Source: an optimization exercise on an open RTL-to-GDS flow (aim: small area, a short achievable clock period and few clock cycles per item). Production flows keep margins and buffers that such runs may drop. Where RTL was checked, it was by simulation tests only, not by an equivalence proof against the original. Some runs may be left out. An edit can pass the tests and still lose a function that they never use. Only the layout flow was run in runs 2 to 10; the RTL was not checked for function there.

Fig. 1: run 1, metal 1
Supply wires on this layer in grey.
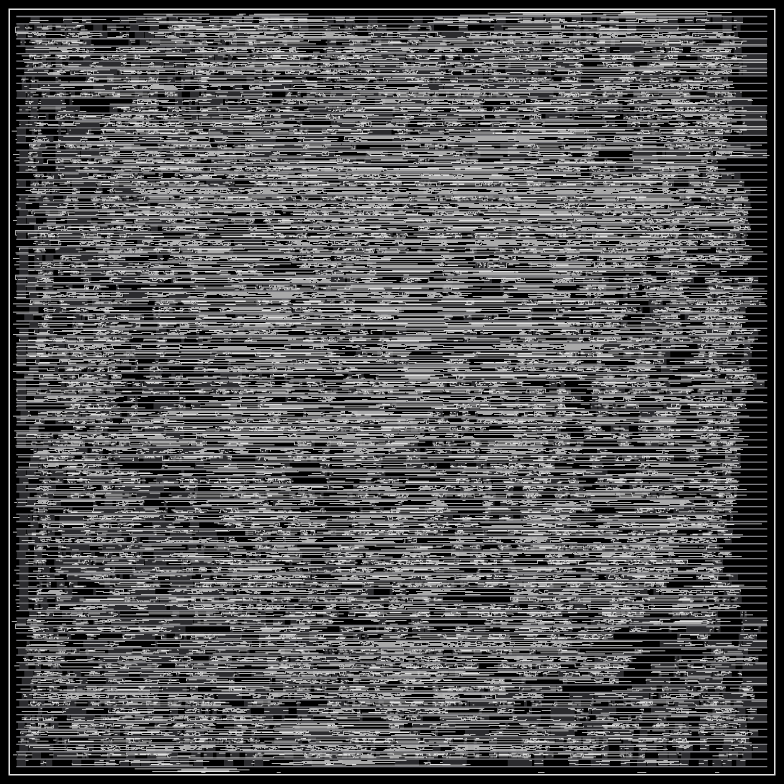
Fig. 2: run 1, cell placement
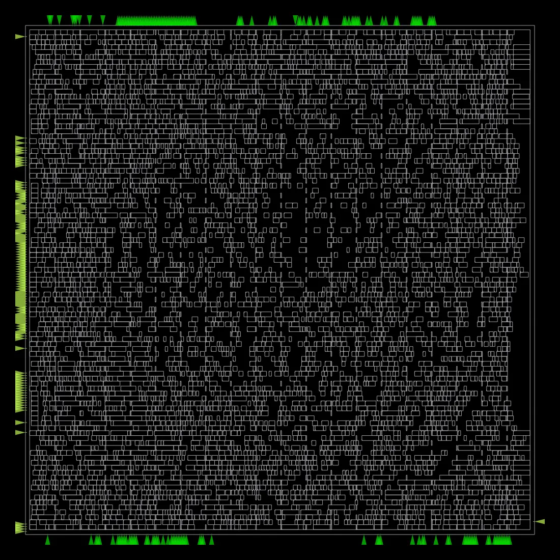
Fig. 3: run 1, logic cells by family
The bar under the picture is 100 um long.
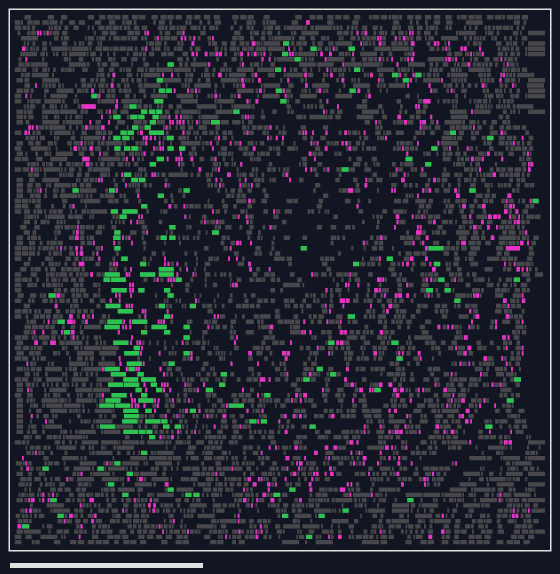
<file path="design/flow/run.sh">
#!/bin/bash
# synth_recipe.tcl (not shown) runs the flow's synth.tcl, then flattens the netlist and writes it again
# the make line also repeats each setting of config.mk as NAME=value (left out here)
make -C /OpenROAD-flow-scripts/flow DESIGN_CONFIG=/design/flow/config.mk WORK_HOME=/design/flow/orfs CLKGATE_MAP_FILE= SYNTH_SCRIPT=/design/flow/synth_recipe.tcl finish
</file>
<file path="design/flow/constraint.sdc">
create_clock -name core_clock -period 20.0 [get_ports {i_clk}]
set_input_delay 4.0000 -clock core_clock [delete_from_list [all_inputs] [get_ports {i_clk}]]
set_output_delay 4.0000 -clock core_clock [all_outputs]
set_load 0.01 [all_outputs]
</file>
<file path="design/flow/design.v">
module div#(
  parameter WIDTH = 64
)(
  input                     i_clk         ,
  input                     i_rst_n       ,
  input                     i_flush       ,
  input                     i_divw        ,
  input                     i_start       ,
  output                    o_busy        ,
  output logic              o_end_valid   ,
  input                     i_end_ready   ,
  input                     i_signed      ,
  input  logic [WIDTH-1:0]  i_dividend    ,
  input  logic [WIDTH-1:0]  i_divisor     ,
  output logic [WIDTH-1:0]  o_quotient    ,
  output logic [WIDTH-1:0]  o_remainder
);
  localparam CNT_W = $clog2(WIDTH);
  logic [CNT_W-1:0] cnt;
  wire cntneq0 = |cnt;
  assign o_busy = (cntneq0) | o_end_valid;
  always@(posedge i_clk or negedge i_rst_n)begin
    if(!i_rst_n)begin
      cnt <= {CNT_W{1'b0}};
    end else if(i_flush) begin
      cnt <= {CNT_W{1'b0}};
    end else if(i_start) begin
      cnt <= i_divw ? {1'b0,{(CNT_W-1){1'b1}}} : {CNT_W{1'b1}};  
    end else if(cntneq0) begin  
      cnt <= cnt - 1;
    end
  end
  always@(posedge i_clk or negedge i_rst_n)begin
    if(!i_rst_n)begin
      o_end_valid <= 1'b0;
    end else if(i_flush)begin
      o_end_valid <= 1'b0;
    end else if(cnt == {{(CNT_W-1){1'b0}},1'b1}) begin
      o_end_valid <= 1'b1;
    end else if(i_end_ready) begin
      o_end_valid <= 1'b0;
    end
  end
  wire [WIDTH-1:0] i_dividend_wrapper = i_divw ? {{(WIDTH/2){i_signed & i_dividend[WIDTH/2-1]}}, i_dividend[WIDTH/2-1:0]} : i_dividend;
  wire [WIDTH-1:0] i_divisor_wrapper  = i_divw ? {{(WIDTH/2){i_signed & i_divisor [WIDTH/2-1]}}, i_divisor [WIDTH/2-1:0]} : i_divisor ;
  wire dividend_positive = i_signed ? ~i_dividend_wrapper[WIDTH-1] : 1;
  wire divisor_positive  = i_signed ? ~i_divisor_wrapper [WIDTH-1] : 1;
  wire [WIDTH-1:0] i_dividend_abs = dividend_positive ? i_dividend_wrapper : ~i_dividend_wrapper + 1'b1;
  wire [WIDTH-1:0] i_divisor_abs  = divisor_positive  ? i_divisor_wrapper  : ~i_divisor_wrapper  + 1'b1;
  logic [WIDTH-1  :0] divisor_r;
  logic [2*WIDTH-1:0] dividend , dividend_r , dividend_r_shift ;
  logic [WIDTH-1  :0] quotient , quotient_r ;
  always@(posedge i_clk or negedge i_rst_n)begin
    if(!i_rst_n)begin
      dividend_r  <= {2*WIDTH{1'b0}};
      divisor_r   <= {  WIDTH{1'b0}};
      quotient_r  <= {  WIDTH{1'b0}};
    end else if(i_flush) begin
      dividend_r  <= {2*WIDTH{1'b0}};
      divisor_r   <= {  WIDTH{1'b0}};
      quotient_r  <= {  WIDTH{1'b0}};
    end else if(i_start) begin
      dividend_r  <= {{WIDTH{1'b0}}, i_dividend_abs};
      divisor_r   <= i_divisor_abs;
      quotient_r  <= {WIDTH{1'b0}};
    end else if(cntneq0) begin
      dividend_r  <= dividend ;
      quotient_r  <= quotient ;
    end
  end
  logic [WIDTH-1:0] div_sub, mask;
  logic sub_positive, sub_negative;
  assign dividend_r_shift = {dividend_r >> cnt};
  assign {sub_negative,div_sub} = dividend_r_shift[WIDTH:0] - {1'b0,divisor_r};
  assign sub_positive = ~sub_negative;
  assign mask = ~({WIDTH{1'b1}} << cnt);  
  assign dividend = sub_negative ? dividend_r : {{WIDTH{1'b0}}, {(div_sub<<cnt) | (dividend_r[WIDTH-1:0] & mask)}};
  for(genvar i=0; i<WIDTH; i++)begin
    assign quotient[i]  = (i == cnt) ? sub_positive : quotient_r[i];
  end
  wire divisor_zero = ~|i_divisor_wrapper;
  wire [WIDTH-1:0] quotient_res  = divisor_zero ? {WIDTH{1'b1}} : (~(dividend_positive^divisor_positive) ? quotient : ~quotient + 1'b1);
  wire [WIDTH-1:0] remainder_res = dividend_positive ? dividend[WIDTH-1:0] : ~dividend[WIDTH-1:0] + 1'b1;
  wire [WIDTH-1:0] quotient_w    = i_divw ? {{(WIDTH/2){quotient_res [WIDTH/2-1]}}, quotient_res [WIDTH/2-1:0]} : quotient_res ;
  wire [WIDTH-1:0] remainder_w   = i_divw ? {{(WIDTH/2){remainder_res[WIDTH/2-1]}}, remainder_res[WIDTH/2-1:0]} : remainder_res;
  assign o_quotient  = cntneq0 ? {WIDTH{1'b0}} : quotient_w ;
  assign o_remainder = cntneq0 ? {WIDTH{1'b0}} : remainder_w;
endmodule
</file>
<file path="design/flow/config.mk">
export PLATFORM = sky130hd
export DESIGN_NAME = div
export DESIGN_NICKNAME = div
export VERILOG_FILES = /design/flow/design.v
export SDC_FILE = /design/flow/constraint.sdc
export NUM_CORES = 4
export LEC_CHECK = 0
export CAP_MARGIN = 20
export CORE_MARGIN = 2
export CORE_UTILIZATION = 45
export PLACE_DENSITY = 0.6
export SLEW_MARGIN = 20
</file>
==> run notes, run 1 <==
* RSZ-0062 raised after global routing: no
* CTS resizes at 0
* Number of setup violations in the final report at 0
* Synth Instances at 5096
* Post-synth top area share at 0.145
* Post-synthesis compound-gate area fraction at 0.356
* Slowest stage delay, CP at 1.14 ns
* Final HPWL DP at 155000 um
* Most frequent cells in the layout: nor2_1 (768), nand2_1 (542), a21oi_1 (485), o21ai_0 (306), clkdlybuf4s50_1 (260)
* Final slew viol count at 0
* Status: finished clean
* Synth Area in XOR/XNOR at 0.0632
* Register area share after synthesis at 0.145
* Hold Startpoint: divisor_r[37]
* CP Launch Type: flip-flop
* Vias in the first global route at 40200
* Reg clk slew, reported paths at 0.10 ns
* Tcrit/Tclk final at 0.795
* Root Buffer: clkbuf_16
* Largest net degree at the start of global routing at 117
* H-tree levels at 4
* Core Box Area at 75600 um^2
* Initial antenna violation count at 14
* Post-synth EDFFs at 0
* Area Overhead vs Synth at 11.3%
* TNS Setup at 0 ns
* Die W at 280 um
* Synth Area in Simple Gates at 0.280
* Ys async rst share at 1.00
* CP Max Fanout at 52
* Num CTS Buffers at 17
* Via-to-Cell Ratio at 7.31
* Total GRT Usage at 0.490
* Number of warning messages in the yosys log at 1
* Post-synthesis adder-cell area fraction at 0.0280
* R2r worst-path depth at 22
* Hold Buf Count CTS at 0
* Clock latency at the later pin of the worst-skew pair at 0.54 ns
* Clock sinks at 199
* Drt first pass iters at 10
* Main combinational cell family by area after synthesis: compound AO/OA/AOI/OAI gates
* Setup repair bufs after CTS at 0
* Crit Path Category: reg2out
* Min-Delay Path Depth at 2
* Worst path slowest cell: a211oi_1
* CTS tree: yes
* Fin crit period at 15.89 ns
* First-pass GRT wire length at 283000 um
* Syn avg cell area at 6.72 um^2
Testbench counts for the RTL of run 1, summed over its fixed seeds: cycles 44,996, items 900.
Back to the opening pictures, Fig. 1:
The longest straight run is 83.7 um. The layer carries 77.5 mm of wire. The wires run mostly horizontal. 5040 nets have wire on it. The layer holds 39% of the routed length.
WL final: 199000 um
GRT met1 Usage: 0.636
Vias: 44500

Back to the opening pictures, Fig. 2:
final core occ: 0.504
Seq area share: 0.131
Fillers: 7812
row cnt: 101

Back to the opening pictures, Fig. 3:
Key: NAND gates = magenta [cells 784, most used nand2_1, where widely spread]; multiplexers = green [cells 186, most used mux2i_1]
commonest non-fill, non-tap cell in the layout: nor2_1
Finished Layout Cells: 6096
multi-input combinational area share: 0.718

run 1: flip-flops by register name, indices dropped and copies added, names as in the netlist:
signal       count
divisor_r       64
o_end_valid      1
dividend_r      64
quotient_r      64
cnt              6
run 1: worst max path at each step:
stage / start / endpoint / slack [ns] / depth (start not counted)
5_1_grt: cnt[0] / o_quotient[42] / 3.79 / 29
4_1_cts: cnt[0] / o_quotient[42] / 4.78 / 29
3_3_place_gp: cnt[0] / o_quotient[42] / 5.50 / 27
3_5_place_dp: cnt[0] / o_quotient[42] / 5.39 / 29
2_1_floorplan: cnt[0] / o_quotient[42] / 5.70 / 45
6_report: cnt[0] / o_remainder[57] / 4.11 / 25
run 1: worst min-delay path, stage by stage (launching register included):
cell and delay (ns):
dfrtp_1 0.35, mux2i_1 0.07, nor2_1 0.07
run 1: final cells by class:
| type | instances | area (um^2) |
|---|---|---|
| flip-flops and latches | 199 | 5000 |
| fillers | 7812 | 37500 |
| repair buffers | 377 | 3500 |
| clock buffers | 18 | 429 |
| multi-input cells | 4392 | 27400 |
| clock inverters | 14 | 158 |
| diodes | 7 | 17.5 |
| well taps | 978 | 1220 |
| inverters | 111 | 418 |
run 1: synth_stat cells (54+ instances only):
library cell and n:
nor2_1 776, mux2i_1 120, o21ai_0 310, o31ai_1 69, clkbuf_1 288, nand3_1 124, nor3_1 167, xnor2_1 112
a31oi_1 81, a21oi_1 487, dfrtp_1 199, nand2_1 545, ha_1 75, buf_2 54, inv_1 106, o211ai_1 55
a211oi_1 130, nand4_1 77, xor2_1 135
run 1: cells by family (layout without fill, tap and decap cells):
logic type	Yosys count	in the layout
adders and majority gates	76	76
AOI/OAI and AO/OA	1812	1812
DFF	199	199
other	0	7
buffers and inverters	505	520
xor gates and xnor gates	247	247
muxes	186	186
and+or+nand+nor	2071	2071
run 1: stage by stage:
| step | hold WS [ns] | instance area, um^2 | setup WS, ns | utilization |
|---|---|---|---|---|
| floorplan | 0.486 | 34200 | 5.70 | - |
| global placement | 0.505 | 37500 | 5.50 | 0.496 |
| detailed placement | 0.512 | 37500 | 5.39 | 0.496 |
| CTS | 0.526 | 38100 | 4.78 | 0.504 |
| global route | 0.560 | 38100 | 3.79 | 0.504 |
| finish | 0.528 | 38100 | 4.11 | 0.504 |
run 1: metal layers:
layer / vias up / part of all wire / track usage
met1: 21200 / 0.39 / 0.636
met5: - / 0.0015 / 0.0188
met3: 825 / 0.14 / 0.175
met2: 3461 / 0.40 / 0.689
li1: 19100 / - / -
met4: 22 / 0.076 / 0.297
Fig. 4: run 1, layout detail
Window x 127 to 152, y 183 to 208 um. Cells in grey, sequential cells in the stronger grey; small squares are vias.
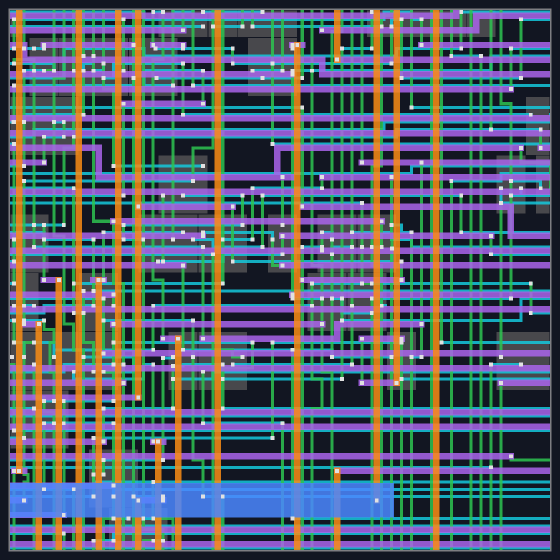

## Run 2: files that changed since run 1, shown whole
==> design/flow/design.v <==
module div_lzc64 (
  input  logic [63:0] a,
  output logic [6:0]  n       
);
  logic [1:0] z2 [32];
  logic [2:0] z4 [16];
  logic [3:0] z8 [8];
  logic [4:0] z16[4];
  logic [5:0] z32[2];
  for (genvar i = 0; i < 32; i++) begin : g2
    wire h = a[2*i+1], l = a[2*i];
    assign z2[i] = h ? 2'd0 : (l ? 2'd1 : 2'd2);
  end
  for (genvar i = 0; i < 16; i++) begin : g4
    wire [1:0] h = z2[2*i+1], l = z2[2*i];
    assign z4[i] = h[1] ? {l[1], ~l[1], l[0]} : {1'b0, h};
  end
  for (genvar i = 0; i < 8; i++) begin : g8
    wire [2:0] h = z4[2*i+1], l = z4[2*i];
    assign z8[i] = h[2] ? {l[2], ~l[2], l[1:0]} : {1'b0, h};
  end
  for (genvar i = 0; i < 4; i++) begin : g16
    wire [3:0] h = z8[2*i+1], l = z8[2*i];
    assign z16[i] = h[3] ? {l[3], ~l[3], l[2:0]} : {1'b0, h};
  end
  for (genvar i = 0; i < 2; i++) begin : g32
    wire [4:0] h = z16[2*i+1], l = z16[2*i];
    assign z32[i] = h[4] ? {l[4], ~l[4], l[3:0]} : {1'b0, h};
  end
  assign n = z32[1][5] ? {z32[0][5], ~z32[0][5], z32[0][4:0]} : {1'b0, z32[1]};
endmodule
module div#(
  parameter WIDTH = 64
)(
  input                     i_clk         ,
  input                     i_rst_n       ,
  input                     i_flush       ,
  input                     i_divw        ,
  input                     i_start       ,
  output                    o_busy        ,
  output logic              o_end_valid   ,
  input                     i_end_ready   ,
  input                     i_signed      ,
  input  logic [WIDTH-1:0]  i_dividend    ,
  input  logic [WIDTH-1:0]  i_divisor     ,
  output logic [WIDTH-1:0]  o_quotient    ,
  output logic [WIDTH-1:0]  o_remainder
);
  localparam K  = 2;           
  localparam WB = 66 + K;      
  localparam WT = WB + 1;      
  localparam [1:0] S_IDLE = 2'd0, S_PREP = 2'd1, S_ITER = 2'd2, S_FIX = 2'd3;
  logic [1:0] state;
  logic [5:0] cnt;
  logic       w_r, sx_r, sd_r, sq_r, fix_r;
  logic [63:0]   rem_r;      
  logic [63:0]   dvr_r;      
  logic [WB-1:0] b_r;        
  logic [63:0]   quo_r;
  assign o_busy      = (state != S_IDLE) | o_end_valid;
  assign o_quotient  = quo_r;
  assign o_remainder = rem_r;
  wire [63:0] x_in = i_divw ? {{32{i_signed & i_dividend[31]}}, i_dividend[31:0]} : i_dividend;
  wire [63:0] d_in = i_divw ? {{32{i_signed & i_divisor [31]}}, i_divisor [31:0]} : i_divisor;
  wire        dz = ~|dvr_r;
  wire [63:0] xa = sx_r ? ~rem_r : rem_r;    
  wire [63:0] da = sd_r ? ~dvr_r : dvr_r;    
  logic [6:0] lzx, lzd;
  div_lzc64 u_lzx (.a(xa), .n(lzx));
  div_lzc64 u_lzd (.a(da), .n(lzd));
  wire signed [8:0] s_ub = $signed({2'b0, lzd}) - $signed({2'b0, lzx}) + $signed({8'b0, sx_r});
  wire        q_zero = s_ub[8];             
  wire [7:0]  s_pos  = s_ub[7:0];
  wire [7:0]  n_steps = s_pos + 8'd1;
  wire [7:0]  n_iter  = (n_steps + 8'(K-1)) / K;
  wire [7:0]  s_use   = n_iter * K - 8'd1;
  wire [WB-1:0] d_ext = {{(WB-64){sd_r}}, dvr_r};
  wire [WB-1:0] d_sh  = d_ext << s_use[6:0];
  wire [WB-1:0] b_init = d_sh ^ {WB{~sd_r}};
  logic [63:0] r_st [K+1];
  logic [K-1:0] qb;
  assign r_st[0] = rem_r;
  for (genvar j = 0; j < K; j++) begin : g_st
    wire [WB-1:0] bj = $signed(b_r) >>> j;
    wire [WT-1:0] t  = {{(WT-64){1'b0}}, r_st[j]} + {bj[WB-1], bj} + {{(WT-1){1'b0}}, ~sd_r};
    assign qb[K-1-j] = ~t[WT-1];
    assign r_st[j+1] = t[WT-1] ? r_st[j] : t[63:0];
  end
  wire        neg_r = (state == S_FIX) ? sx_r : (sx_r & ~q_zero & ~dz);
  wire [63:0] r_neg = neg_r ? (~rem_r + 64'd1) : rem_r;
  wire        ext_r = w_r & ((state == S_FIX) | q_zero | dz);
  wire [63:0] r_fix = ext_r ? {{32{r_neg[31]}}, r_neg[31:0]} : r_neg;
  wire [63:0] q_neg = sq_r ? (~quo_r + 64'd1) : quo_r;
  wire [63:0] q_fix = w_r ? {{32{q_neg[31]}}, q_neg[31:0]} : q_neg;
  always_ff @(posedge i_clk or negedge i_rst_n) begin
    if (!i_rst_n) begin
      state       <= S_IDLE;
      o_end_valid <= 1'b0;
    end else if (i_flush) begin
      state       <= S_IDLE;
      o_end_valid <= 1'b0;
    end else begin
      case (state)
        S_IDLE: begin
          if (i_start) state <= S_PREP;
          if (i_end_ready) o_end_valid <= 1'b0;
        end
        S_PREP: begin
          if (q_zero | dz) begin
            state <= S_IDLE;
            o_end_valid <= 1'b1;
          end else state <= S_ITER;
        end
        S_ITER: begin
          if (cnt == 6'd1) begin
            if (fix_r) state <= S_FIX;
            else begin
              state <= S_IDLE;
              o_end_valid <= 1'b1;
            end
          end
        end
        S_FIX: begin
          state <= S_IDLE;
          o_end_valid <= 1'b1;
        end
      endcase
    end
  end
  always_ff @(posedge i_clk) begin
    case (state)
      S_IDLE: if (i_start) begin
        rem_r <= x_in;
        dvr_r <= d_in;
        w_r   <= i_divw;
        sx_r  <= i_signed & x_in[63];
        sd_r  <= i_signed & d_in[63];
        sq_r  <= i_signed & (x_in[63] ^ d_in[63]);
        fix_r <= i_divw | (i_signed & (x_in[63] | d_in[63]));
      end
      S_PREP: begin
        rem_r <= r_fix;
        quo_r <= {64{dz}};
        b_r   <= b_init;
        cnt   <= n_iter[5:0];
      end
      S_ITER: begin
        rem_r <= r_st[K];
        quo_r <= {quo_r[63-K:0], qb};
        b_r   <= $signed(b_r) >>> K;
        cnt   <= cnt - 6'd1;
      end
      S_FIX: begin
        rem_r <= r_fix;
        quo_r <= q_fix;
      end
    endcase
  end
endmodule
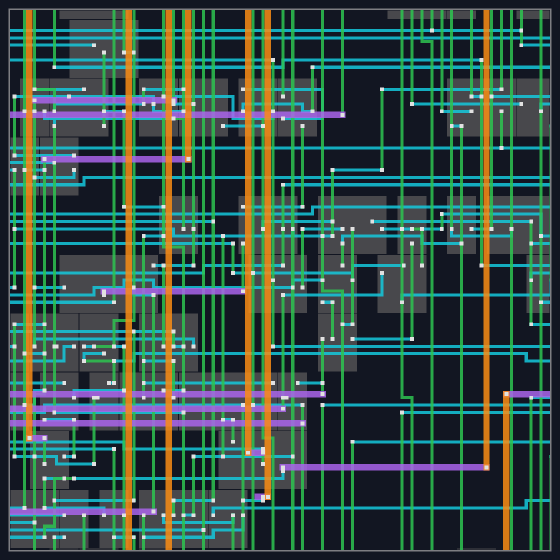
Fig. 5. Layout detail (run 2).
Window x 121 to 146, y 174 to 199 um. Cells in grey, sequential cells in the stronger grey; small squares are vias.
Key: metal 2 = green; metal 1 = cyan; metal 3 = purple; metal 4 = orange
37 logic cells have their middle in the window. Most frequent: a21oi_1 (5), nand2_1 (4), o21ai_0 (4). Sequential cells in the window: 0.

==> run 2 against run 1 <==
Against the previous run:
- non-clock buffer count is 61 lower
- cell count down 18%
- via count decreased by 27%
- count of clock-buffer cells in the layout increased by 26
- die area decreased by 9.4%
- maximum frequency increased by 62%
- hold slack gained 0.034 ns
- clock skew is 0.0038 ns higher
- final area fell by 7.4%
- first-iteration DRC count is 50% lower
==> run notes, run 2 <==
* RSZ-0062 raised after global routing: no (unchanged)
* Min Hold Slack at 0.562 ns (was 0.528 ns)
* H-tree levels at 2 (was 4)
* Final HPWL DP at 97600 um (was 155000 um)
* First-pass GRT wire length at 190000 um (was 283000 um)
* Clock latency at the later pin of the worst-skew pair at 0.61 ns (was 0.54 ns)
* Ys async rst share at 0.0109 (was 1.00)
* Status: finished clean (unchanged)
* Number of setup violations in the final report at 0 (unchanged)
* Via-to-Cell Ratio at 6.45 (was 7.31)
* CTS resizes at 0 (unchanged)
* Post-synth EDFFs at 271 (was 0)
* Commonest non-fill, non-tap cell in the layout: nand2_1 (was nor2_1)
* CTS tree: yes (unchanged)
* Num CTS Buffers at 37 (was 17)
* Drt first pass iters at 6 (was 10)
* Number of warning messages in the yosys log at 8 (was 1)
* Total GRT Usage at 0.349 (was 0.490)
* Synth Instances at 4068 (was 5096)
* Largest net degree at the start of global routing at 91 (was 117)
* Max FFs per register at 68
* Largest reg by FF count: b_r
* WL final at 128000 um (was 199000 um)
* Clock sinks at 274 (was 199)
* Syn avg cell area at 7.61 um^2 (was 6.72 um^2)
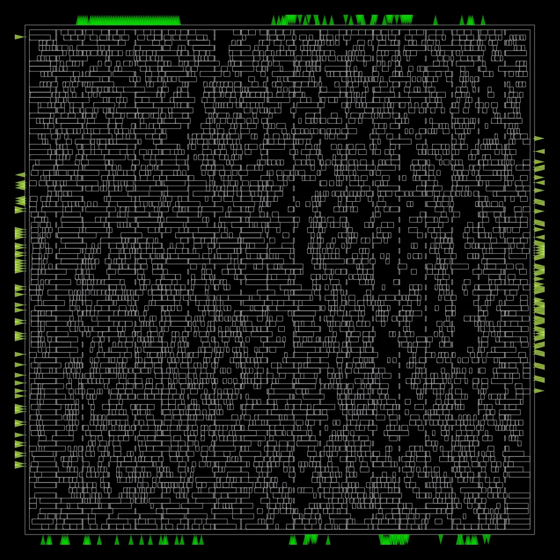
Fig. 6. Cell placement (run 2).
row cnt: 96
Tapcells: 882
Seq area share: 0.233
Finished Layout Cells: 5019
Fillers: 6692

run 2: per-layer routing:
metal,GRT usage,vias up,share of wire
met5,0,-,0.00010
met4,0.150,2,0.047
met3,0.0434,261,0.080
met2,0.539,1547,0.44
met1,0.491,15400,0.43
li1,-,15100,-
run 2: final cells by class:
class / count / area [um^2]
clock buffers: 44 / 952
flip-flops and latches: 274 / 8210
multi-input cells: 3322 / 21100
repair buffers: 316 / 3030
clock inverters: 23 / 275
fillers: 6692 / 33000
inverters: 158 / 593
well taps: 882 / 1100
run 2: critical path, stage by stage, from the launching register on:
cell       delay, ns
edfxtp_1        0.66
fa_1            0.57
inv_1           0.09
fa_1            0.20
nand2b_1        0.15
a21oi_1         0.10
o21ai_0         0.46
a21oi_1         0.26
o21ai_0         0.31
nand3_1         0.22
a21oi_4         0.70
buf_4           0.42
buf_4           0.60
o21ai_0         0.34
ha_1            0.47
a2111oi_0       0.46
o21ai_0         0.17
a221oi_1        0.54
o21ai_0         0.16
nand2_1         0.09
nand2_1         0.17
nor2_1          0.53
nand2_1         0.46
nor2_1          0.93
a22oi_1         0.16
a21oi_1         0.27
run 2: final timing paths:
check	from	to	slack (ns)	cells after the start
worst min-delay path	o_end_valid	o_end_valid	0.56	2
min in group asynchronous	i_rst_n	o_end_valid	3.58	1
max in group asynchronous	i_rst_n	state[1]	16.26	1
worst max register to register	rem_r[0]	rem_r[59]	10.21	25
worst max-delay path	rem_r[0]	rem_r[59]	10.21	25
worst min register to register	o_end_valid	o_end_valid	0.56	2
run 2: kinds of logic after synthesis:
| logic type | synth area share |
|---|---|
| flip-flops | 0.265 |
| AND/OR/NAND/NOR | 0.210 |
| AO/OA/AOI/OAI | 0.261 |
| adder cells (fa/ha/maj) | 0.0626 |
| multiplexers | 0.0618 |
| XOR/XNOR | 0.0819 |
| buffers and inverters | 0.0577 |
run 2: per-stage QoR:
stage	area, um^2	setup WS, ns	utilization	cells
5_1_grt	35300	9.77	0.517	5019
3_5_place_dp	34100	10.45	0.499	4952
6_report	35300	10.21	0.517	5019
4_1_cts	35300	10.41	0.517	5019
2_1_floorplan	31000	13.14	-	4068
3_3_place_gp	34100	10.54	0.498	4952
Fig. 7: run 2, M3 wires
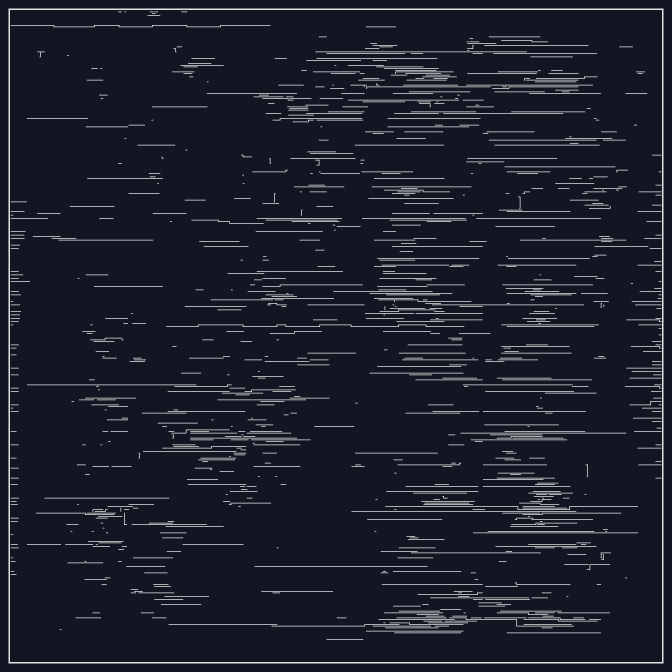

## Run 3: files that changed since run 2, shown whole
==> design/flow/design.v <==
module div_lzc64 (
  input  logic [63:0] a,
  output logic [6:0]  n       
);
  logic [1:0] z2 [32];
  logic [2:0] z4 [16];
  logic [3:0] z8 [8];
  logic [4:0] z16[4];
  logic [5:0] z32[2];
  for (genvar i = 0; i < 32; i++) begin : g2
    wire h = a[2*i+1], l = a[2*i];
    assign z2[i] = h ? 2'd0 : (l ? 2'd1 : 2'd2);
  end
  for (genvar i = 0; i < 16; i++) begin : g4
    wire [1:0] h = z2[2*i+1], l = z2[2*i];
    assign z4[i] = h[1] ? {l[1], ~l[1], l[0]} : {1'b0, h};
  end
  for (genvar i = 0; i < 8; i++) begin : g8
    wire [2:0] h = z4[2*i+1], l = z4[2*i];
    assign z8[i] = h[2] ? {l[2], ~l[2], l[1:0]} : {1'b0, h};
  end
  for (genvar i = 0; i < 4; i++) begin : g16
    wire [3:0] h = z8[2*i+1], l = z8[2*i];
    assign z16[i] = h[3] ? {l[3], ~l[3], l[2:0]} : {1'b0, h};
  end
  for (genvar i = 0; i < 2; i++) begin : g32
    wire [4:0] h = z16[2*i+1], l = z16[2*i];
    assign z32[i] = h[4] ? {l[4], ~l[4], l[3:0]} : {1'b0, h};
  end
  assign n = z32[1][5] ? {z32[0][5], ~z32[0][5], z32[0][4:0]} : {1'b0, z32[1]};
endmodule
module div#(
  parameter WIDTH = 64
)(
  input                     i_clk         ,
  input                     i_rst_n       ,
  input                     i_flush       ,
  input                     i_divw        ,
  input                     i_start       ,
  output                    o_busy        ,
  output logic              o_end_valid   ,
  input                     i_end_ready   ,
  input                     i_signed      ,
  input  logic [WIDTH-1:0]  i_dividend    ,
  input  logic [WIDTH-1:0]  i_divisor     ,
  output logic [WIDTH-1:0]  o_quotient    ,
  output logic [WIDTH-1:0]  o_remainder
);
  localparam WB = 67;          
  localparam WT = WB + 1;      
  logic       busy_r, prep_r, iter_r;
  logic [6:0] cnt;
  logic       last;
  logic       w_r, sx_r, sd_r, sq_r;
  logic [63:0]   rem_r;      
  logic [WB-1:0] b_r;        
  logic [63:0]   quo_r;
  assign o_busy      = busy_r;
  assign o_quotient  = quo_r;
  assign o_remainder = rem_r;
  wire [63:0] x_in = i_divw ? {{32{i_signed & i_dividend[31]}}, i_dividend[31:0]} : i_dividend;
  wire [63:0] d_in = i_divw ? {{32{i_signed & i_divisor [31]}}, i_divisor [31:0]} : i_divisor;
  wire [63:0] draw = b_r[63:0];
  wire        dz = ~|draw;
  wire [63:0] xa = rem_r ^ {sx_r, rem_r[63:1]};
  wire [63:0] da = draw  ^ {sd_r, draw[63:1]};
  logic [6:0] lzx, lzd;
  div_lzc64 u_lzx (.a(xa), .n(lzx));
  div_lzc64 u_lzd (.a(da), .n(lzd));
  wire signed [8:0] s_ub = $signed({2'b0, lzd}) - $signed({2'b0, lzx}) + $signed({8'b0, sx_r});
  wire        q_zero = s_ub[8];             
  wire [6:0]  s_pos  = s_ub[6:0];
  wire [63:0] nd = sd_r ? (draw - 64'd1) : ~draw;
  wire [WB-1:0] nd_sh = ~({{(WB-64){1'b0}}, ~nd} << s_pos);
  wire        neg_r = last & sx_r;
  wire        neg_q = last & sq_r;
  wire        ext   = last & w_r;
  wire [WT-1:0] t   = {{(WT-64){1'b0}}, rem_r} + {b_r[WB-1], b_r} + {{(WT-1){1'b0}}, ~neg_r};
  wire        ones  = &({{(WT-64){1'b0}}, rem_r} ^ {b_r[WB-1], b_r});
  wire        acc   = ~t[WT-1] | (neg_r & ones);
  wire [63:0] r_neg = ~rem_r + 64'd1;
  wire [63:0] q_neg = ~quo_r + 64'd1;
  wire [63:0] r_it  = acc ? (t[63:0] ^ {64{neg_r}}) : (neg_r ? r_neg : rem_r);
  wire [63:0] q_it  = neg_q ? (acc ? {~quo_r[62:0], 1'b1} : {q_neg[62:0], 1'b0}) : {quo_r[62:0], acc};
  wire [63:0] r_ext = ext ? {{32{r_it[31]}}, r_it[31:0]} : r_it;
  wire [63:0] q_ext = ext ? {{32{q_it[31]}}, q_it[31:0]} : q_it;
  wire        short = dz | q_zero;
  wire [63:0] r_short = w_r ? {{32{rem_r[31]}}, rem_r[31:0]} : rem_r;
  wire [63:0] r_abs   = sx_r ? r_neg : rem_r;
  always_ff @(posedge i_clk or negedge i_rst_n) begin
    if (!i_rst_n) begin
      busy_r      <= 1'b0;
      prep_r      <= 1'b0;
      iter_r      <= 1'b0;
      o_end_valid <= 1'b0;
    end else if (i_flush) begin
      busy_r      <= 1'b0;
      prep_r      <= 1'b0;
      iter_r      <= 1'b0;
      o_end_valid <= 1'b0;
    end else begin
      prep_r <= i_start;
      if (i_start) busy_r <= 1'b1;
      else if (o_end_valid & i_end_ready) busy_r <= 1'b0;
      if (prep_r) iter_r <= ~short;
      else if (iter_r & last) iter_r <= 1'b0;
      if ((prep_r & short) | (iter_r & last)) o_end_valid <= 1'b1;
      else if (i_end_ready) o_end_valid <= 1'b0;
    end
  end
  always_ff @(posedge i_clk) begin
    if (!busy_r) begin
      rem_r <= x_in;
      b_r   <= {{(WB-64){i_signed & d_in[63]}}, d_in};
      w_r   <= i_divw;
      sx_r  <= i_signed & x_in[63];
      sd_r  <= i_signed & d_in[63];
      sq_r  <= i_signed & (x_in[63] ^ d_in[63]);
    end else if (prep_r) begin
      rem_r <= short ? r_short : r_abs;
      quo_r <= {64{dz}};
      b_r   <= nd_sh;
      cnt   <= s_pos;
      last  <= (s_pos == 7'd0);
    end else if (iter_r) begin
      rem_r <= r_ext;
      quo_r <= q_ext;
      b_r   <= $signed(b_r) >>> 1;
      cnt   <= cnt - 7'd1;
      last  <= (cnt == 7'd1);
    end
  end
endmodule
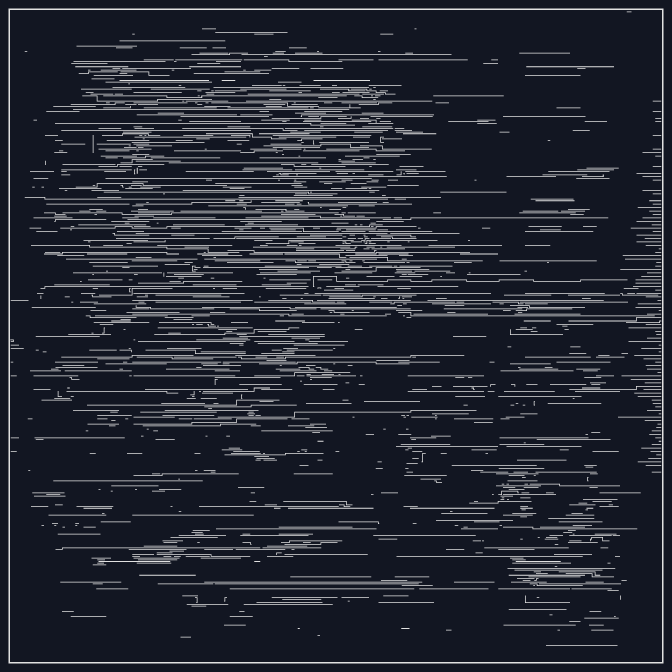
Fig. 8. M3 wires (run 3).
The layer holds 12% of the routed length. The longest straight run is 136 um. The layer carries 17700 um of wire.
Vias: 32600
WL final: 150000 um
GR Util met3: 0.111

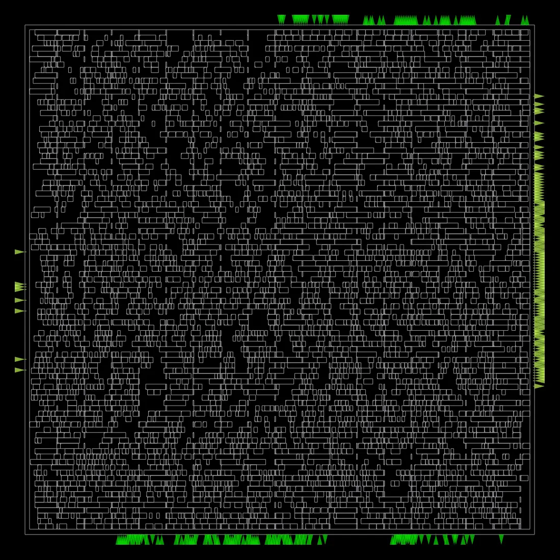
Fig. 9. Cell placement (run 3).
final core occ: 0.523
Seq cells: 211
Tapcells: 855

==> run 3 against run 2 <==
Against the previous run:
- critical endpoint is now b_r[37]
- first-iteration DRC count up 28%
- via count up 0.77%
- sequential cell count down 63
- sequential share of layout area down 4.4 points
- maximum frequency up 11%
==> run notes, run 3 <==
* Status: finished clean (unchanged)
* CP dominant cell by count: nand2_1 (was o21ai_0)
* Die W at 258 um (was 266 um)
* First-pass GRT wire length at 214000 um (was 190000 um)
* Post-synth top area share at 0.214 (was 0.263)
* Commonest non-fill, non-tap cell in the layout: nor2_1 (was nand2_1)
* H-tree levels at 1 (was 2)
* CP Max Fanout at 58 (was 64)
* Biggest regs: b_r (67), quo_r (64), rem_r (64)
* Row cnt at 93 (was 96)
* Worst setup margin at 11.22 ns (was 10.21 ns)
* Max FFs per register at 67 (was 68)
* Total GRT Usage at 0.435 (was 0.349)
* Register area share after synthesis at 0.217 (was 0.265)
* RSZ-0062 raised after global routing: no (unchanged)
* Setup repair bufs after CTS at 0 (unchanged)
* Clock latency at the later pin of the worst-skew pair at 0.63 ns (was 0.61 ns)
* Reg clk slew, reported paths at 0.07 ns (was 0.06 ns)
* Cell count after placement at 4691 (was 4952)
* Hold Buf Count CTS at 0 (unchanged)
* TNS Setup at 0 ns (unchanged)
* Via-to-Cell Ratio at 6.87 (was 6.45)
* CP Launch Type: flip-flop (unchanged)
* Final HPWL DP at 118000 um (was 97600 um)
* Post-synth EDFFs at 207 (was 271)
* Root Buffer: clkbuf_16 (unchanged)
* Slowest stage delay, CP at 0.94 ns (was 0.93 ns)
* Fillers at 6351 (was 6692)
* Commonest cells in the netlist: nor2_1 (362), nand2_1 (324), a21oi_1 (278) (was nand2_1 (460), a21oi_1 (439), o21ai_0 (361))
* Critical-path cell list: clkinv_1, ha_1, nor4_1, nand2_1, nor3_1, o311ai_0, o21ai_0, a22oi_1, o32ai_1, inv_1, fa_1, xnor2_1, xnor2_2, buf_4, nand2_1, o22ai_1, a21oi_1, a2111oi_0, o221ai_1
* Initial antenna violation count at 4 (was 2)
* Syn avg cell area at 7.81 um^2 (was 7.61 um^2)
* Tcrit/Tclk final at 0.439 (was 0.490)
* Number of setup violations in the final report at 0 (unchanged)
* Dpl ws at 11.79 ns (was 10.45 ns)
* Worst path slowest cell: o22ai_1 (was nor2_1)
* Area Overhead vs Synth at 15.4% (was 14.0%)
* Drt first pass iters at 7 (was 6)
* Vias in the first global route at 30300 (was 29800)
* Finished Layout Cells at 4751 (was 5019)
* Synth Instances at 3718 (was 4068)
* CP top delay family: compound AO/OA/AOI/OAI gates (unchanged)
* Final slew viol count at 0 (unchanged)
run 3: cell types whose count changed in the layout (fill, tap and decap cells not counted), moves of 64 or more:
cell / previous run / this run
inv_1: 154 / 232
ha_1: 143 / 215
nand2_1: 459 / 322
a21oi_1: 436 / 278
o21ai_0: 361 / 238
xor2_1: 113 / 37
xnor2_1: 165 / 255
edfxtp_1: 271 / 207
run 3: kinds of logic after synthesis:
kind of cell / after synthesis / share of synthesized area
compound gates: 1220 / 0.285
simple gates: 1188 / 0.194
buf+inv: 449 / 0.0589
xor+xnor: 298 / 0.0903
fa+ha+maj: 219 / 0.0948
flops: 211 / 0.217
mux: 133 / 0.0596
run 3: worst min-delay path: stages (launching register included):
cell and delay [ns]:
dfrtp_1 0.42, nand3_1 0.10, a21oi_1 0.06
run 3: path summary, 6_finish.rpt:
path	from	end	slack, ns	cells after the start
min	iter_r	iter_r	0.63	2
min reg2reg	iter_r	iter_r	0.63	2
max in group asynchronous	i_rst_n	busy_r	16.18	1
min in group asynchronous	i_rst_n	iter_r	3.60	1
max reg2reg	b_r[28]	b_r[37]	11.22	19
max	b_r[28]	b_r[37]	11.22	19
run 3: cell type report:
type / count / area (um^2) / share of cell area
diodes: 6 / 15.0 / 0.000448
clock buffers: 31 / 733 / 0.0219
clock inverters: 23 / 199 / 0.00593
inverters: 240 / 901 / 0.0269
multi-input cells: 3058 / 21200 / 0.631
flip-flops and latches: 211 / 6320 / 0.189
well taps: 855 / 1070 / 0.0319
repair buffers: 327 / 3120 / 0.0929
run 3: routing by layer:
| metal | part of all wire | vias up | GRT usage | wire length [um] |
|---|---|---|---|---|
| li1 | - | 14300 | - | - |
| met1 | 0.39 | 15500 | 0.566 | 58400 |
| met5 | 0.00058 | - | 0.00712 | 87 |
| met2 | 0.41 | 2273 | 0.636 | 62100 |
| met3 | 0.12 | 562 | 0.111 | 17700 |
| met4 | 0.079 | 6 | 0.286 | 11900 |
run 3: metrics by stage:
| step | utilization | hold WS [ns] | cell area [um^2] |
|---|---|---|---|
| finish | 0.523 | 0.627 | 33500 |
| global route | 0.523 | 0.645 | 33500 |
| CTS | 0.522 | 0.621 | 33500 |
| detailed placement | 0.508 | 0.607 | 32600 |
| global placement | 0.508 | 0.591 | 32600 |
| floorplan | - | 0.556 | 29100 |
Fig. 10: run 3, logic cells by family
The bar under the picture is 100 um long.
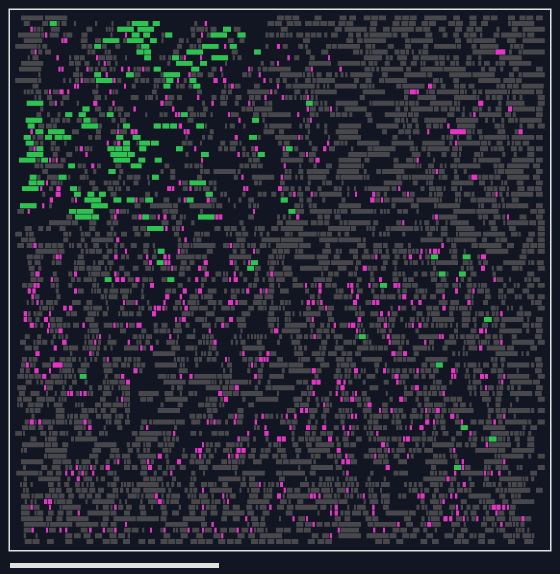

## Run 4: what changed since run 3
==> design/flow/flow/run.sh (new file) <==
#!/bin/bash
set -euo pipefail
bash standard.sh SETUP_SLACK_MARGIN=14.5 finish > standard_flow.log 2>&1
==> design/flow/standard.sh (new file) <==
#!/bin/bash
# synth_recipe.tcl (not shown) runs the flow's synth.tcl, then flattens the netlist and writes it again
# the make line also repeats each setting of config.mk as NAME=value (left out here)
make -C /OpenROAD-flow-scripts/flow DESIGN_CONFIG=/design/flow/config.mk WORK_HOME=/design/flow/orfs CLKGATE_MAP_FILE= SYNTH_SCRIPT=/design/flow/synth_recipe.tcl "${@:-finish}"
removed: design/flow/run.sh
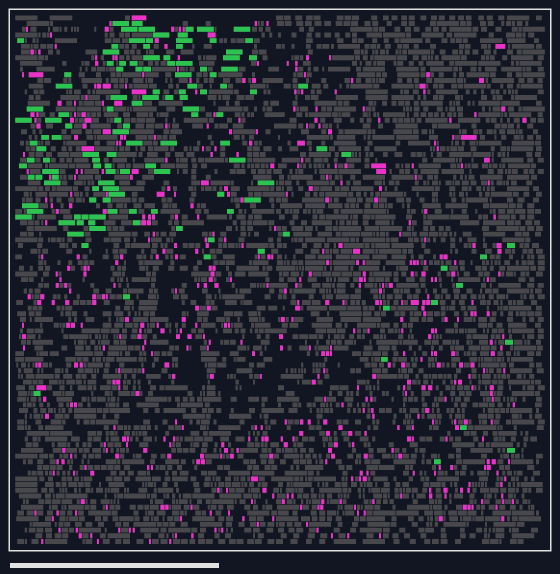
Fig. 11. Logic cells by family (run 4).
The bar under the picture is 100 um long.
Key: NAND gates = magenta [cells 527, most used nand2_1, where widely spread]; multiplexers = green [cells 133, most used mux2i_1]
Finished Layout Cells: 5143
commonest non-fill, non-tap cell in the layout: buf_4
multi-input combinational area share: 0.595

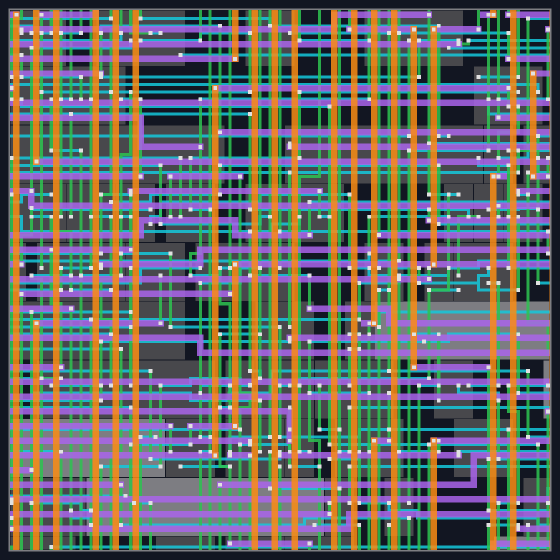
Fig. 12. Layout detail (run 4).
Window x 117 to 142, y 168 to 193 um. Cells in grey, sequential cells in the stronger grey; small squares are vias.
Key: metal 2 = green; metal 1 = cyan; metal 3 = purple; metal 4 = orange
Netlist names of flops here include `b_r` (3). Most frequent: nor2_1 (6). 43 logic cells have their middle in the window. Sequential cells in the window: 3.

==> run 4 against run 3 <==
Against the previous run:
- still clean on timing, DRC and antenna
- register-to-register slack improved by 3.0 ns
- worst setup slack improved by 3.0 ns
- sequential cell count did not move
- routed wire length rose by 14%
- sequential share of layout area fell by 3.0 points
- critical path depth rose by 4
- global-route usage rose by 5.3 points
- critical endpoint is now b_r[40]
- highest routed layer unchanged
==> run notes, run 4 <==
* Crit Path Category: reg2reg (unchanged)
* Largest net degree at the start of global routing at 76 (was 67)
* Num CTS Buffers at 29 (unchanged)
* Top-count cell post-synth: nor2_1 (unchanged)
* Ys async rst share at 0.0190 (unchanged)
* WP buf/inv at 5 (was 3)
* Drt first pass iters at 11 (was 7)
* Number of setup violations in the final report at 0 (unchanged)
* Slowest stage delay, CP at 0.54 ns (was 0.94 ns)
* Area occupied by multi-input gates at 23700 um^2 (was 21200 um^2)
* Largest reg by FF count: b_r (unchanged)
* Number of warning messages in the yosys log at 7 (unchanged)
* Fillers at 5666 (was 6351)
* WL final at 172000 um (was 150000 um)
* RSZ-0062 raised after global routing: yes (was no)
* Register area share after synthesis at 0.217 (unchanged)
* Reg area at 6320 um^2 (unchanged)
* Vias in the first global route at 32700 (was 30300)
* # DRC at 0 (unchanged)
* Initial antenna violation count at 10 (was 4)
* First-pass GRT wire length at 237000 um (was 214000 um)
* Max Root-Sink Buffers at 3 (unchanged)
* Worst path slowest cell: edfxtp_1 (was o22ai_1)
* Tcrit/Tclk final at 0.291 (was 0.439)
* Final slew viol count at 0 (unchanged)
* Biggest regs: b_r (67), quo_r (64), rem_r (64) (unchanged)
* Max Used Layer: met5 (unchanged)
* Reg clk slew, reported paths at 0.07 ns (about the same)
* Status: finished clean (unchanged)
* TNS Setup at 0 ns (unchanged)
* Row cnt at 93 (unchanged)
* Cell count after placement at 4689 (was 4691)
* Core Box Area at 64100 um^2 (unchanged)
* Fin crit period at 5.82 ns (was 8.78 ns)
* Max FFs per register at 67 (unchanged)
* Total GRT Usage at 0.488 (was 0.435)
* Most frequent cells in the layout: buf_4 (383), nor2_1 (330), nand2_1 (294), a21oi_1 (253), xnor2_1 (250) (was nor2_1 (360), nand2_1 (322), a21oi_1 (278), clkdlybuf4s50_1 (264), xnor2_1 (255))
* Clock sinks at 211 (unchanged)
* CP top delay family: simple AND/OR/NAND/NOR gates (was compound AO/OA/AOI/OAI gates)
* Library cells used by synthesis at 109 (unchanged)
* Synth Instances at 3718 (unchanged)
* Die W at 258 um (unchanged)
* Met3 wire len at 24700 um (was 17700 um)
* Area Overhead vs Synth at 37.2% (was 15.4%)
* CP Launch Type: flip-flop (unchanged)
* Syn avg cell area at 7.81 um^2 (unchanged)
* Vias at 36200 (was 32600)
* Clock latency at the later pin of the worst-skew pair at 0.66 ns (was 0.63 ns)
* Critical-path cell list: inv_2, ha_4, nor4_4, nand2_2, nor3_4, o311ai_2, o21ai_4, a22oi_2, o32ai_2, inv_1, fa_2, xnor2_4, buf_12, and3_1, xnor2_2, buf_4, buf_12, nor2_1, nand2_1, o211a_1, o221ai_4, nor2_1, nor3_2 (was clkinv_1, ha_1, nor4_1, nand2_1, nor3_1, o311ai_0, o21ai_0, a22oi_1, o32ai_1, inv_1, fa_1, xnor2_1, xnor2_2, buf_4, nand2_1, o22ai_1, a21oi_1, a2111oi_0, o221ai_1)
* CTS tree: yes (unchanged)
* Post-synth EDFFs at 207 (unchanged)
* Via-to-Cell Ratio at 7.05 (was 6.87)
* Layout cells sized above 1 at 0.228 (was 0.0607)
* Routed met1 length at 62900 um (was 58400 um)
* CP Max Fanout at 26 (was 58)
## run 4: cell counts after synthesis
Identical to the previous run, type by type.
## run 4: kinds of logic after synthesis
logic type                 after synthesis  synth area share
AOI/OAI and AO/OA                     1220             0.285
and+or+nand+nor                       1188             0.194
buffers and inverters                  449            0.0589
xor gates and xnor gates               298            0.0903
adders and majority gates              219            0.0948
DFF                                    211             0.217
muxes                                  133            0.0596
## run 4: final timing paths
kind	slack [ns]	cells past startpoint	start	to
min in group asynchronous	3.57	1	i_rst_n	o_end_valid
hold / removal	0.62	2	o_end_valid	o_end_valid
hold reg to reg	0.62	2	o_end_valid	o_end_valid
setup reg to reg	14.18	23	b_r[26]	b_r[40]
setup / recovery	14.18	23	b_r[26]	b_r[40]
max in group asynchronous	16.19	1	i_rst_n	busy_r
## run 4: cell type report
| type | instances | share of cell area |
|---|---|---|
| sequential | 211 | 0.159 |
| timing repair inverter | 2 | 0.000440 |
| tap | 855 | 0.0268 |
| clock buffer | 37 | 0.0190 |
| clock inverter | 17 | 0.00634 |
| inverter | 240 | 0.0237 |
| timing repair buffer | 715 | 0.169 |
| antenna | 7 | 0.000440 |
| multi-input combinational | 3059 | 0.595 |
## run 4: timing repair
item | in CTS | in global routing
setup buffers | 255 | 115
endpoints found under the setup margin | 335 | 207
gates resized for setup | 512 | 222
pin swaps | 60 | 66
gates cloned | 16 | 5
## run 4: routing by layer
| layer | global-route usage | vias to the layer above |
|---|---|---|
| met5 | 0 | - |
| met4 | 0.343 | 8 |
| met3 | 0.179 | 952 |
| met2 | 0.689 | 3029 |
| met1 | 0.613 | 17200 |
| li1 | - | 15100 |
## run 4: worst reg2reg max path, delay by kind of cell, from the launching register on
kind | cells | cell delay [ns]
simple gates | 8 | 2.07
compound gates | 6 | 1.23
buf+inv | 5 | 0.77
fa+ha+maj | 2 | 0.68
flops | 1 | 0.54
xor+xnor | 2 | 0.30
## run 4: through the flow
step	worst slack, ns	hold WS, ns	instance area, um^2	utilization
4_1_cts	14.34	0.614	37700	0.588
3_3_place_gp	11.44	0.587	32700	0.509
3_5_place_dp	11.65	0.608	32700	0.509
2_1_floorplan	14.51	0.556	29200	-
6_report	14.18	0.621	39800	0.622
5_1_grt	14.15	0.644	39800	0.621
Fig. 13: run 4, M3 wires
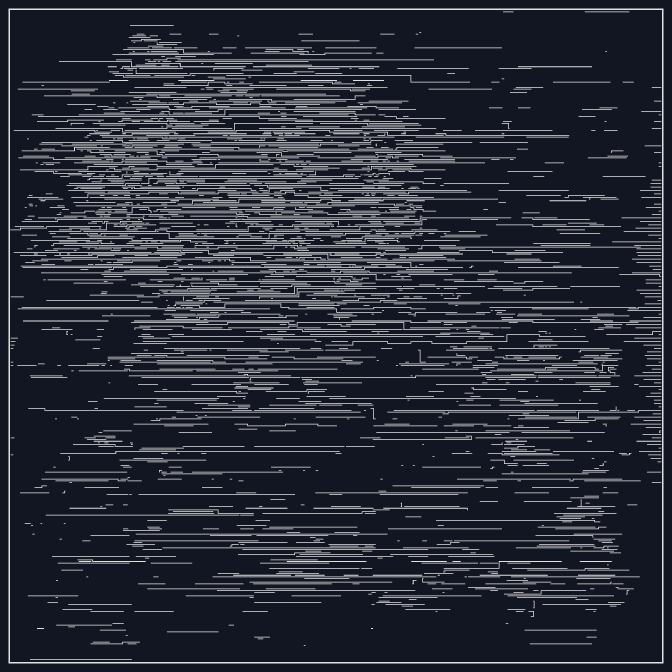

## Run 5: what changed since run 4
--- a/design/flow/design.v
+++ b/design/flow/design.v
@@ -48,6 +48,6 @@
 );
-  localparam WB = 67;          
+  localparam WB = 68;          
   localparam WT = WB + 1;      
-  logic       busy_r, prep_r, iter_r;
-  logic [6:0] cnt;
+  logic       busy_r, prep_r, iter_r, fix_r;
+  logic [5:0] cnt;
   logic       last;
@@ -71,17 +71,22 @@
   wire        q_zero = s_ub[8];             
-  wire [6:0]  s_pos  = s_ub[6:0];
+  wire [6:0]  s_use  = s_ub[6:0] | 7'd1;    
   wire [63:0] nd = sd_r ? (draw - 64'd1) : ~draw;
-  wire [WB-1:0] nd_sh = ~({{(WB-64){1'b0}}, ~nd} << s_pos);
-  wire        neg_r = last & sx_r;
+  wire [WB-1:0] nd_sh = ~({{(WB-64){1'b0}}, ~nd} << s_use);
+  wire [WB-1:0] b1 = $signed(b_r) >>> 1;
+  wire [WT-1:0] t0 = {{(WT-64){1'b0}}, rem_r} + {b_r[WB-1], b_r} + {{(WT-1){1'b0}}, 1'b1};
+  wire          a0 = ~t0[WT-1];
+  wire [63:0]   r1 = a0 ? t0[63:0] : rem_r;
+  wire [WT-1:0] t1 = {{(WT-64){1'b0}}, r1} + {b1[WB-1], b1} + {{(WT-1){1'b0}}, 1'b1};
+  wire          a1 = ~t1[WT-1];
+  wire [63:0]   r2 = a1 ? t1[63:0] : r1;
   wire        neg_q = last & sq_r;
   wire        ext   = last & w_r;
-  wire [WT-1:0] t   = {{(WT-64){1'b0}}, rem_r} + {b_r[WB-1], b_r} + {{(WT-1){1'b0}}, ~neg_r};
-  wire        ones  = &({{(WT-64){1'b0}}, rem_r} ^ {b_r[WB-1], b_r});
-  wire        acc   = ~t[WT-1] | (neg_r & ones);
+  wire [63:0] q_neg = ~quo_r + 64'd1;
+  wire [63:0] q_it  = ~neg_q ? {quo_r[61:0], a0, a1} :
+                      a1     ? {~quo_r[61:0], ~a0, 1'b1} :
+                      a0     ? {~quo_r[61:0], 2'b10} : {q_neg[61:0], 2'b00};
+  wire [63:0] r_ext = ext ? {{32{r2[31]}}, r2[31:0]} : r2;
+  wire [63:0] q_ext = ext ? {{32{q_it[31]}}, q_it[31:0]} : q_it;
   wire [63:0] r_neg = ~rem_r + 64'd1;
-  wire [63:0] q_neg = ~quo_r + 64'd1;
-  wire [63:0] r_it  = acc ? (t[63:0] ^ {64{neg_r}}) : (neg_r ? r_neg : rem_r);
-  wire [63:0] q_it  = neg_q ? (acc ? {~quo_r[62:0], 1'b1} : {q_neg[62:0], 1'b0}) : {quo_r[62:0], acc};
-  wire [63:0] r_ext = ext ? {{32{r_it[31]}}, r_it[31:0]} : r_it;
-  wire [63:0] q_ext = ext ? {{32{q_it[31]}}, q_it[31:0]} : q_it;
+  wire [63:0] r_fix = w_r ? {{32{r_neg[31]}}, r_neg[31:0]} : r_neg;
   wire        short = dz | q_zero;
@@ -94,2 +99,3 @@
       iter_r      <= 1'b0;
+      fix_r       <= 1'b0;
       o_end_valid <= 1'b0;
@@ -99,2 +105,3 @@
       iter_r      <= 1'b0;
+      fix_r       <= 1'b0;
       o_end_valid <= 1'b0;
@@ -106,3 +113,4 @@
       else if (iter_r & last) iter_r <= 1'b0;
-      if ((prep_r & short) | (iter_r & last)) o_end_valid <= 1'b1;
+      fix_r <= iter_r & last & sx_r;
+      if ((prep_r & short) | (iter_r & last & ~sx_r) | fix_r) o_end_valid <= 1'b1;
       else if (i_end_ready) o_end_valid <= 1'b0;
@@ -122,4 +130,4 @@
       b_r   <= nd_sh;
-      cnt   <= s_pos;
-      last  <= (s_pos == 7'd0);
+      cnt   <= s_use[6:1];
+      last  <= (s_use[6:1] == 6'd0);
     end else if (iter_r) begin
@@ -127,5 +135,7 @@
       quo_r <= q_ext;
-      b_r   <= $signed(b_r) >>> 1;
-      cnt   <= cnt - 7'd1;
-      last  <= (cnt == 7'd1);
+      b_r   <= $signed(b_r) >>> 2;
+      cnt   <= cnt - 6'd1;
+      last  <= (cnt == 6'd1);
+    end else if (fix_r) begin
+      rem_r <= r_fix;
     end
==> design/flow/flow/run.sh (replaced) <==
#!/bin/bash
set -euo pipefail
bash standard.sh SETUP_SLACK_MARGIN=13.5 finish > standard_flow.log 2>&1
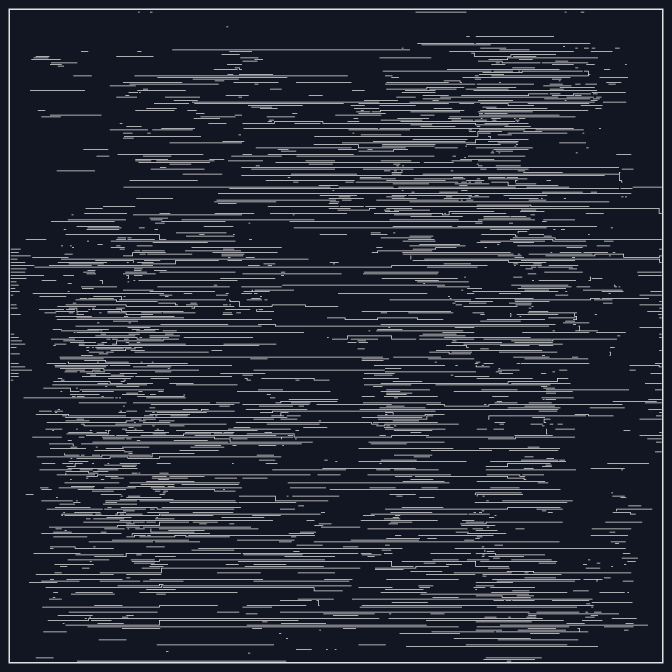
Fig. 14. M3 wires (run 5).
The layer carries 24.8 mm of wire. The wires run mostly horizontal. 965 nets have wire on it. The layer holds 14% of the routed length.
WL final: 172000 um
Vias: 39000
GR Util met3: 0.129

==> run 5 against run 4 <==
Against the previous run:
- still clean
- clock skew grew 0.025 ns
- worst setup slack got worse by 0.82 ns
- core utilization is 3.7 points lower
- non-clock buffer count decreased by 151
- count of clock-buffer cells in the layout decreased by 2
- hold slack improved by 0.025 ns
- via count rose by 7.7%
- die area increased by 10%
- cell count rose by 9.5%
- first-iteration DRC count is 7.7% lower
- critical path type unchanged
- critical endpoint is now b_r[33]
- largest cell class unchanged
==> run notes, run 5 <==
* Syn avg cell area at 7.44 um^2 (was 7.81 um^2)
* Initial antenna violation count at 11 (was 10)
* Layout cells sized above 1 at 0.165 (was 0.228)
* Post-synth EDFFs at 207 (unchanged)
* Crit Path Category: reg2reg (unchanged)
* Vias in the first global route at 34900 (was 32700)
* Commonest cells in the netlist: a21oi_1 (457), nand2_1 (424), nor2_1 (358) (was nor2_1 (362), nand2_1 (324), a21oi_1 (278))
* Min Hold Slack at 0.646 ns (was 0.621 ns)
* Drt first pass iters at 8 (was 11)
* Root Buffer: clkbuf_16 (unchanged)
* Most frequent cells in the layout: a21oi_1 (426), nand2_1 (411), nor2_1 (335), clkdlybuf4s50_1 (264), o21ai_0 (257) (was buf_4 (383), nor2_1 (330), nand2_1 (294), a21oi_1 (253), xnor2_1 (250))
* Synth Area in XOR/XNOR at 0.0778 (was 0.0903)
* First-pass GRT wire length at 240000 um (was 237000 um)
* Die W at 271 um (was 258 um)
* R2r worst-path depth at 21 (was 23)
* Clock sinks at 212 (was 211)
* TNS Setup at 0 ns (unchanged)
* Ys async rst share at 0.0236 (was 0.0190)
* Library cells used by synthesis at 99 (was 109)
* RSZ-0062 raised after global routing: yes (unchanged)
* Post-synthesis adder-cell area fraction at 0.105 (was 0.0948)
* Row cnt at 97 (was 93)
* Area Overhead vs Synth at 28.0% (was 37.2%)
* Num CTS Buffers at 29 (unchanged)
* Largest net degree at the start of global routing at 72 (was 76)
* H-tree levels at 1 (unchanged)
* Top-count cell post-synth: a21oi_1 (was nor2_1)
* Multiplexer area fraction after synthesis at 0.0469 (was 0.0596)
* Biggest regs: b_r (68), quo_r (64), rem_r (64) (was b_r (67), quo_r (64), rem_r (64))
* Synth Instances at 4320 (was 3718)
* Final core occ at 0.584 (was 0.622)
* CTS tree: yes (unchanged)
* Number of warning messages in the yosys log at 7 (unchanged)
* Reg clk slew, reported paths at 0.07 ns (about the same)
* Clock latency at the later pin of the worst-skew pair at 0.66 ns (about the same)
* Fin crit period at 6.65 ns (was 5.82 ns)
* Post-synthesis compound-gate area fraction at 0.296 (was 0.285)
* Max FFs per register at 68 (was 67)
* Largest reg by FF count: b_r (unchanged)
* Tcrit/Tclk final at 0.332 (was 0.291)
* Hold Buf Count CTS at 0 (unchanged)
* CP Max Fanout at 50 (was 26)
* Number of setup violations in the final report at 0 (unchanged)
* Status: finished clean (unchanged)
* Via-to-Cell Ratio at 6.93 (was 7.05)
* Main combinational cell family by area after synthesis: compound AO/OA/AOI/OAI gates (unchanged)
* Commonest non-fill, non-tap cell in the layout: a21oi_1 (was buf_4)
* Final HPWL DP at 127000 um (was 120000 um)
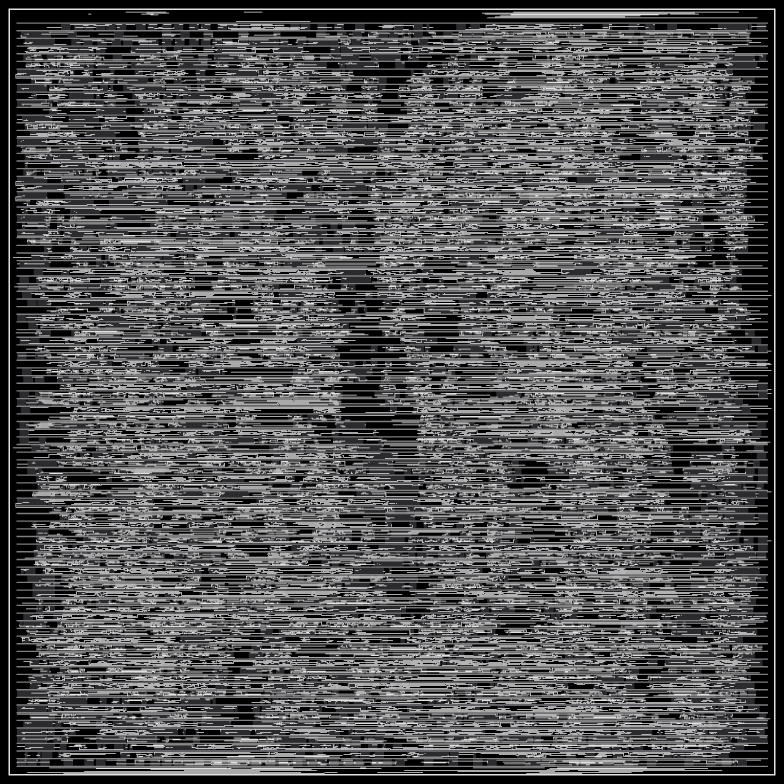
Fig. 15. Metal 1 (run 5).
Supply wires on this layer in grey.
The layer holds 39% of the routed length. The longest straight run is 97.1 um. The wires run mostly horizontal. 4839 nets have wire on it.
GRT met1 Usage: 0.606

run 5: changes by cell type in the layout (fill, tap and decap cells not counted), moves of 28 or more:
cell	change
a21oi_1	+173
buf_4	-134
clkdlybuf4s50_1	+134
dlygate4sd2_1	-131
nand2_1	+117
o21ai_0	+57
nor3_1	+56
inv_1	+41
mux2i_1	+34
xnor2_1	-32
a21boi_0	-30
ha_2	+28
run 5: area by class of cell:
class	instances	area, um^2
antenna	4	10.0
clock buffer	35	748
clock inverter	19	236
fill	6610	29300
inverter	252	952
multi-input combinational	3606	26300
sequential	212	6350
tap	940	1180
timing repair buffer	564	5400
run 5: what timing repair did:
item,CTS,global route
pin swaps,23,54
resized for setup,240,291
setup endpoints to repair,264,257
setup buffers,95,116
cloned,6,9
hold endpoints to repair,0,0
run 5: cells by family after synthesis:
group,count (synthesis)
buffers and inverters,507
DFF,212
muxes,133
adders and majority gates,268
xor gates and xnor gates,284
AOI/OAI and AO/OA,1476
and+or+nand+nor,1440
run 5: layer usage:
| layer | up-vias | share of wire | track usage |
|---|---|---|---|
| met4 | 10 | 0.062 | 0.200 |
| li1 | 17000 | - | - |
| met1 | 18500 | 0.39 | 0.606 |
| met2 | 2901 | 0.40 | 0.619 |
| met3 | 563 | 0.14 | 0.129 |
| met5 | - | 0.00038 | 0 |
run 5: path summary, 6_finish.rpt:
kind	start	end	slack (ns)
max	rem_r[18]	b_r[33]	13.35
min in group asynchronous	i_rst_n	busy_r	3.61
min	fix_r	o_end_valid	0.65
max reg2reg	rem_r[18]	b_r[33]	13.35
min reg2reg	fix_r	o_end_valid	0.65
max in group asynchronous	i_rst_n	prep_r	16.14
run 5: stage by stage:
stage / setup WS, ns / instances / area [um^2]
after global placement: 10.78 / 5348 / 35700
after global routing: 13.24 / 5628 / 41100
after floorplan: 13.58 / 4320 / 32100
final: 13.35 / 5632 / 41100
after detailed placement: 10.53 / 5348 / 35700
after CTS: 13.46 / 5503 / 38700
run 5: worst max-delay path: stages, from the launching register on:
cell	delay, ns
edfxtp_1	0.60
inv_4	0.12
ha_1	0.36
nor4_4	0.34
nand4_1	0.17
buf_4	0.18
a21oi_4	0.21
o21ai_2	0.11
o2111ai_2	0.08
o31a_1	0.41
ha_2	0.27
inv_2	0.04
fa_2	0.57
ha_4	0.26
buf_16	0.21
a2111oi_1	0.79
nor3_1	0.11
a31o_2	0.28
o21a_1	0.21
mux2i_1	0.23
o21ai_0	0.29
a221oi_1	0.49
Fig. 16: run 5, logic cells by family
The bar under the picture is 100 um long.
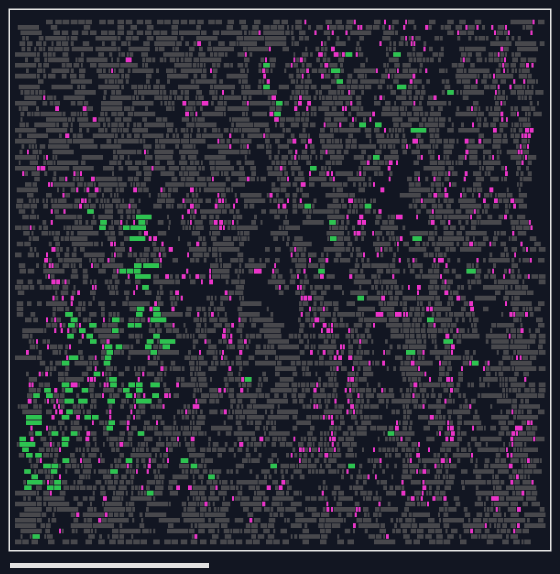

## Run 6: what changed since run 5
==> design/flow/flow/run.sh (replaced) <==
#!/bin/bash
set -euo pipefail
bash standard.sh SETUP_SLACK_MARGIN=12.5 finish > standard_flow.log 2>&1
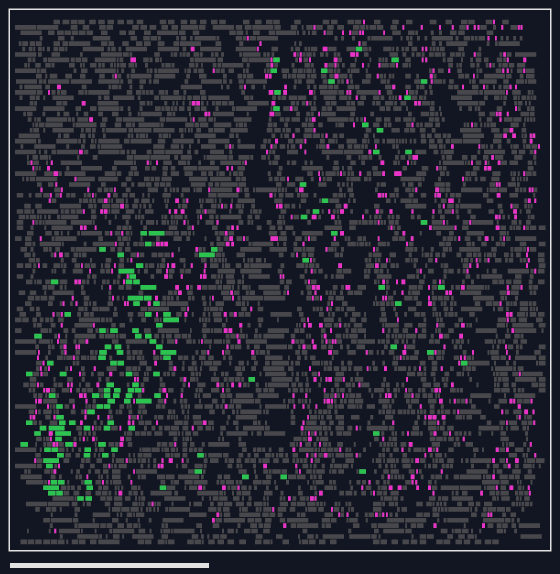
Fig. 17. Logic cells by family (run 6).
The bar under the picture is 100 um long.
Key: multiplexers = green [cells 133, most used mux2i_1]; NAND gates = magenta [cells 644, most used nand2_1, where widely spread]
commonest non-fill, non-tap cell in the layout: a21oi_1
Finished Layout Cells: 5443
multi-input combinational area share: 0.652

==> run 6 against run 5 <==
Against the previous run:
- critical path depth up 4
- critical endpoint is now b_r[45]
- cell count down 3.4%
- highest routed layer unchanged
- first-iteration DRC count down 4.9%
- sequential share of layout area up 1.5 points
==> run notes, run 6 <==
* Biggest regs: b_r (68), quo_r (64), rem_r (64) (unchanged)
* Hold Path End: o_end_valid (unchanged)
* Multiplexer area fraction after synthesis at 0.0469 (unchanged)
* CP Max Fanout at 11 (was 50)
* Min-Delay Path Depth at 4 (unchanged)
* Syn avg cell area at 7.44 um^2 (unchanged)
* CP Launch Type: flip-flop (unchanged)
* Worst R2R End: b_r[45] (was b_r[33])
* Final HPWL DP at 125000 um (was 127000 um)
* Slowest stage delay, CP at 0.83 ns (was 0.79 ns)
* # DRC at 0 (unchanged)
* First-pass GRT wire length at 230000 um (was 240000 um)
* Hold Startpoint: fix_r (unchanged)
* Die W at 271 um (unchanged)
* Synth Instances at 4320 (unchanged)
* Number of warning messages in the yosys log at 7 (unchanged)
* Core Box Area at 70400 um^2 (unchanged)
* Hold Buf Count CTS at 0 (unchanged)
* H-tree levels at 1 (unchanged)
* Drt first pass iters at 7 (was 8)
* Status: finished clean (unchanged)
* TNS Setup at 0 ns (unchanged)
* R2r worst-path depth at 25 (was 21)
* Final slew viol count at 0 (unchanged)
* Main combinational cell family by area after synthesis: compound AO/OA/AOI/OAI gates (unchanged)
* Top-count cell post-synth: a21oi_1 (unchanged)
* Fin crit period at 7.49 ns (was 6.65 ns)
* Crit Path Category: reg2reg (unchanged)
* RSZ-0062 raised after global routing: no (was yes)
* Fillers at 6979 (was 6610)
* Number of setup violations in the final report at 0 (unchanged)
* Critical R2R Launch: rem_r[31] (was rem_r[18])
* Max Root-Sink Buffers at 3 (unchanged)
* Num CTS Buffers at 30 (was 29)
* Worst path slowest cell: nor2_1 (was a2111oi_1)
* Synth Area in Simple Gates at 0.216 (unchanged)
* Layout cells sized above 1 at 0.0744 (was 0.165)
* Most frequent cells in the layout: a21oi_1 (450), nand2_1 (420), nor2_1 (346), o21ai_0 (297), clkdlybuf4s50_1 (264) (was a21oi_1 (426), nand2_1 (411), nor2_1 (335), clkdlybuf4s50_1 (264), o21ai_0 (257))
* Row cnt at 97 (unchanged)
* Register area share after synthesis at 0.197 (unchanged)
* Root Buffer: clkbuf_16 (unchanged)
* Final core occ at 0.533 (was 0.584)
* Post-synthesis compound-gate area fraction at 0.296 (unchanged)
* Library cells used by synthesis at 99 (unchanged)
* Reg2reg setup slack at 12.51 ns (was 13.35 ns)
* Initial antenna violation count at 6 (was 11)
* Dpl ws at 10.77 ns (was 10.53 ns)
* Largest net degree at the start of global routing at 75 (was 72)
* Post-synthesis adder-cell area fraction at 0.105 (unchanged)
* CP dominant cell by count: o21ai_0
* Ys async rst share at 0.0236 (unchanged)
* Synth Area in XOR/XNOR at 0.0778 (unchanged)
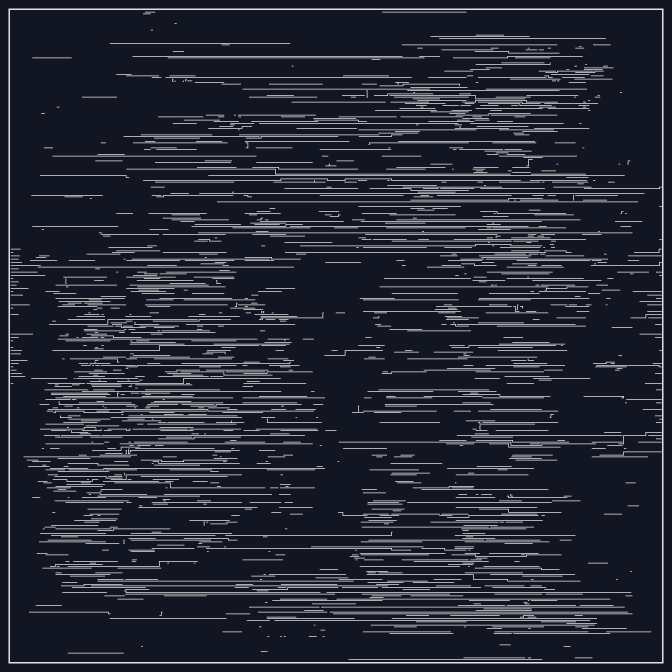
Fig. 18. M3 wires (run 6).
The wires run mostly horizontal. The layer holds 13% of the routed length.
GR Util met3: 0.100
WL final: 161000 um
Vias: 37200

## run 6: kinds of logic (layout without fill, tap and decap cells)
| logic type | after synthesis | in the layout |
|---|---|---|
| XOR/XNOR | 284 | 284 |
| adder cells (fa/ha/maj) | 268 | 268 |
| buffers and inverters | 507 | 685 |
| AND/OR/NAND/NOR | 1440 | 1442 |
| AO/OA/AOI/OAI | 1476 | 1477 |
| multiplexers | 133 | 133 |
| other | 0 | 2 |
| flip-flops | 212 | 212 |
## run 6: worst max path at each step
stage	end	startpoint
2_1_floorplan	rem_r[32]	sd_r
3_3_place_gp	quo_r[50]	b_r[50]
3_5_place_dp	quo_r[46]	b_r[46]
4_1_cts	b_r[18]	rem_r[31]
5_1_grt	quo_r[30]	rem_r[47]
6_report	b_r[45]	rem_r[31]
## run 6: what timing repair did
| action | CTS | global route |
|---|---|---|
| endpoints found under the setup margin | 242 | 242 |
| cloned | 1 | 3 |
| buffers inserted | 6 | 31 |
| resized for setup | 48 | 38 |
| pin swaps | 4 | 8 |
## run 6: metal layers
metal / wire, um / track usage / up-vias
met4: 7910 / 0.167 / 8
met2: 65100 / 0.601 / 2558
met5: 62 / 0 / -
met3: 21400 / 0.100 / 387
met1: 66200 / 0.590 / 17600
li1: - / - / 16600
## run 6: cell type report
cell class | instances | share of cell area
multi-input cells | 3604 | 0.652
flip-flops and latches | 212 | 0.169
repair buffers | 377 | 0.0953
well taps | 940 | 0.0314
inverters | 252 | 0.0253
clock buffers | 37 | 0.0207
clock inverters | 19 | 0.00617
diodes | 2 | 0.000134
## run 6: worst max-delay path: cells and delay by family, from the launching register on
| kind | cells | cell delay (ns) |
|---|---|---|
| and+or+nand+nor | 7 | 2.52 |
| AOI/OAI and AO/OA | 9 | 1.89 |
| adders and majority gates | 3 | 1.00 |
| buffers and inverters | 4 | 0.73 |
| DFF | 1 | 0.58 |
| xor gates and xnor gates | 2 | 0.36 |
## run 6: through the flow
step | hold WS (ns) | instance area, um^2 | cells
2_1_floorplan | 0.556 | 32100 | 4320
3_3_place_gp | 0.615 | 35700 | 5341
3_5_place_dp | 0.623 | 35700 | 5343
4_1_cts | 0.637 | 37000 | 5406
5_1_grt | 0.688 | 37500 | 5441
6_report | 0.626 | 37500 | 5443
Fig. 19: run 6, metal 1
Supply wires on this layer in grey.
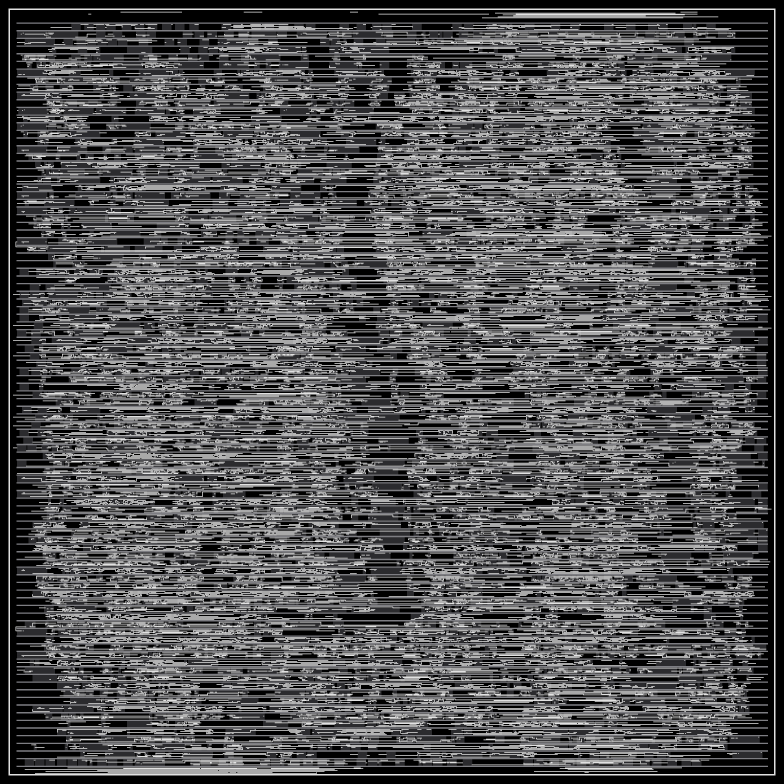

## Run 7: what changed since run 6
--- a/design/flow/design.v
+++ b/design/flow/design.v
@@ -72,9 +72,8 @@
   wire [6:0]  s_use  = s_ub[6:0] | 7'd1;    
-  wire [63:0] nd = sd_r ? (draw - 64'd1) : ~draw;
-  wire [WB-1:0] nd_sh = ~({{(WB-64){1'b0}}, ~nd} << s_use);
+  wire [WB-1:0] nd_sh = $signed(b_r << s_use) ^ {WB{~sd_r}};
   wire [WB-1:0] b1 = $signed(b_r) >>> 1;
-  wire [WT-1:0] t0 = {{(WT-64){1'b0}}, rem_r} + {b_r[WB-1], b_r} + {{(WT-1){1'b0}}, 1'b1};
+  wire [WT-1:0] t0 = {{(WT-64){1'b0}}, rem_r} + {b_r[WB-1], b_r} + {{(WT-1){1'b0}}, ~sd_r};
   wire          a0 = ~t0[WT-1];
   wire [63:0]   r1 = a0 ? t0[63:0] : rem_r;
-  wire [WT-1:0] t1 = {{(WT-64){1'b0}}, r1} + {b1[WB-1], b1} + {{(WT-1){1'b0}}, 1'b1};
+  wire [WT-1:0] t1 = {{(WT-64){1'b0}}, r1} + {b1[WB-1], b1} + {{(WT-1){1'b0}}, ~sd_r};
   wire          a1 = ~t1[WT-1];
@@ -121,3 +120,2 @@
       rem_r <= x_in;
-      b_r   <= {{(WB-64){i_signed & d_in[63]}}, d_in};
       w_r   <= i_divw;
@@ -129,3 +127,2 @@
       quo_r <= {64{dz}};
-      b_r   <= nd_sh;
       cnt   <= s_use[6:1];
@@ -135,3 +132,2 @@
       quo_r <= q_ext;
-      b_r   <= $signed(b_r) >>> 2;
       cnt   <= cnt - 6'd1;
@@ -142,2 +138,7 @@
   end
+  always_ff @(posedge i_clk) begin
+    if (!busy_r)     b_r <= {{(WB-64){i_signed & d_in[63]}}, d_in};
+    else if (prep_r) b_r <= nd_sh;
+    else             b_r <= $signed(b_r) >>> 2;
+  end
 endmodule
==> design/flow/flow/run.sh (replaced) <==
#!/bin/bash
set -euo pipefail
bash standard.sh SETUP_SLACK_MARGIN=13 finish > standard_flow.log 2>&1
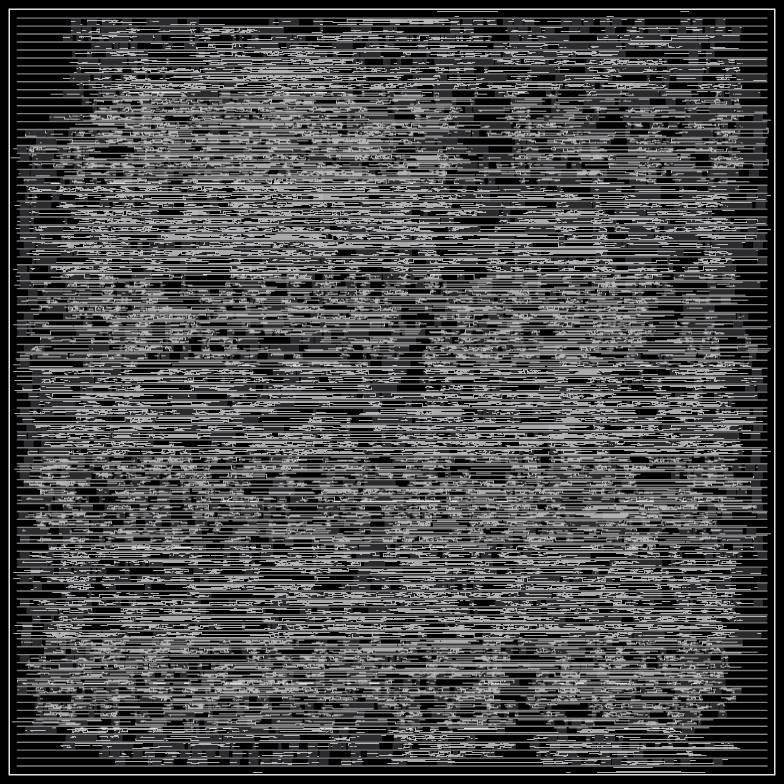
Fig. 20. Metal 1 (run 7).
Supply wires on this layer in grey.
The layer carries 55.3 mm of wire. 4355 nets have wire on it. The wires run mostly horizontal.
Vias: 32900
WL final: 138000 um
GRT met1 Usage: 0.497

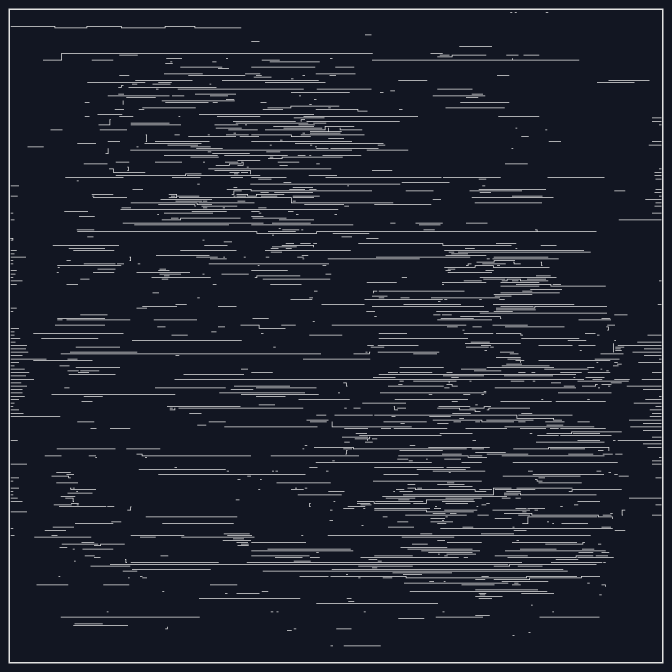
Fig. 21. M3 wires (run 7).
The layer carries 12900 um of wire. The layer holds 9.3% of the routed length. 646 nets have wire on it. The longest straight run is 164 um. The wires run mostly horizontal.
GR Util met3: 0.0682

==> run 7 against run 6 <==
Against the previous run:
- still clean on timing, DRC and antenna
- first-iteration DRC count shrank 31%
- die area shrank 7.3%
- sequential share of layout area shrank 1.1 points
- non-clock buffer count grew 33
==> run notes, run 7 <==
* Initial antenna violation count at 4 (was 6)
* # DRC at 0 (unchanged)
* H-tree levels at 1 (unchanged)
* Vias in the first global route at 30600 (was 33600)
* Layout cells sized above 1 at 0.0959 (was 0.0744)
* Row cnt at 94 (was 97)
* Final core occ at 0.548 (was 0.533)
* Die W at 261 um (was 271 um)
* CP Max Fanout at 36 (was 11)
* Root Buffer: clkbuf_16 (unchanged)
* Num CTS Buffers at 28 (was 30)
* Via-to-Cell Ratio at 6.42 (was 6.83)
* Commonest cells in the netlist: a21oi_1 (482), nor2_1 (393), nand2_1 (354) (was a21oi_1 (457), nand2_1 (424), nor2_1 (358))
* Library cells used by synthesis at 104 (was 99)
* Final slew viol count at 0 (unchanged)
* TNS Setup at 0 ns (unchanged)
* Worst R2R End: b_r[67] (was b_r[45])
* R2r worst-path depth at 21 (was 25)
* Core Box Area at 65600 um^2 (was 70400 um^2)
* Most frequent cells in the layout: a21oi_1 (469), nor2_1 (383), nand2_1 (349), o21ai_0 (264), clkdlybuf4s50_1 (264) (was a21oi_1 (450), nand2_1 (420), nor2_1 (346), o21ai_0 (297), clkdlybuf4s50_1 (264))
* First-pass GRT wire length at 198000 um (was 230000 um)
* Commonest non-fill, non-tap cell in the layout: a21oi_1 (unchanged)
* Syn avg cell area at 7.38 um^2 (was 7.44 um^2)
* Top-count cell post-synth: a21oi_1 (unchanged)
* Critical R2R Launch: rem_r[31] (unchanged)
* Tcrit/Tclk final at 0.348 (was 0.374)
* Reg area at 5680 um^2 (was 6350 um^2)
* Area occupied by multi-input gates at 23100 um^2 (was 24400 um^2)
* Clock sinks at 212 (unchanged)
* Number of warning messages in the yosys log at 7 (unchanged)
* Status: finished clean (unchanged)
## run 7: cells by family after synthesis
family	share of synthesized area
simple gates	0.199
mux	0.0899
xor+xnor	0.101
flops	0.191
buf+inv	0.0648
fa+ha+maj	0.100
compound gates	0.255
## run 7: worst max path at each step
stage,startpoint,end,slack [ns]
finish,rem_r[31],b_r[67],13.03
global route,rem_r[33],b_r[43],12.95
CTS,rem_r[31],b_r[33],12.96
detailed placement,sd_r,rem_r[54],10.47
global placement,sd_r,rem_r[54],10.67
floorplan,sd_r,quo_r[45],13.00
## run 7: timing repair
action / CTS / global route
setup buffers: 18 / 34
pin swaps: 8 / 26
cloned: 7 / 9
setup endpoints to repair: 264 / 239
resized for setup: 91 / 127
## run 7: per-stage QoR
| step | std cells | worst slack, ns | instance area (um^2) | hold slack [ns] |
|---|---|---|---|---|
| floorplan | 4032 | 13.00 | 29800 | 0.486 |
| global placement | 4996 | 10.67 | 33200 | 0.618 |
| detailed placement | 4996 | 10.47 | 33200 | 0.615 |
| CTS | 5073 | 12.96 | 34900 | 0.644 |
| global route | 5118 | 12.95 | 36000 | 0.684 |
| finish | 5119 | 13.03 | 36000 | 0.650 |
## run 7: critical path, stage by stage (launching register included)
cell and delay [ns]:
edfxtp_1 0.33, buf_4 0.30, inv_4 0.16, ha_1 0.43, nor4_4 0.39, nand2_1 0.15, nand4b_1 0.25, o21ai_0 0.29
o21ai_0 0.29, a31oi_2 0.45, ha_1 0.25, inv_1 0.05, fa_1 0.47, xor2_4 0.33, and3_1 0.39, xnor3_4 0.45
buf_8 0.25, nor4_2 0.52, mux2i_1 0.13, o22ai_1 0.29, xnor2_1 0.11, o21ai_0 0.38
## run 7: layout make-up
type,count,share of cell area
Multi-Input combinational cell,3337,0.641
Sequential cell,212,0.158
Timing Repair Buffer,410,0.117
Tap cell,864,0.0300
Inverter,242,0.0257
Clock buffer,42,0.0250
Clock inverter,10,0.00309
Antenna cell,2,0.000139
## run 7: routing by layer
layer  part of all wire  vias up
met1               0.40    15500
li1                   -    15100
met2               0.44     1794
met4              0.065        4
met5            0.00020        -
met3              0.093      418
Fig. 22: run 7, logic cells by family
The bar under the picture is 100 um long.
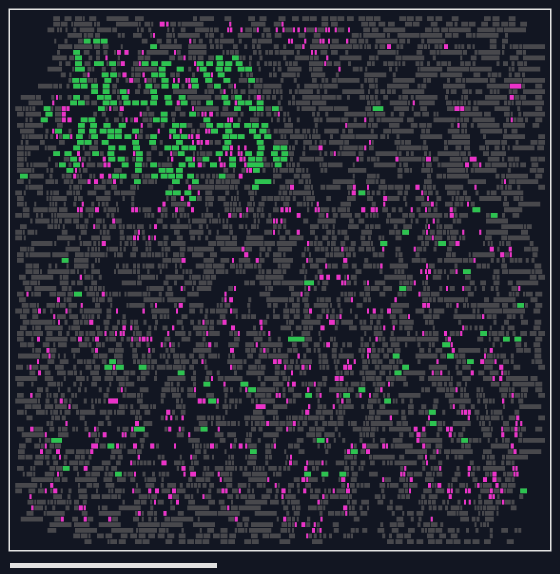

## Run 8: what changed since run 7
==> design/flow/flow/run.sh (replaced) <==
#!/bin/bash
set -euo pipefail
bash standard.sh SETUP_SLACK_MARGIN=14 finish > standard_flow.log 2>&1
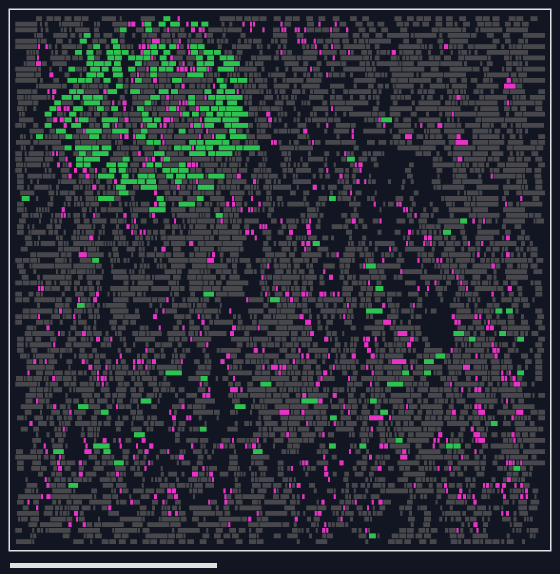
Fig. 23. Logic cells by family (run 8).
The bar under the picture is 100 um long.
Key: NAND gates = magenta [cells 570, most used nand2_1, where widely spread]; multiplexers = green [cells 261, most used mux2i_1]
Finished Layout Cells: 5380
multi-input combinational area share: 0.625

==> run 8 against run 7 <==
Against the previous run:
- still clean on timing, DRC and antenna
- critical path depth rose by 11
- sequential share of layout area is 2.1 points lower
- global-route usage increased by 3.1 points
- maximum frequency increased by 5.5%
- register-to-register slack improved by 0.36 ns
- core utilization is 8.8 points higher
- die area unchanged
- sequential cell count unchanged
- first-iteration DRC count rose by 13%
- final area increased by 16%
==> run notes, run 8 <==
* Area occupied by multi-input gates at 26100 um^2 (was 23100 um^2)
* Vias in the first global route at 31900 (was 30600)
* CP dominant cell by count: fa_2 (was o21ai_0)
* Register area share after synthesis at 0.191 (unchanged)
* Worst path slowest cell: edfxtp_1 (was nor4_2)
* Final core occ at 0.636 (was 0.548)
* Crit Path Category: reg2reg (unchanged)
* Die W at 261 um (unchanged)
* Layout cells sized above 1 at 0.246 (was 0.0959)
* Clock sinks at 212 (unchanged)
* Commonest non-fill, non-tap cell in the layout: a21oi_1 (unchanged)
* Final slew viol count at 0 (unchanged)
* Via-to-Cell Ratio at 6.61 (was 6.42)
* Top-count cell post-synth: a21oi_1 (unchanged)
* CP Launch Type: flip-flop (unchanged)
* Largest reg by FF count: b_r (unchanged)
* CTS tree: yes (unchanged)
* Fillers at 5749 (was 6532)
* WL final at 155000 um (was 138000 um)
* Core Box Area at 65600 um^2 (unchanged)
* Number of warning messages in the yosys log at 7 (unchanged)
* Number of setup violations in the final report at 0 (unchanged)
* Initial antenna violation count at 4 (unchanged)
* Vias at 35600 (was 32900)
* Most frequent cells in the layout: a21oi_1 (385), nor2_1 (363), nand2_1 (334), buf_4 (266), clkdlybuf4s50_1 (263) (was a21oi_1 (469), nor2_1 (383), nand2_1 (349), o21ai_0 (264), clkdlybuf4s50_1 (264))
* Post-synth EDFFs at 140 (unchanged)
* TNS Setup at 0 ns (unchanged)
* Clock latency at the later pin of the worst-skew pair at 0.66 ns (was 0.63 ns)
* Tcrit/Tclk final at 0.330 (was 0.348)
* Biggest regs: b_r (68), quo_r (64), rem_r (64) (unchanged)
* Status: finished clean (unchanged)
* Syn avg cell area at 7.38 um^2 (unchanged)
* Ys async rst share at 0.0236 (unchanged)
* Reg clk slew, reported paths at 0.07 ns (about the same)
* Num CTS Buffers at 29 (was 28)
* Reg area at 5710 um^2 (was 5680 um^2)
* Final HPWL DP at 106000 um (was 104000 um)
* Library cells used by synthesis at 104 (unchanged)
* Hold Buf Count CTS at 0 (unchanged)
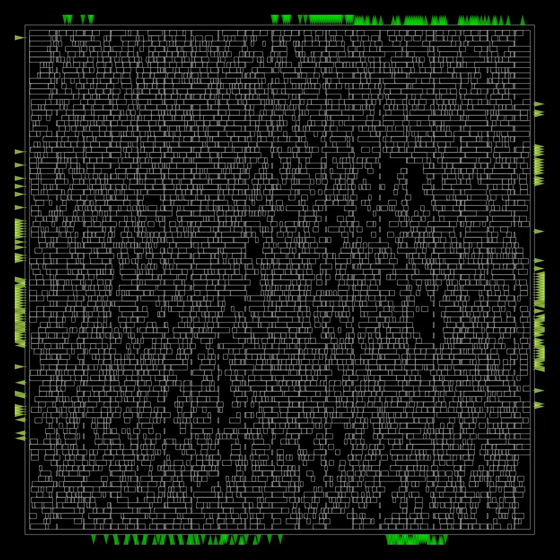
Fig. 24. Cell placement (run 8).
Tapcells: 864
row cnt: 94
Seq area share: 0.137

==> run 8: cell counts after synthesis <==
Identical to the previous run, type by type.
==> run 8: logic make-up (layout without fill, tap and decap cells) <==
group,after synthesis,after routing,share of synthesized area
flops,212,212,0.191
simple gates,1257,1266,0.199
buf+inv,487,957,0.0648
fa+ha+maj,236,236,0.100
mux,261,261,0.0899
other cells,0,4,0
xor+xnor,338,338,0.101
compound gates,1241,1242,0.255
==> run 8: per-stage QoR <==
stage          hold WS [ns]  cells  setup slack [ns]
3_5_place_dp          0.613   4996             11.23
3_3_place_gp          0.623   4996             11.35
5_1_grt               0.677   5376             13.30
2_1_floorplan         0.486   4032             13.59
4_1_cts               0.645   5231             13.60
6_report              0.643   5380             13.39
==> run 8: routing by layer <==
layer | routed length (um) | global-route usage
met5 | 38 | 0
met4 | 11700 | 0.223
met2 | 66800 | 0.655
met1 | 59400 | 0.534
met3 | 17500 | 0.0845
==> run 8: timing repair <==
action	in CTS	in global routing
cloned	28	15
endpoints found under the setup margin	267	261
pin swaps	150	163
buffers inserted	153	130
resized for setup	472	470
==> run 8: final cells by class <==
| class | instances | area share |
|---|---|---|
| Clock buffer | 33 | 0.0188 |
| Clock inverter | 21 | 0.00626 |
| Timing Repair Buffer | 660 | 0.165 |
| Antenna cell | 4 | 0.000240 |
| Timing Repair inverter | 1 | 0.000210 |
| Multi-Input combinational cell | 3343 | 0.625 |
| Tap cell | 864 | 0.0259 |
| Sequential cell | 212 | 0.137 |
| Inverter | 242 | 0.0227 |
==> run 8: final timing paths <==
path                               from   endpoint  slack, ns  cells past startpoint
worst min-delay path             cnt[0]     cnt[0]       0.64                      1
max in group asynchronous       i_rst_n     prep_r      16.14                      1
worst max register to register     sd_r  rem_r[62]      13.39                     32
worst max-delay path               sd_r  rem_r[62]      13.39                     32
worst min register to register   cnt[0]     cnt[0]       0.64                      1
min in group asynchronous       i_rst_n     busy_r       3.60                      1
==> run 8: critical path: cells and delay by family, from the launching register on <==
family                   cells  cell delay (ns)
AO/OA/AOI/OAI               13             2.65
AND/OR/NAND/NOR              7             1.16
adder cells (fa/ha/maj)      4             1.08
buffers and inverters        8             0.98
flip-flops                   1             0.40
Fig. 25: run 8, M3 wires
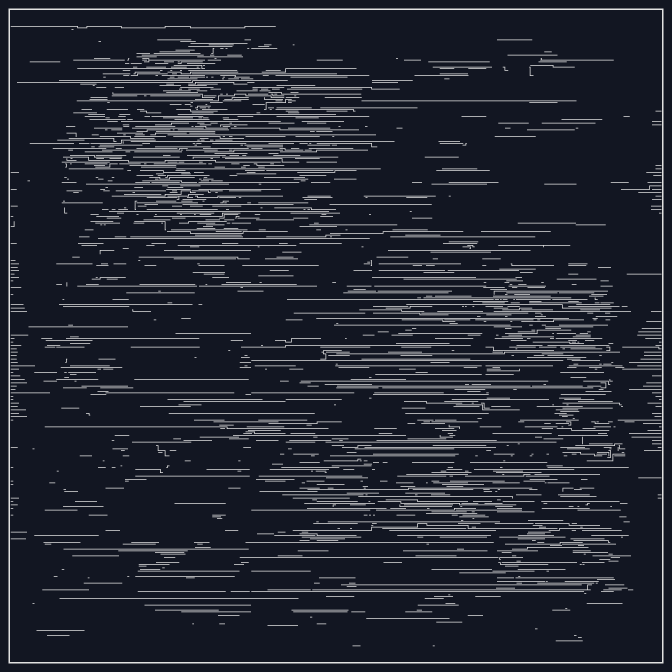

## Run 9: what changed since run 8
--- a/design/flow/design.v
+++ b/design/flow/design.v
@@ -48,3 +48,3 @@
 );
-  localparam WB = 68;          
+  localparam WB = 66;          
   localparam WT = WB + 1;      
@@ -69,3 +69,5 @@
   div_lzc64 u_lzd (.a(da), .n(lzd));
-  wire signed [8:0] s_ub = $signed({2'b0, lzd}) - $signed({2'b0, lzx}) + $signed({8'b0, sx_r});
+  wire        px = sx_r & ~|(~rem_r[63:1] & rem_r[62:0]);
+  wire        pd = sd_r & ~|(~draw[63:1]  & draw[62:0]);
+  wire signed [8:0] s_ub = $signed({2'b0, lzd}) - $signed({2'b0, lzx}) + $signed({8'b0, px}) - $signed({8'b0, pd});
   wire        q_zero = s_ub[8];             
==> design/flow/flow/run.sh (replaced) <==
#!/bin/bash
set -euo pipefail
bash standard.sh SETUP_SLACK_MARGIN=13.5 finish > standard_flow.log 2>&1
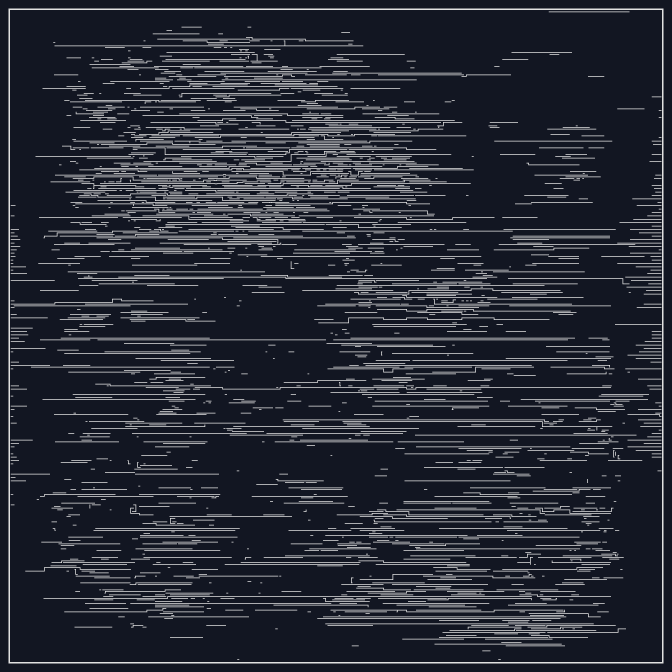
Fig. 26. M3 wires (run 9).
The layer carries 22.2 mm of wire. The wires run mostly horizontal. 1005 nets have wire on it. The longest straight run is 146 um. The layer holds 14% of the routed length.
Vias: 37400
WL final: 165000 um

==> run 9 against run 8 <==
Against the previous run:
- still clean on timing, DRC and antenna
- maximum frequency decreased by 5.7%
- first-iteration DRC count up 25%
- via count rose by 5.2%
- critical path depth rose by 1
- synthesized cell count down 0.57%
- cell count increased by 2.0%
- die area fell by 0.25%
- register-to-register slack lost 0.40 ns
- largest cell class unchanged
- highest routed layer is now met4
==> run notes, run 9 <==
* Status: finished clean (unchanged)
* Max FFs per register at 66 (was 68)
* Syn avg cell area at 7.41 um^2 (was 7.38 um^2)
* Dpl ws at 11.07 ns (was 11.23 ns)
* Ys async rst share at 0.0238 (was 0.0236)
* Max Root-Sink Buffers at 3 (unchanged)
* Post-synth top area share at 0.142 (was 0.141)
* Library cells used by synthesis at 92 (was 104)
* H-tree levels at 1 (unchanged)
* RSZ-0062 raised after global routing: yes (unchanged)
* Root Buffer: clkbuf_16 (unchanged)
* Reg2reg setup slack at 12.99 ns (was 13.39 ns)
* Worst setup margin at 12.99 ns (was 13.39 ns)
* Crit Path Category: reg2reg (unchanged)
* Fin crit period at 7.01 ns (was 6.61 ns)
* CP dominant cell by count: nor2_1 (was fa_2)
* Die W at 261 um (about the same)
* Drt first pass iters at 12 (was 6)
* Worst path slowest cell: mux2i_2 (was edfxtp_1)
* Register area share after synthesis at 0.190 (was 0.191)
* Number of setup violations in the final report at 0 (unchanged)
* Clock latency at the later pin of the worst-skew pair at 0.67 ns (was 0.66 ns)
* Worst R2R End: b_r[55] (was rem_r[62])
* Slowest stage delay, CP at 0.49 ns (was 0.40 ns)
* Largest reg by FF count: b_r (unchanged)
* # DRC at 0 (unchanged)
* Layout cells sized above 1 at 0.291 (was 0.246)
* CP endpoint: b_r[55] (was rem_r[62])
* Via-to-Cell Ratio at 6.82 (was 6.61)
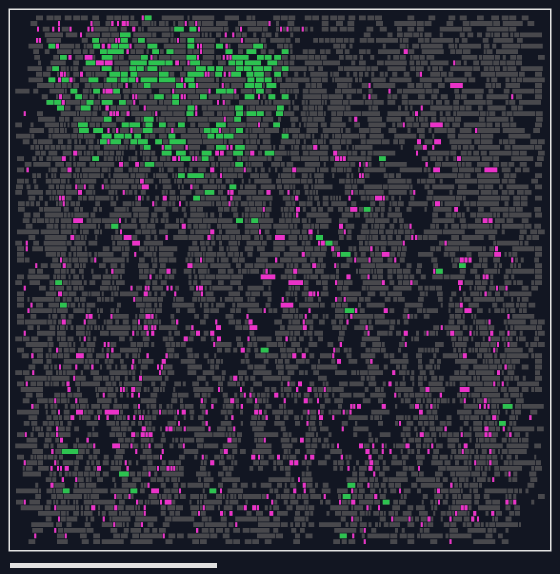
Fig. 27. Logic cells by family (run 9).
The bar under the picture is 100 um long.
Key: multiplexers = green [cells 186, most used mux2i_1]; NAND gates = magenta [cells 606, most used nand2_1, where widely spread]
Finished Layout Cells: 5488
commonest non-fill, non-tap cell in the layout: nand2_1

-- run 9: cell types whose count changed after synthesis, sizes merged, moves of 37 or more --
cell   change
a21oi    -116
buf       -46
mux2i     -72
nand2     +70
nor2      -46
nor2b     +37
xnor2     -61
-- run 9: critical path, delay by kind of cell, from the launching register on --
| family | cells | cell delay, ns |
|---|---|---|
| AND/OR/NAND/NOR | 11 | 1.80 |
| adder cells (fa/ha/maj) | 4 | 1.30 |
| buffers and inverters | 8 | 1.18 |
| AO/OA/AOI/OAI | 6 | 1.16 |
| multiplexers | 3 | 0.88 |
| flip-flops | 1 | 0.33 |
| XOR/XNOR | 1 | 0.19 |
-- run 9: cell families after synthesis --
family / share of synthesized area
xor+xnor: 0.0900
fa+ha+maj: 0.105
mux: 0.0634
simple gates: 0.202
buf+inv: 0.0591
flops: 0.190
compound gates: 0.291
-- run 9: routing by layer --
| metal | global-route usage | part of all wire | up-vias |
|---|---|---|---|
| met5 | 0 | 0 | - |
| li1 | - | - | 16000 |
| met2 | 0.647 | 0.41 | 2884 |
| met3 | 0.125 | 0.13 | 829 |
| met4 | 0.265 | 0.084 | 0 |
| met1 | 0.574 | 0.37 | 17700 |
-- run 9: stage by stage --
stage	cell area, um^2	utilization
after CTS	39500	0.603
after global routing	43700	0.667
after global placement	33300	0.508
after floorplan	29800	-
final	43700	0.667
after detailed placement	33300	0.508
-- run 9: layout make-up --
cell class	count	area [um^2]	share of cell area
Clock inverter	9	66.3	0.00152
Timing Repair Buffer	786	8240	0.189
Antenna cell	2	5.00	0.000115
Tap cell	864	1080	0.0247
Multi-Input combinational cell	3348	26800	0.613
Sequential cell	210	5720	0.131
Clock buffer	45	881	0.0202
Inverter	224	931	0.0213
-- run 9: worst min path at each step --
stage	slack [ns]	end	from	cells after the start
floorplan	0.50	b_r[62]	b_r[64]	2
global route	0.52	b_r[22]	b_r[24]	2
CTS	0.51	b_r[22]	b_r[24]	2
detailed placement	0.50	b_r[22]	b_r[24]	2
global placement	0.47	b_r[22]	b_r[24]	2
finish	0.52	b_r[22]	b_r[24]	2
-- run 9: repair_timing --
action | CTS | global route
pin swaps | 161 | 230
buffers inserted | 231 | 167
setup endpoints to repair | 263 | 259
gates cloned | 32 | 15
resized for setup | 599 | 624
Fig. 28: run 9, metal 1
Supply wires on this layer in grey.
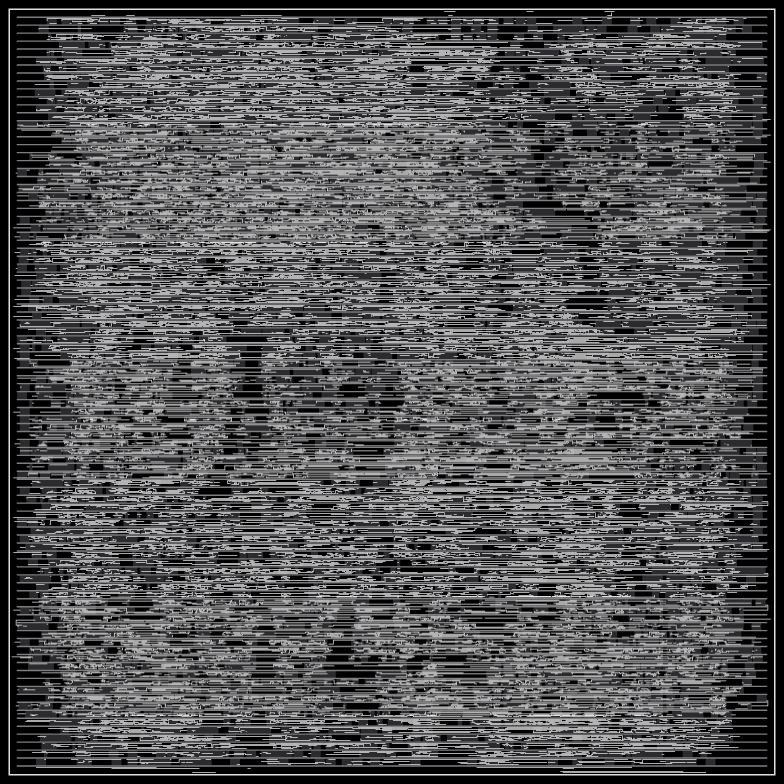

## Run 10: what changed since run 9
==> design/flow/flow/run.sh (replaced) <==
#!/bin/bash
set -euo pipefail
bash standard.sh SETUP_SLACK_MARGIN=13 'BUFFER_PORTS_ARGS=-buffer_cell sky130_fd_sc_hd__buf_2' finish > standard_flow.log 2>&1
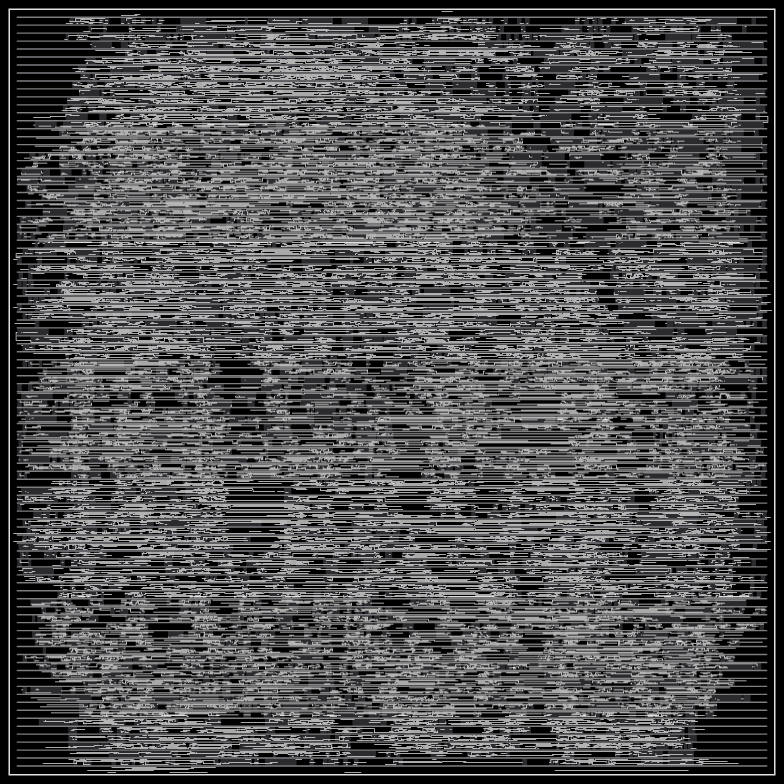
Fig. 29. Metal 1 (run 10).
Supply wires on this layer in grey.
The layer carries 61.1 mm of wire. 4489 nets have wire on it. The layer holds 40% of the routed length.
WL final: 154000 um
Vias: 35200
GRT met1 Usage: 0.575

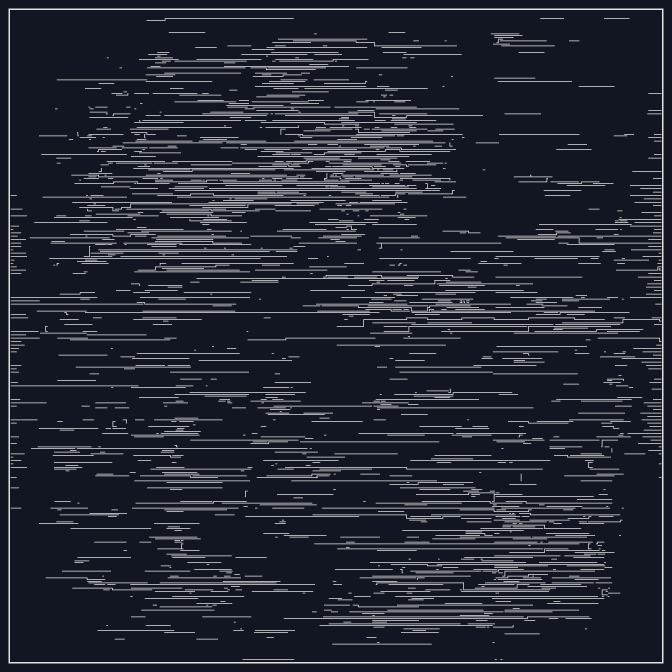
Fig. 30. M3 wires (run 10).
The layer holds 12% of the routed length. The longest straight run is 118 um.
GR Util met3: 0.0861

==> run 10 against run 9 <==
Against the previous run:
- still clean
- cell count decreased by 3.8%
- first-iteration DRC count decreased by 7.2%
- core utilization decreased by 10 points
- routed wire length decreased by 6.4%
- clock skew decreased by 0.047 ns
- final area decreased by 15%
- sequential cell count unchanged
- synthesized area unchanged
- maximum frequency decreased by 0.19%
==> run notes, run 10 <==
* Critical R2R Launch: b_r[13] (was b_r[43])
* Via-to-Cell Ratio at 6.67 (was 6.82)
* TNS Setup at 0 ns (unchanged)
* GRT met2 Usage at 0.631 (was 0.647)
* H-tree levels at 1 (unchanged)
* Fillers at 6325 (was 5452)
* Vias in the first global route at 31300 (was 33700)
* Commonest non-fill, non-tap cell in the layout: nand2_1 (unchanged)
* Status: finished clean (unchanged)
* # DRC at 0 (unchanged)
* Finished Layout Cells at 5281 (was 5488)
* Max FFs per register at 66 (unchanged)
* Max Root-Sink Buffers at 3 (unchanged)
* Min Hold Slack at 0.505 ns (was 0.517 ns)
* Commonest cells in the netlist: nand2_1 (424), a21oi_1 (366), nor2_1 (347) (unchanged)
* First-pass GRT wire length at 213000 um (was 224000 um)
* Synth Instances at 4009 (unchanged)
* Fin crit period at 7.02 ns (was 7.01 ns)
* RSZ-0062 raised after global routing: yes (unchanged)
* Area Overhead vs Synth at 24.9% (was 47.2%)
* Reg area at 5690 um^2 (was 5720 um^2)
* Reg clk slew, reported paths at 0.06 ns (was 0.07 ns)
* Largest reg by FF count: b_r (unchanged)
* Grt peak-use layer: met2 (unchanged)
* Area occupied by multi-input gates at 24000 um^2 (was 26800 um^2)
* Dpl cell area at 32000 um^2 (was 33300 um^2)
* Cell count after placement at 4991 (was 4987)
* Synth Area in XOR/XNOR at 0.0900 (unchanged)
* Post-synthesis adder-cell area fraction at 0.105 (unchanged)
* Num CTS Buffers at 30 (was 29)
* Die W at 261 um (unchanged)
* Hold Startpoint: b_r[20] (was b_r[24])
* Slowest stage delay, CP at 0.48 ns (was 0.49 ns)
* Most frequent cells in the layout: nand2_1 (417), a21oi_1 (340), nor2_1 (325), buf_2 (264), buf_4 (252) (was nand2_1 (400), buf_4 (360), nor2_1 (290), clkdlybuf4s50_1 (264), a21oi_1 (255))
* Reg2reg setup slack at 12.98 ns (was 12.99 ns)
* Worst path slowest cell: fa_4 (was mux2i_2)
* Ys async rst share at 0.0238 (unchanged)
* Final Cell Area at 37100 um^2 (was 43700 um^2)
* CP Launch Type: flip-flop (unchanged)
* Number of warning messages in the yosys log at 7 (unchanged)
[run 10: changes by cell type in the layout (fill, tap and decap cells not counted), sizes merged, moves of 2 or more]
cell	before	now
clkinv	7	9
clkbuf	57	51
diode	2	4
buf	504	565
inv	207	212
clkinvlp	19	13
clkdlybuf4s50	264	0
nand2	427	425
[run 10: worst max-delay path by stage]
stage / from / endpoint / slack, ns / cells past startpoint
finish: b_r[13] / b_r[41] / 12.98 / 30
global route: rem_r[39] / b_r[51] / 12.89 / 30
CTS: rem_r[31] / rem_r[44] / 12.91 / 31
detailed placement: rem_r[0] / rem_r[35] / 10.27 / 25
global placement: rem_r[0] / rem_r[35] / 10.46 / 25
floorplan: rem_r[62] / rem_r[10] / 13.00 / 26
[run 10: layout make-up]
type	count	share of cell area
Sequential cell	210	0.154
Multi-Input combinational cell	3345	0.648
Clock inverter	11	0.00277
Timing Repair Buffer	579	0.118
Tap cell	864	0.0292
Inverter	224	0.0242
Antenna cell	4	0.000270
Clock buffer	44	0.0242
[run 10: what timing repair did]
item                       in CTS  in global routing
resized for setup             208                268
setup endpoints to repair     262                244
setup buffers                  86                123
pin swaps                      41                 85
cloned                         14                  8
[run 10: cells by family after synthesis]
kind of cell | after synthesis
AOI/OAI and AO/OA | 1327
and+or+nand+nor | 1276
buffers and inverters | 459
xor gates and xnor gates | 305
adders and majority gates | 246
DFF | 210
muxes | 186
[run 10: tightest hold or removal path: cells and delay by family (launching register included)]
kind           cells  cell delay (ns)
AO/OA/AOI/OAI      2             0.15
flip-flops         1             0.33
[run 10: routing by layer]
layer / share of wire / routed length, um
met1: 0.40 / 61100
met2: 0.42 / 63900
met3: 0.12 / 18700
met4: 0.067 / 10300
met5: 0.00037 / 57
[run 10: stage by stage]
| stage | util |
|---|---|
| floorplan | - |
| global placement | 0.488 |
| detailed placement | 0.488 |
| CTS | 0.532 |
| global route | 0.566 |
| finish | 0.566 |
Fig. 31: run 10, layout detail
Window x 118 to 143, y 170 to 195 um. Cells in grey, sequential cells in the stronger grey; small squares are vias.
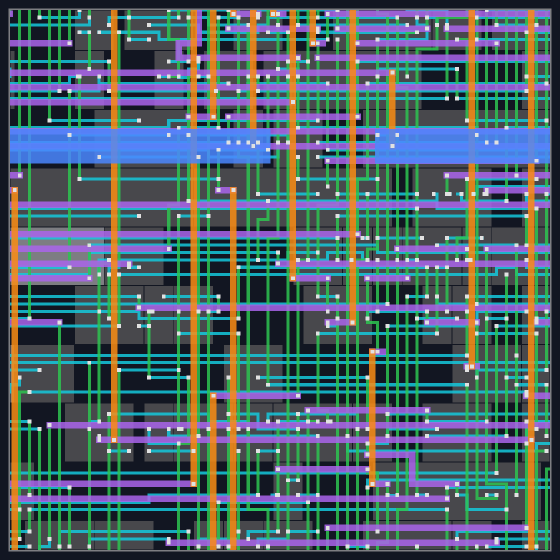

## Run 11: what changed since run 10
--- a/design/flow/design.v
+++ b/design/flow/design.v
@@ -48,3 +48,3 @@
 );
-  localparam WB = 66;          
+  localparam WB = 68;          
   localparam WT = WB + 1;      
@@ -69,9 +69,7 @@
   div_lzc64 u_lzd (.a(da), .n(lzd));
-  wire        px = sx_r & ~|(~rem_r[63:1] & rem_r[62:0]);
-  wire        pd = sd_r & ~|(~draw[63:1]  & draw[62:0]);
-  wire signed [8:0] s_ub = $signed({2'b0, lzd}) - $signed({2'b0, lzx}) + $signed({8'b0, px}) - $signed({8'b0, pd});
+  wire [8:0]  s_ub = {2'b0, lzd} - {2'b0, lzx} + {8'b0, sx_r};
   wire        q_zero = s_ub[8];             
   wire [6:0]  s_use  = s_ub[6:0] | 7'd1;    
-  wire [WB-1:0] nd_sh = $signed(b_r << s_use) ^ {WB{~sd_r}};
-  wire [WB-1:0] b1 = $signed(b_r) >>> 1;
+  wire [WB-1:0] nd_sh = (b_r << s_use) ^ {WB{~sd_r}};
+  wire [WB-1:0] b1 = {b_r[WB-1], b_r[WB-1:1]};
   wire [WT-1:0] t0 = {{(WT-64){1'b0}}, rem_r} + {b_r[WB-1], b_r} + {{(WT-1){1'b0}}, ~sd_r};
@@ -143,3 +141,3 @@
     else if (prep_r) b_r <= nd_sh;
-    else             b_r <= $signed(b_r) >>> 2;
+    else             b_r <= {{2{b_r[WB-1]}}, b_r[WB-1:2]};
   end
==> design/flow/flow/run.sh (replaced) <==
#!/bin/bash
set -euo pipefail
bash standard.sh SETUP_SLACK_MARGIN=13 finish > standard_flow.log 2>&1
--- a/design/flow/config.mk
+++ b/design/flow/config.mk
@@ -9,4 +9,4 @@
 export CORE_MARGIN = 2
-export CORE_UTILIZATION = 45
-export PLACE_DENSITY = 0.6
+export CORE_UTILIZATION = 50
+export PLACE_DENSITY = 0.65
 export SLEW_MARGIN = 20
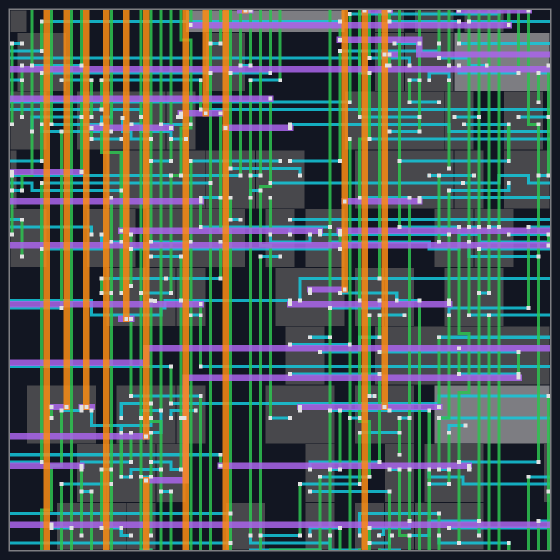
Fig. 32. Layout detail (run 11).
Window x 111 to 136, y 161 to 186 um. Cells in grey, sequential cells in the stronger grey; small squares are vias.
Key: metal 1 = cyan; metal 4 = orange; metal 2 = green; metal 3 = purple
Sequential cells in the window: 2. Most frequent: nor2_1 (11), inv_1 (7). 54 logic cells have their middle in the window. Netlist names of flops here include `b_r` (2).

==> run 11 against run 10 <==
Against the previous run:
- via count fell by 6.1%
- hold slack improved by 0.11 ns
- worst setup slack improved by 0.097 ns
- sequential cell count rose by 2
- count of clock-buffer cells in the layout fell by 7
- final area fell by 4.5%
- core utilization rose by 3.5 points
- sequential share of layout area rose by 0.68 points
- maximum frequency rose by 1.4%
- critical endpoint is now b_r[34]
- largest cell class unchanged
==> run notes, run 11 <==
* Status: finished clean (unchanged)
* Most frequent cells in the layout: a21oi_1 (465), nor2_1 (381), nand2_1 (348), o21ai_0 (267), clkdlybuf4s50_1 (264) (was nand2_1 (417), a21oi_1 (340), nor2_1 (325), buf_2 (264), buf_4 (252))
* CP Launch Type: flip-flop (unchanged)
* Row cnt at 89 (was 94)
* Biggest regs: b_r (68), quo_r (64), rem_r (64) (was b_r (66), quo_r (64), rem_r (64))
* Clock sinks at 212 (was 210)
* Commonest cells in the netlist: a21oi_1 (482), nor2_1 (393), nand2_1 (354) (was nand2_1 (424), a21oi_1 (366), nor2_1 (347))
* Number of setup violations in the final report at 0 (unchanged)
* Post-synth top area share at 0.141 (was 0.142)
* Vias in the first global route at 30600 (was 31300)
* Min Hold Slack at 0.618 ns (was 0.505 ns)
* Largest net degree at the start of global routing at 83 (was 114)
* Root Buffer: clkbuf_16 (unchanged)
* First-pass GRT wire length at 192000 um (was 213000 um)
* Layout cells sized above 1 at 0.0888 (was 0.229)
* Dpl cell area at 33000 um^2 (was 32000 um^2)
* Initial antenna violation count at 1 (unchanged)
* Max Root-Sink Buffers at 3 (unchanged)
* Vias at 33100 (was 35200)
* Area occupied by multi-input gates at 23000 um^2 (was 24000 um^2)
* Area Overhead vs Synth at 19.0% (was 24.9%)
* Final HPWL DP at 99500 um (was 112000 um)
* Fin crit period at 6.92 ns (was 7.02 ns)
* TNS Setup at 0 ns (unchanged)
* Die W at 248 um (was 261 um)
* Library cells used by synthesis at 104 (was 92)
* H-tree levels at 1 (unchanged)
* CTS tree: yes (unchanged)
* Final Cell Area at 35400 um^2 (was 37100 um^2)
* Post-synth EDFFs at 140 (unchanged)
* Reg area at 5680 um^2 (was 5690 um^2)
* Max FFs per register at 68 (was 66)
* Syn avg cell area at 7.38 um^2 (was 7.41 um^2)
* Via-to-Cell Ratio at 6.61 (was 6.67)
* Largest reg by FF count: b_r (unchanged)
* Synth Instances at 4032 (was 4009)
* # DRC at 0 (unchanged)
* WL final at 132000 um (was 154000 um)
* Number of warning messages in the yosys log at 7 (unchanged)
Testbench counts for the RTL of run 11, summed over its fixed seeds: cycles 6,959, items 900.
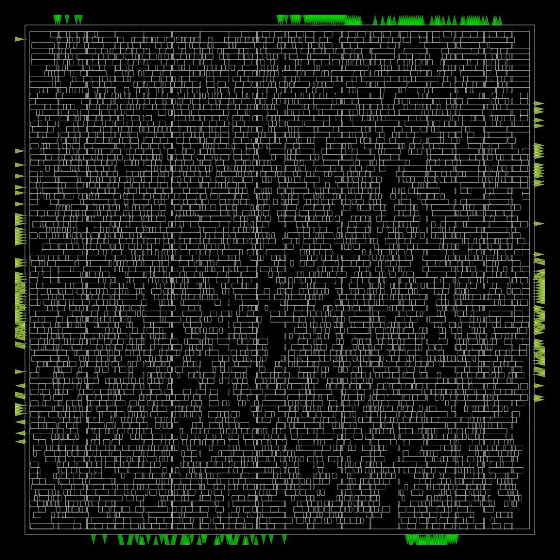
Fig. 33. Cell placement (run 11).
Seq area share: 0.160
final core occ: 0.601
Core Box Area: 58900 um^2

## run 11: cell count changes in the layout (fill, tap and decap cells not counted), moves of 36 or more
cell,previous run,this run
a21oi_1,340,465
buf_2,264,0
buf_4,252,98
clkdlybuf4s50_1,0,264
inv_1,189,233
mux2i_1,154,238
nand2_1,417,348
nand3_1,71,113
nor2_1,325,381
nor2b_1,65,29
xnor2_1,180,243
## run 11: cell families after synthesis
family                     after synthesis  synth area share
AOI/OAI and AO/OA                     1241             0.255
xor gates and xnor gates               338             0.101
adders and majority gates              236             0.100
buffers and inverters                  487            0.0648
DFF                                    212             0.191
muxes                                  261            0.0899
and+or+nand+nor                       1257             0.199
## run 11: metal layers
metal / up-vias / part of all wire / global-route usage
met4: 2 / 0.066 / 0.223
li1: 15100 / - / -
met1: 15600 / 0.39 / 0.536
met5: - / 0.000098 / 0
met2: 2026 / 0.44 / 0.650
met3: 454 / 0.10 / 0.0708
## run 11: through the flow
step | cells | setup slack (ns)
4_1_cts | 4966 | 13.01
3_3_place_gp | 4891 | 10.77
5_1_grt | 5007 | 12.80
6_report | 5008 | 13.08
2_1_floorplan | 4032 | 13.00
3_5_place_dp | 4891 | 10.61
## run 11: layout make-up
type                    count  share of cell area
clock buffers              37              0.0225
flip-flops and latches    212               0.160
inverters                 242              0.0265
repair buffers            390               0.110
diodes                      1           0.0000706
repair inverters            1            0.000318
clock inverters            14             0.00389
multi-input cells        3338               0.649
well taps                 773              0.0273
## run 11: path summary, 6_finish.rpt
check | slack, ns | end | from | cells past startpoint
worst max-delay path | 13.08 | b_r[34] | rem_r[12] | 20
worst min-delay path | 0.62 | b_r[64] | b_r[66] | 2
worst max register to register | 13.08 | b_r[34] | rem_r[12] | 20
worst min register to register | 0.62 | b_r[64] | b_r[66] | 2
max in group asynchronous | 16.18 | busy_r | i_rst_n | 1
min in group asynchronous | 3.60 | prep_r | i_rst_n | 1
## run 11: worst max-delay path, cell delays in order (launching register included)
cell	delay [ns]
edfxtp_1	0.46
inv_1	0.19
ha_1	0.29
nor4_2	0.50
and2_2	0.35
nand3_1	0.22
a21oi_4	0.32
o21ai_1	0.26
a31oi_4	0.34
ha_1	0.22
inv_1	0.06
fa_1	0.43
xor2_2	0.43
and3_1	0.30
xnor3_2	0.28
buf_6	0.27
nor4_1	0.87
mux2i_1	0.26
or3_1	0.37
a31oi_1	0.22
a21oi_1	0.06
## run 11: repair_timing
| item | 4_1_cts | 5_1_grt |
|---|---|---|
| hold buffers | 0 | 0 |
| buffers inserted | 16 | 38 |
| pin swaps | 10 | 29 |
| gates cloned | 8 | 3 |
| setup endpoints to repair | 264 | 256 |
| resized for setup | 74 | 120 |

separate check: timing with driven ports:
How much do the figures lean on ideal ports? The routed layouts below were timed once more, with nothing changed but the port constraints. Step 1 assumes that a clkbuf_16 drives the clock port and a buf_2 every other input. Step 2 moves the port delays by t, midway between the first and last clock arrival at a register: inputs arrive t later, outputs are due t later. That takes back most of the time a late clock gives input paths. Three values: ideal ports, drivers, drivers and shift; two values: the first two.
run	t, ns	slack for setup (ns)	hold WS [ns]	worst setup path after step 2	latest minus earliest clock arrival (ns)
run 1	0.605	4.106 / 4.028 / 4.633	0.528 / 0.528 / 0.528	register to output	0.026 / 0.025
run 2	0.662	10.208 / 10.208 / 10.208	0.562 / 0.562 / 0.562	register to register	0.030 / 0.030
run 3	0.687	11.216 / 11.216 / 11.216	0.627 / 0.627 / 0.627	register to register	0.029 / 0.030
run 4	0.724	14.175 / 14.175 / 13.747	0.621 / 0.621 / 0.621	input to register	0.017 / 0.017
run 5	0.697	13.352 / 13.352 / 12.902	0.646 / 0.646 / 0.646	input to register	0.043 / 0.042
run 6	0.694	12.513 / 12.513 / 12.513	0.626 / 0.626 / 0.626	register to register	0.017 / 0.017
run 7	0.682	13.031 / 13.031 / 13.031	0.650 / 0.650 / 0.650	register to register	0.020 / 0.020
run 8	0.711	13.393 / 13.393 / 13.393	0.643 / 0.643 / 0.643	register to register	0.028 / 0.028
run 9	0.709	12.993 / 12.993 / 12.903	0.517 / 0.517 / 0.517	input to register	0.066 / 0.066
run 10	0.710	12.980 / 12.980 / 12.980	0.505 / 0.505 / 0.505	register to register	0.019 / 0.019
run 11	0.697	13.077 / 13.077 / 13.077	0.618 / 0.618 / 0.618	register to register	0.029 / 0.029
After both steps setup and hold are still met in every run listed. For run 5, which loses most, drivers alone change the setup slack by 0.000 ns; drivers and shift together by -0.450 ns.
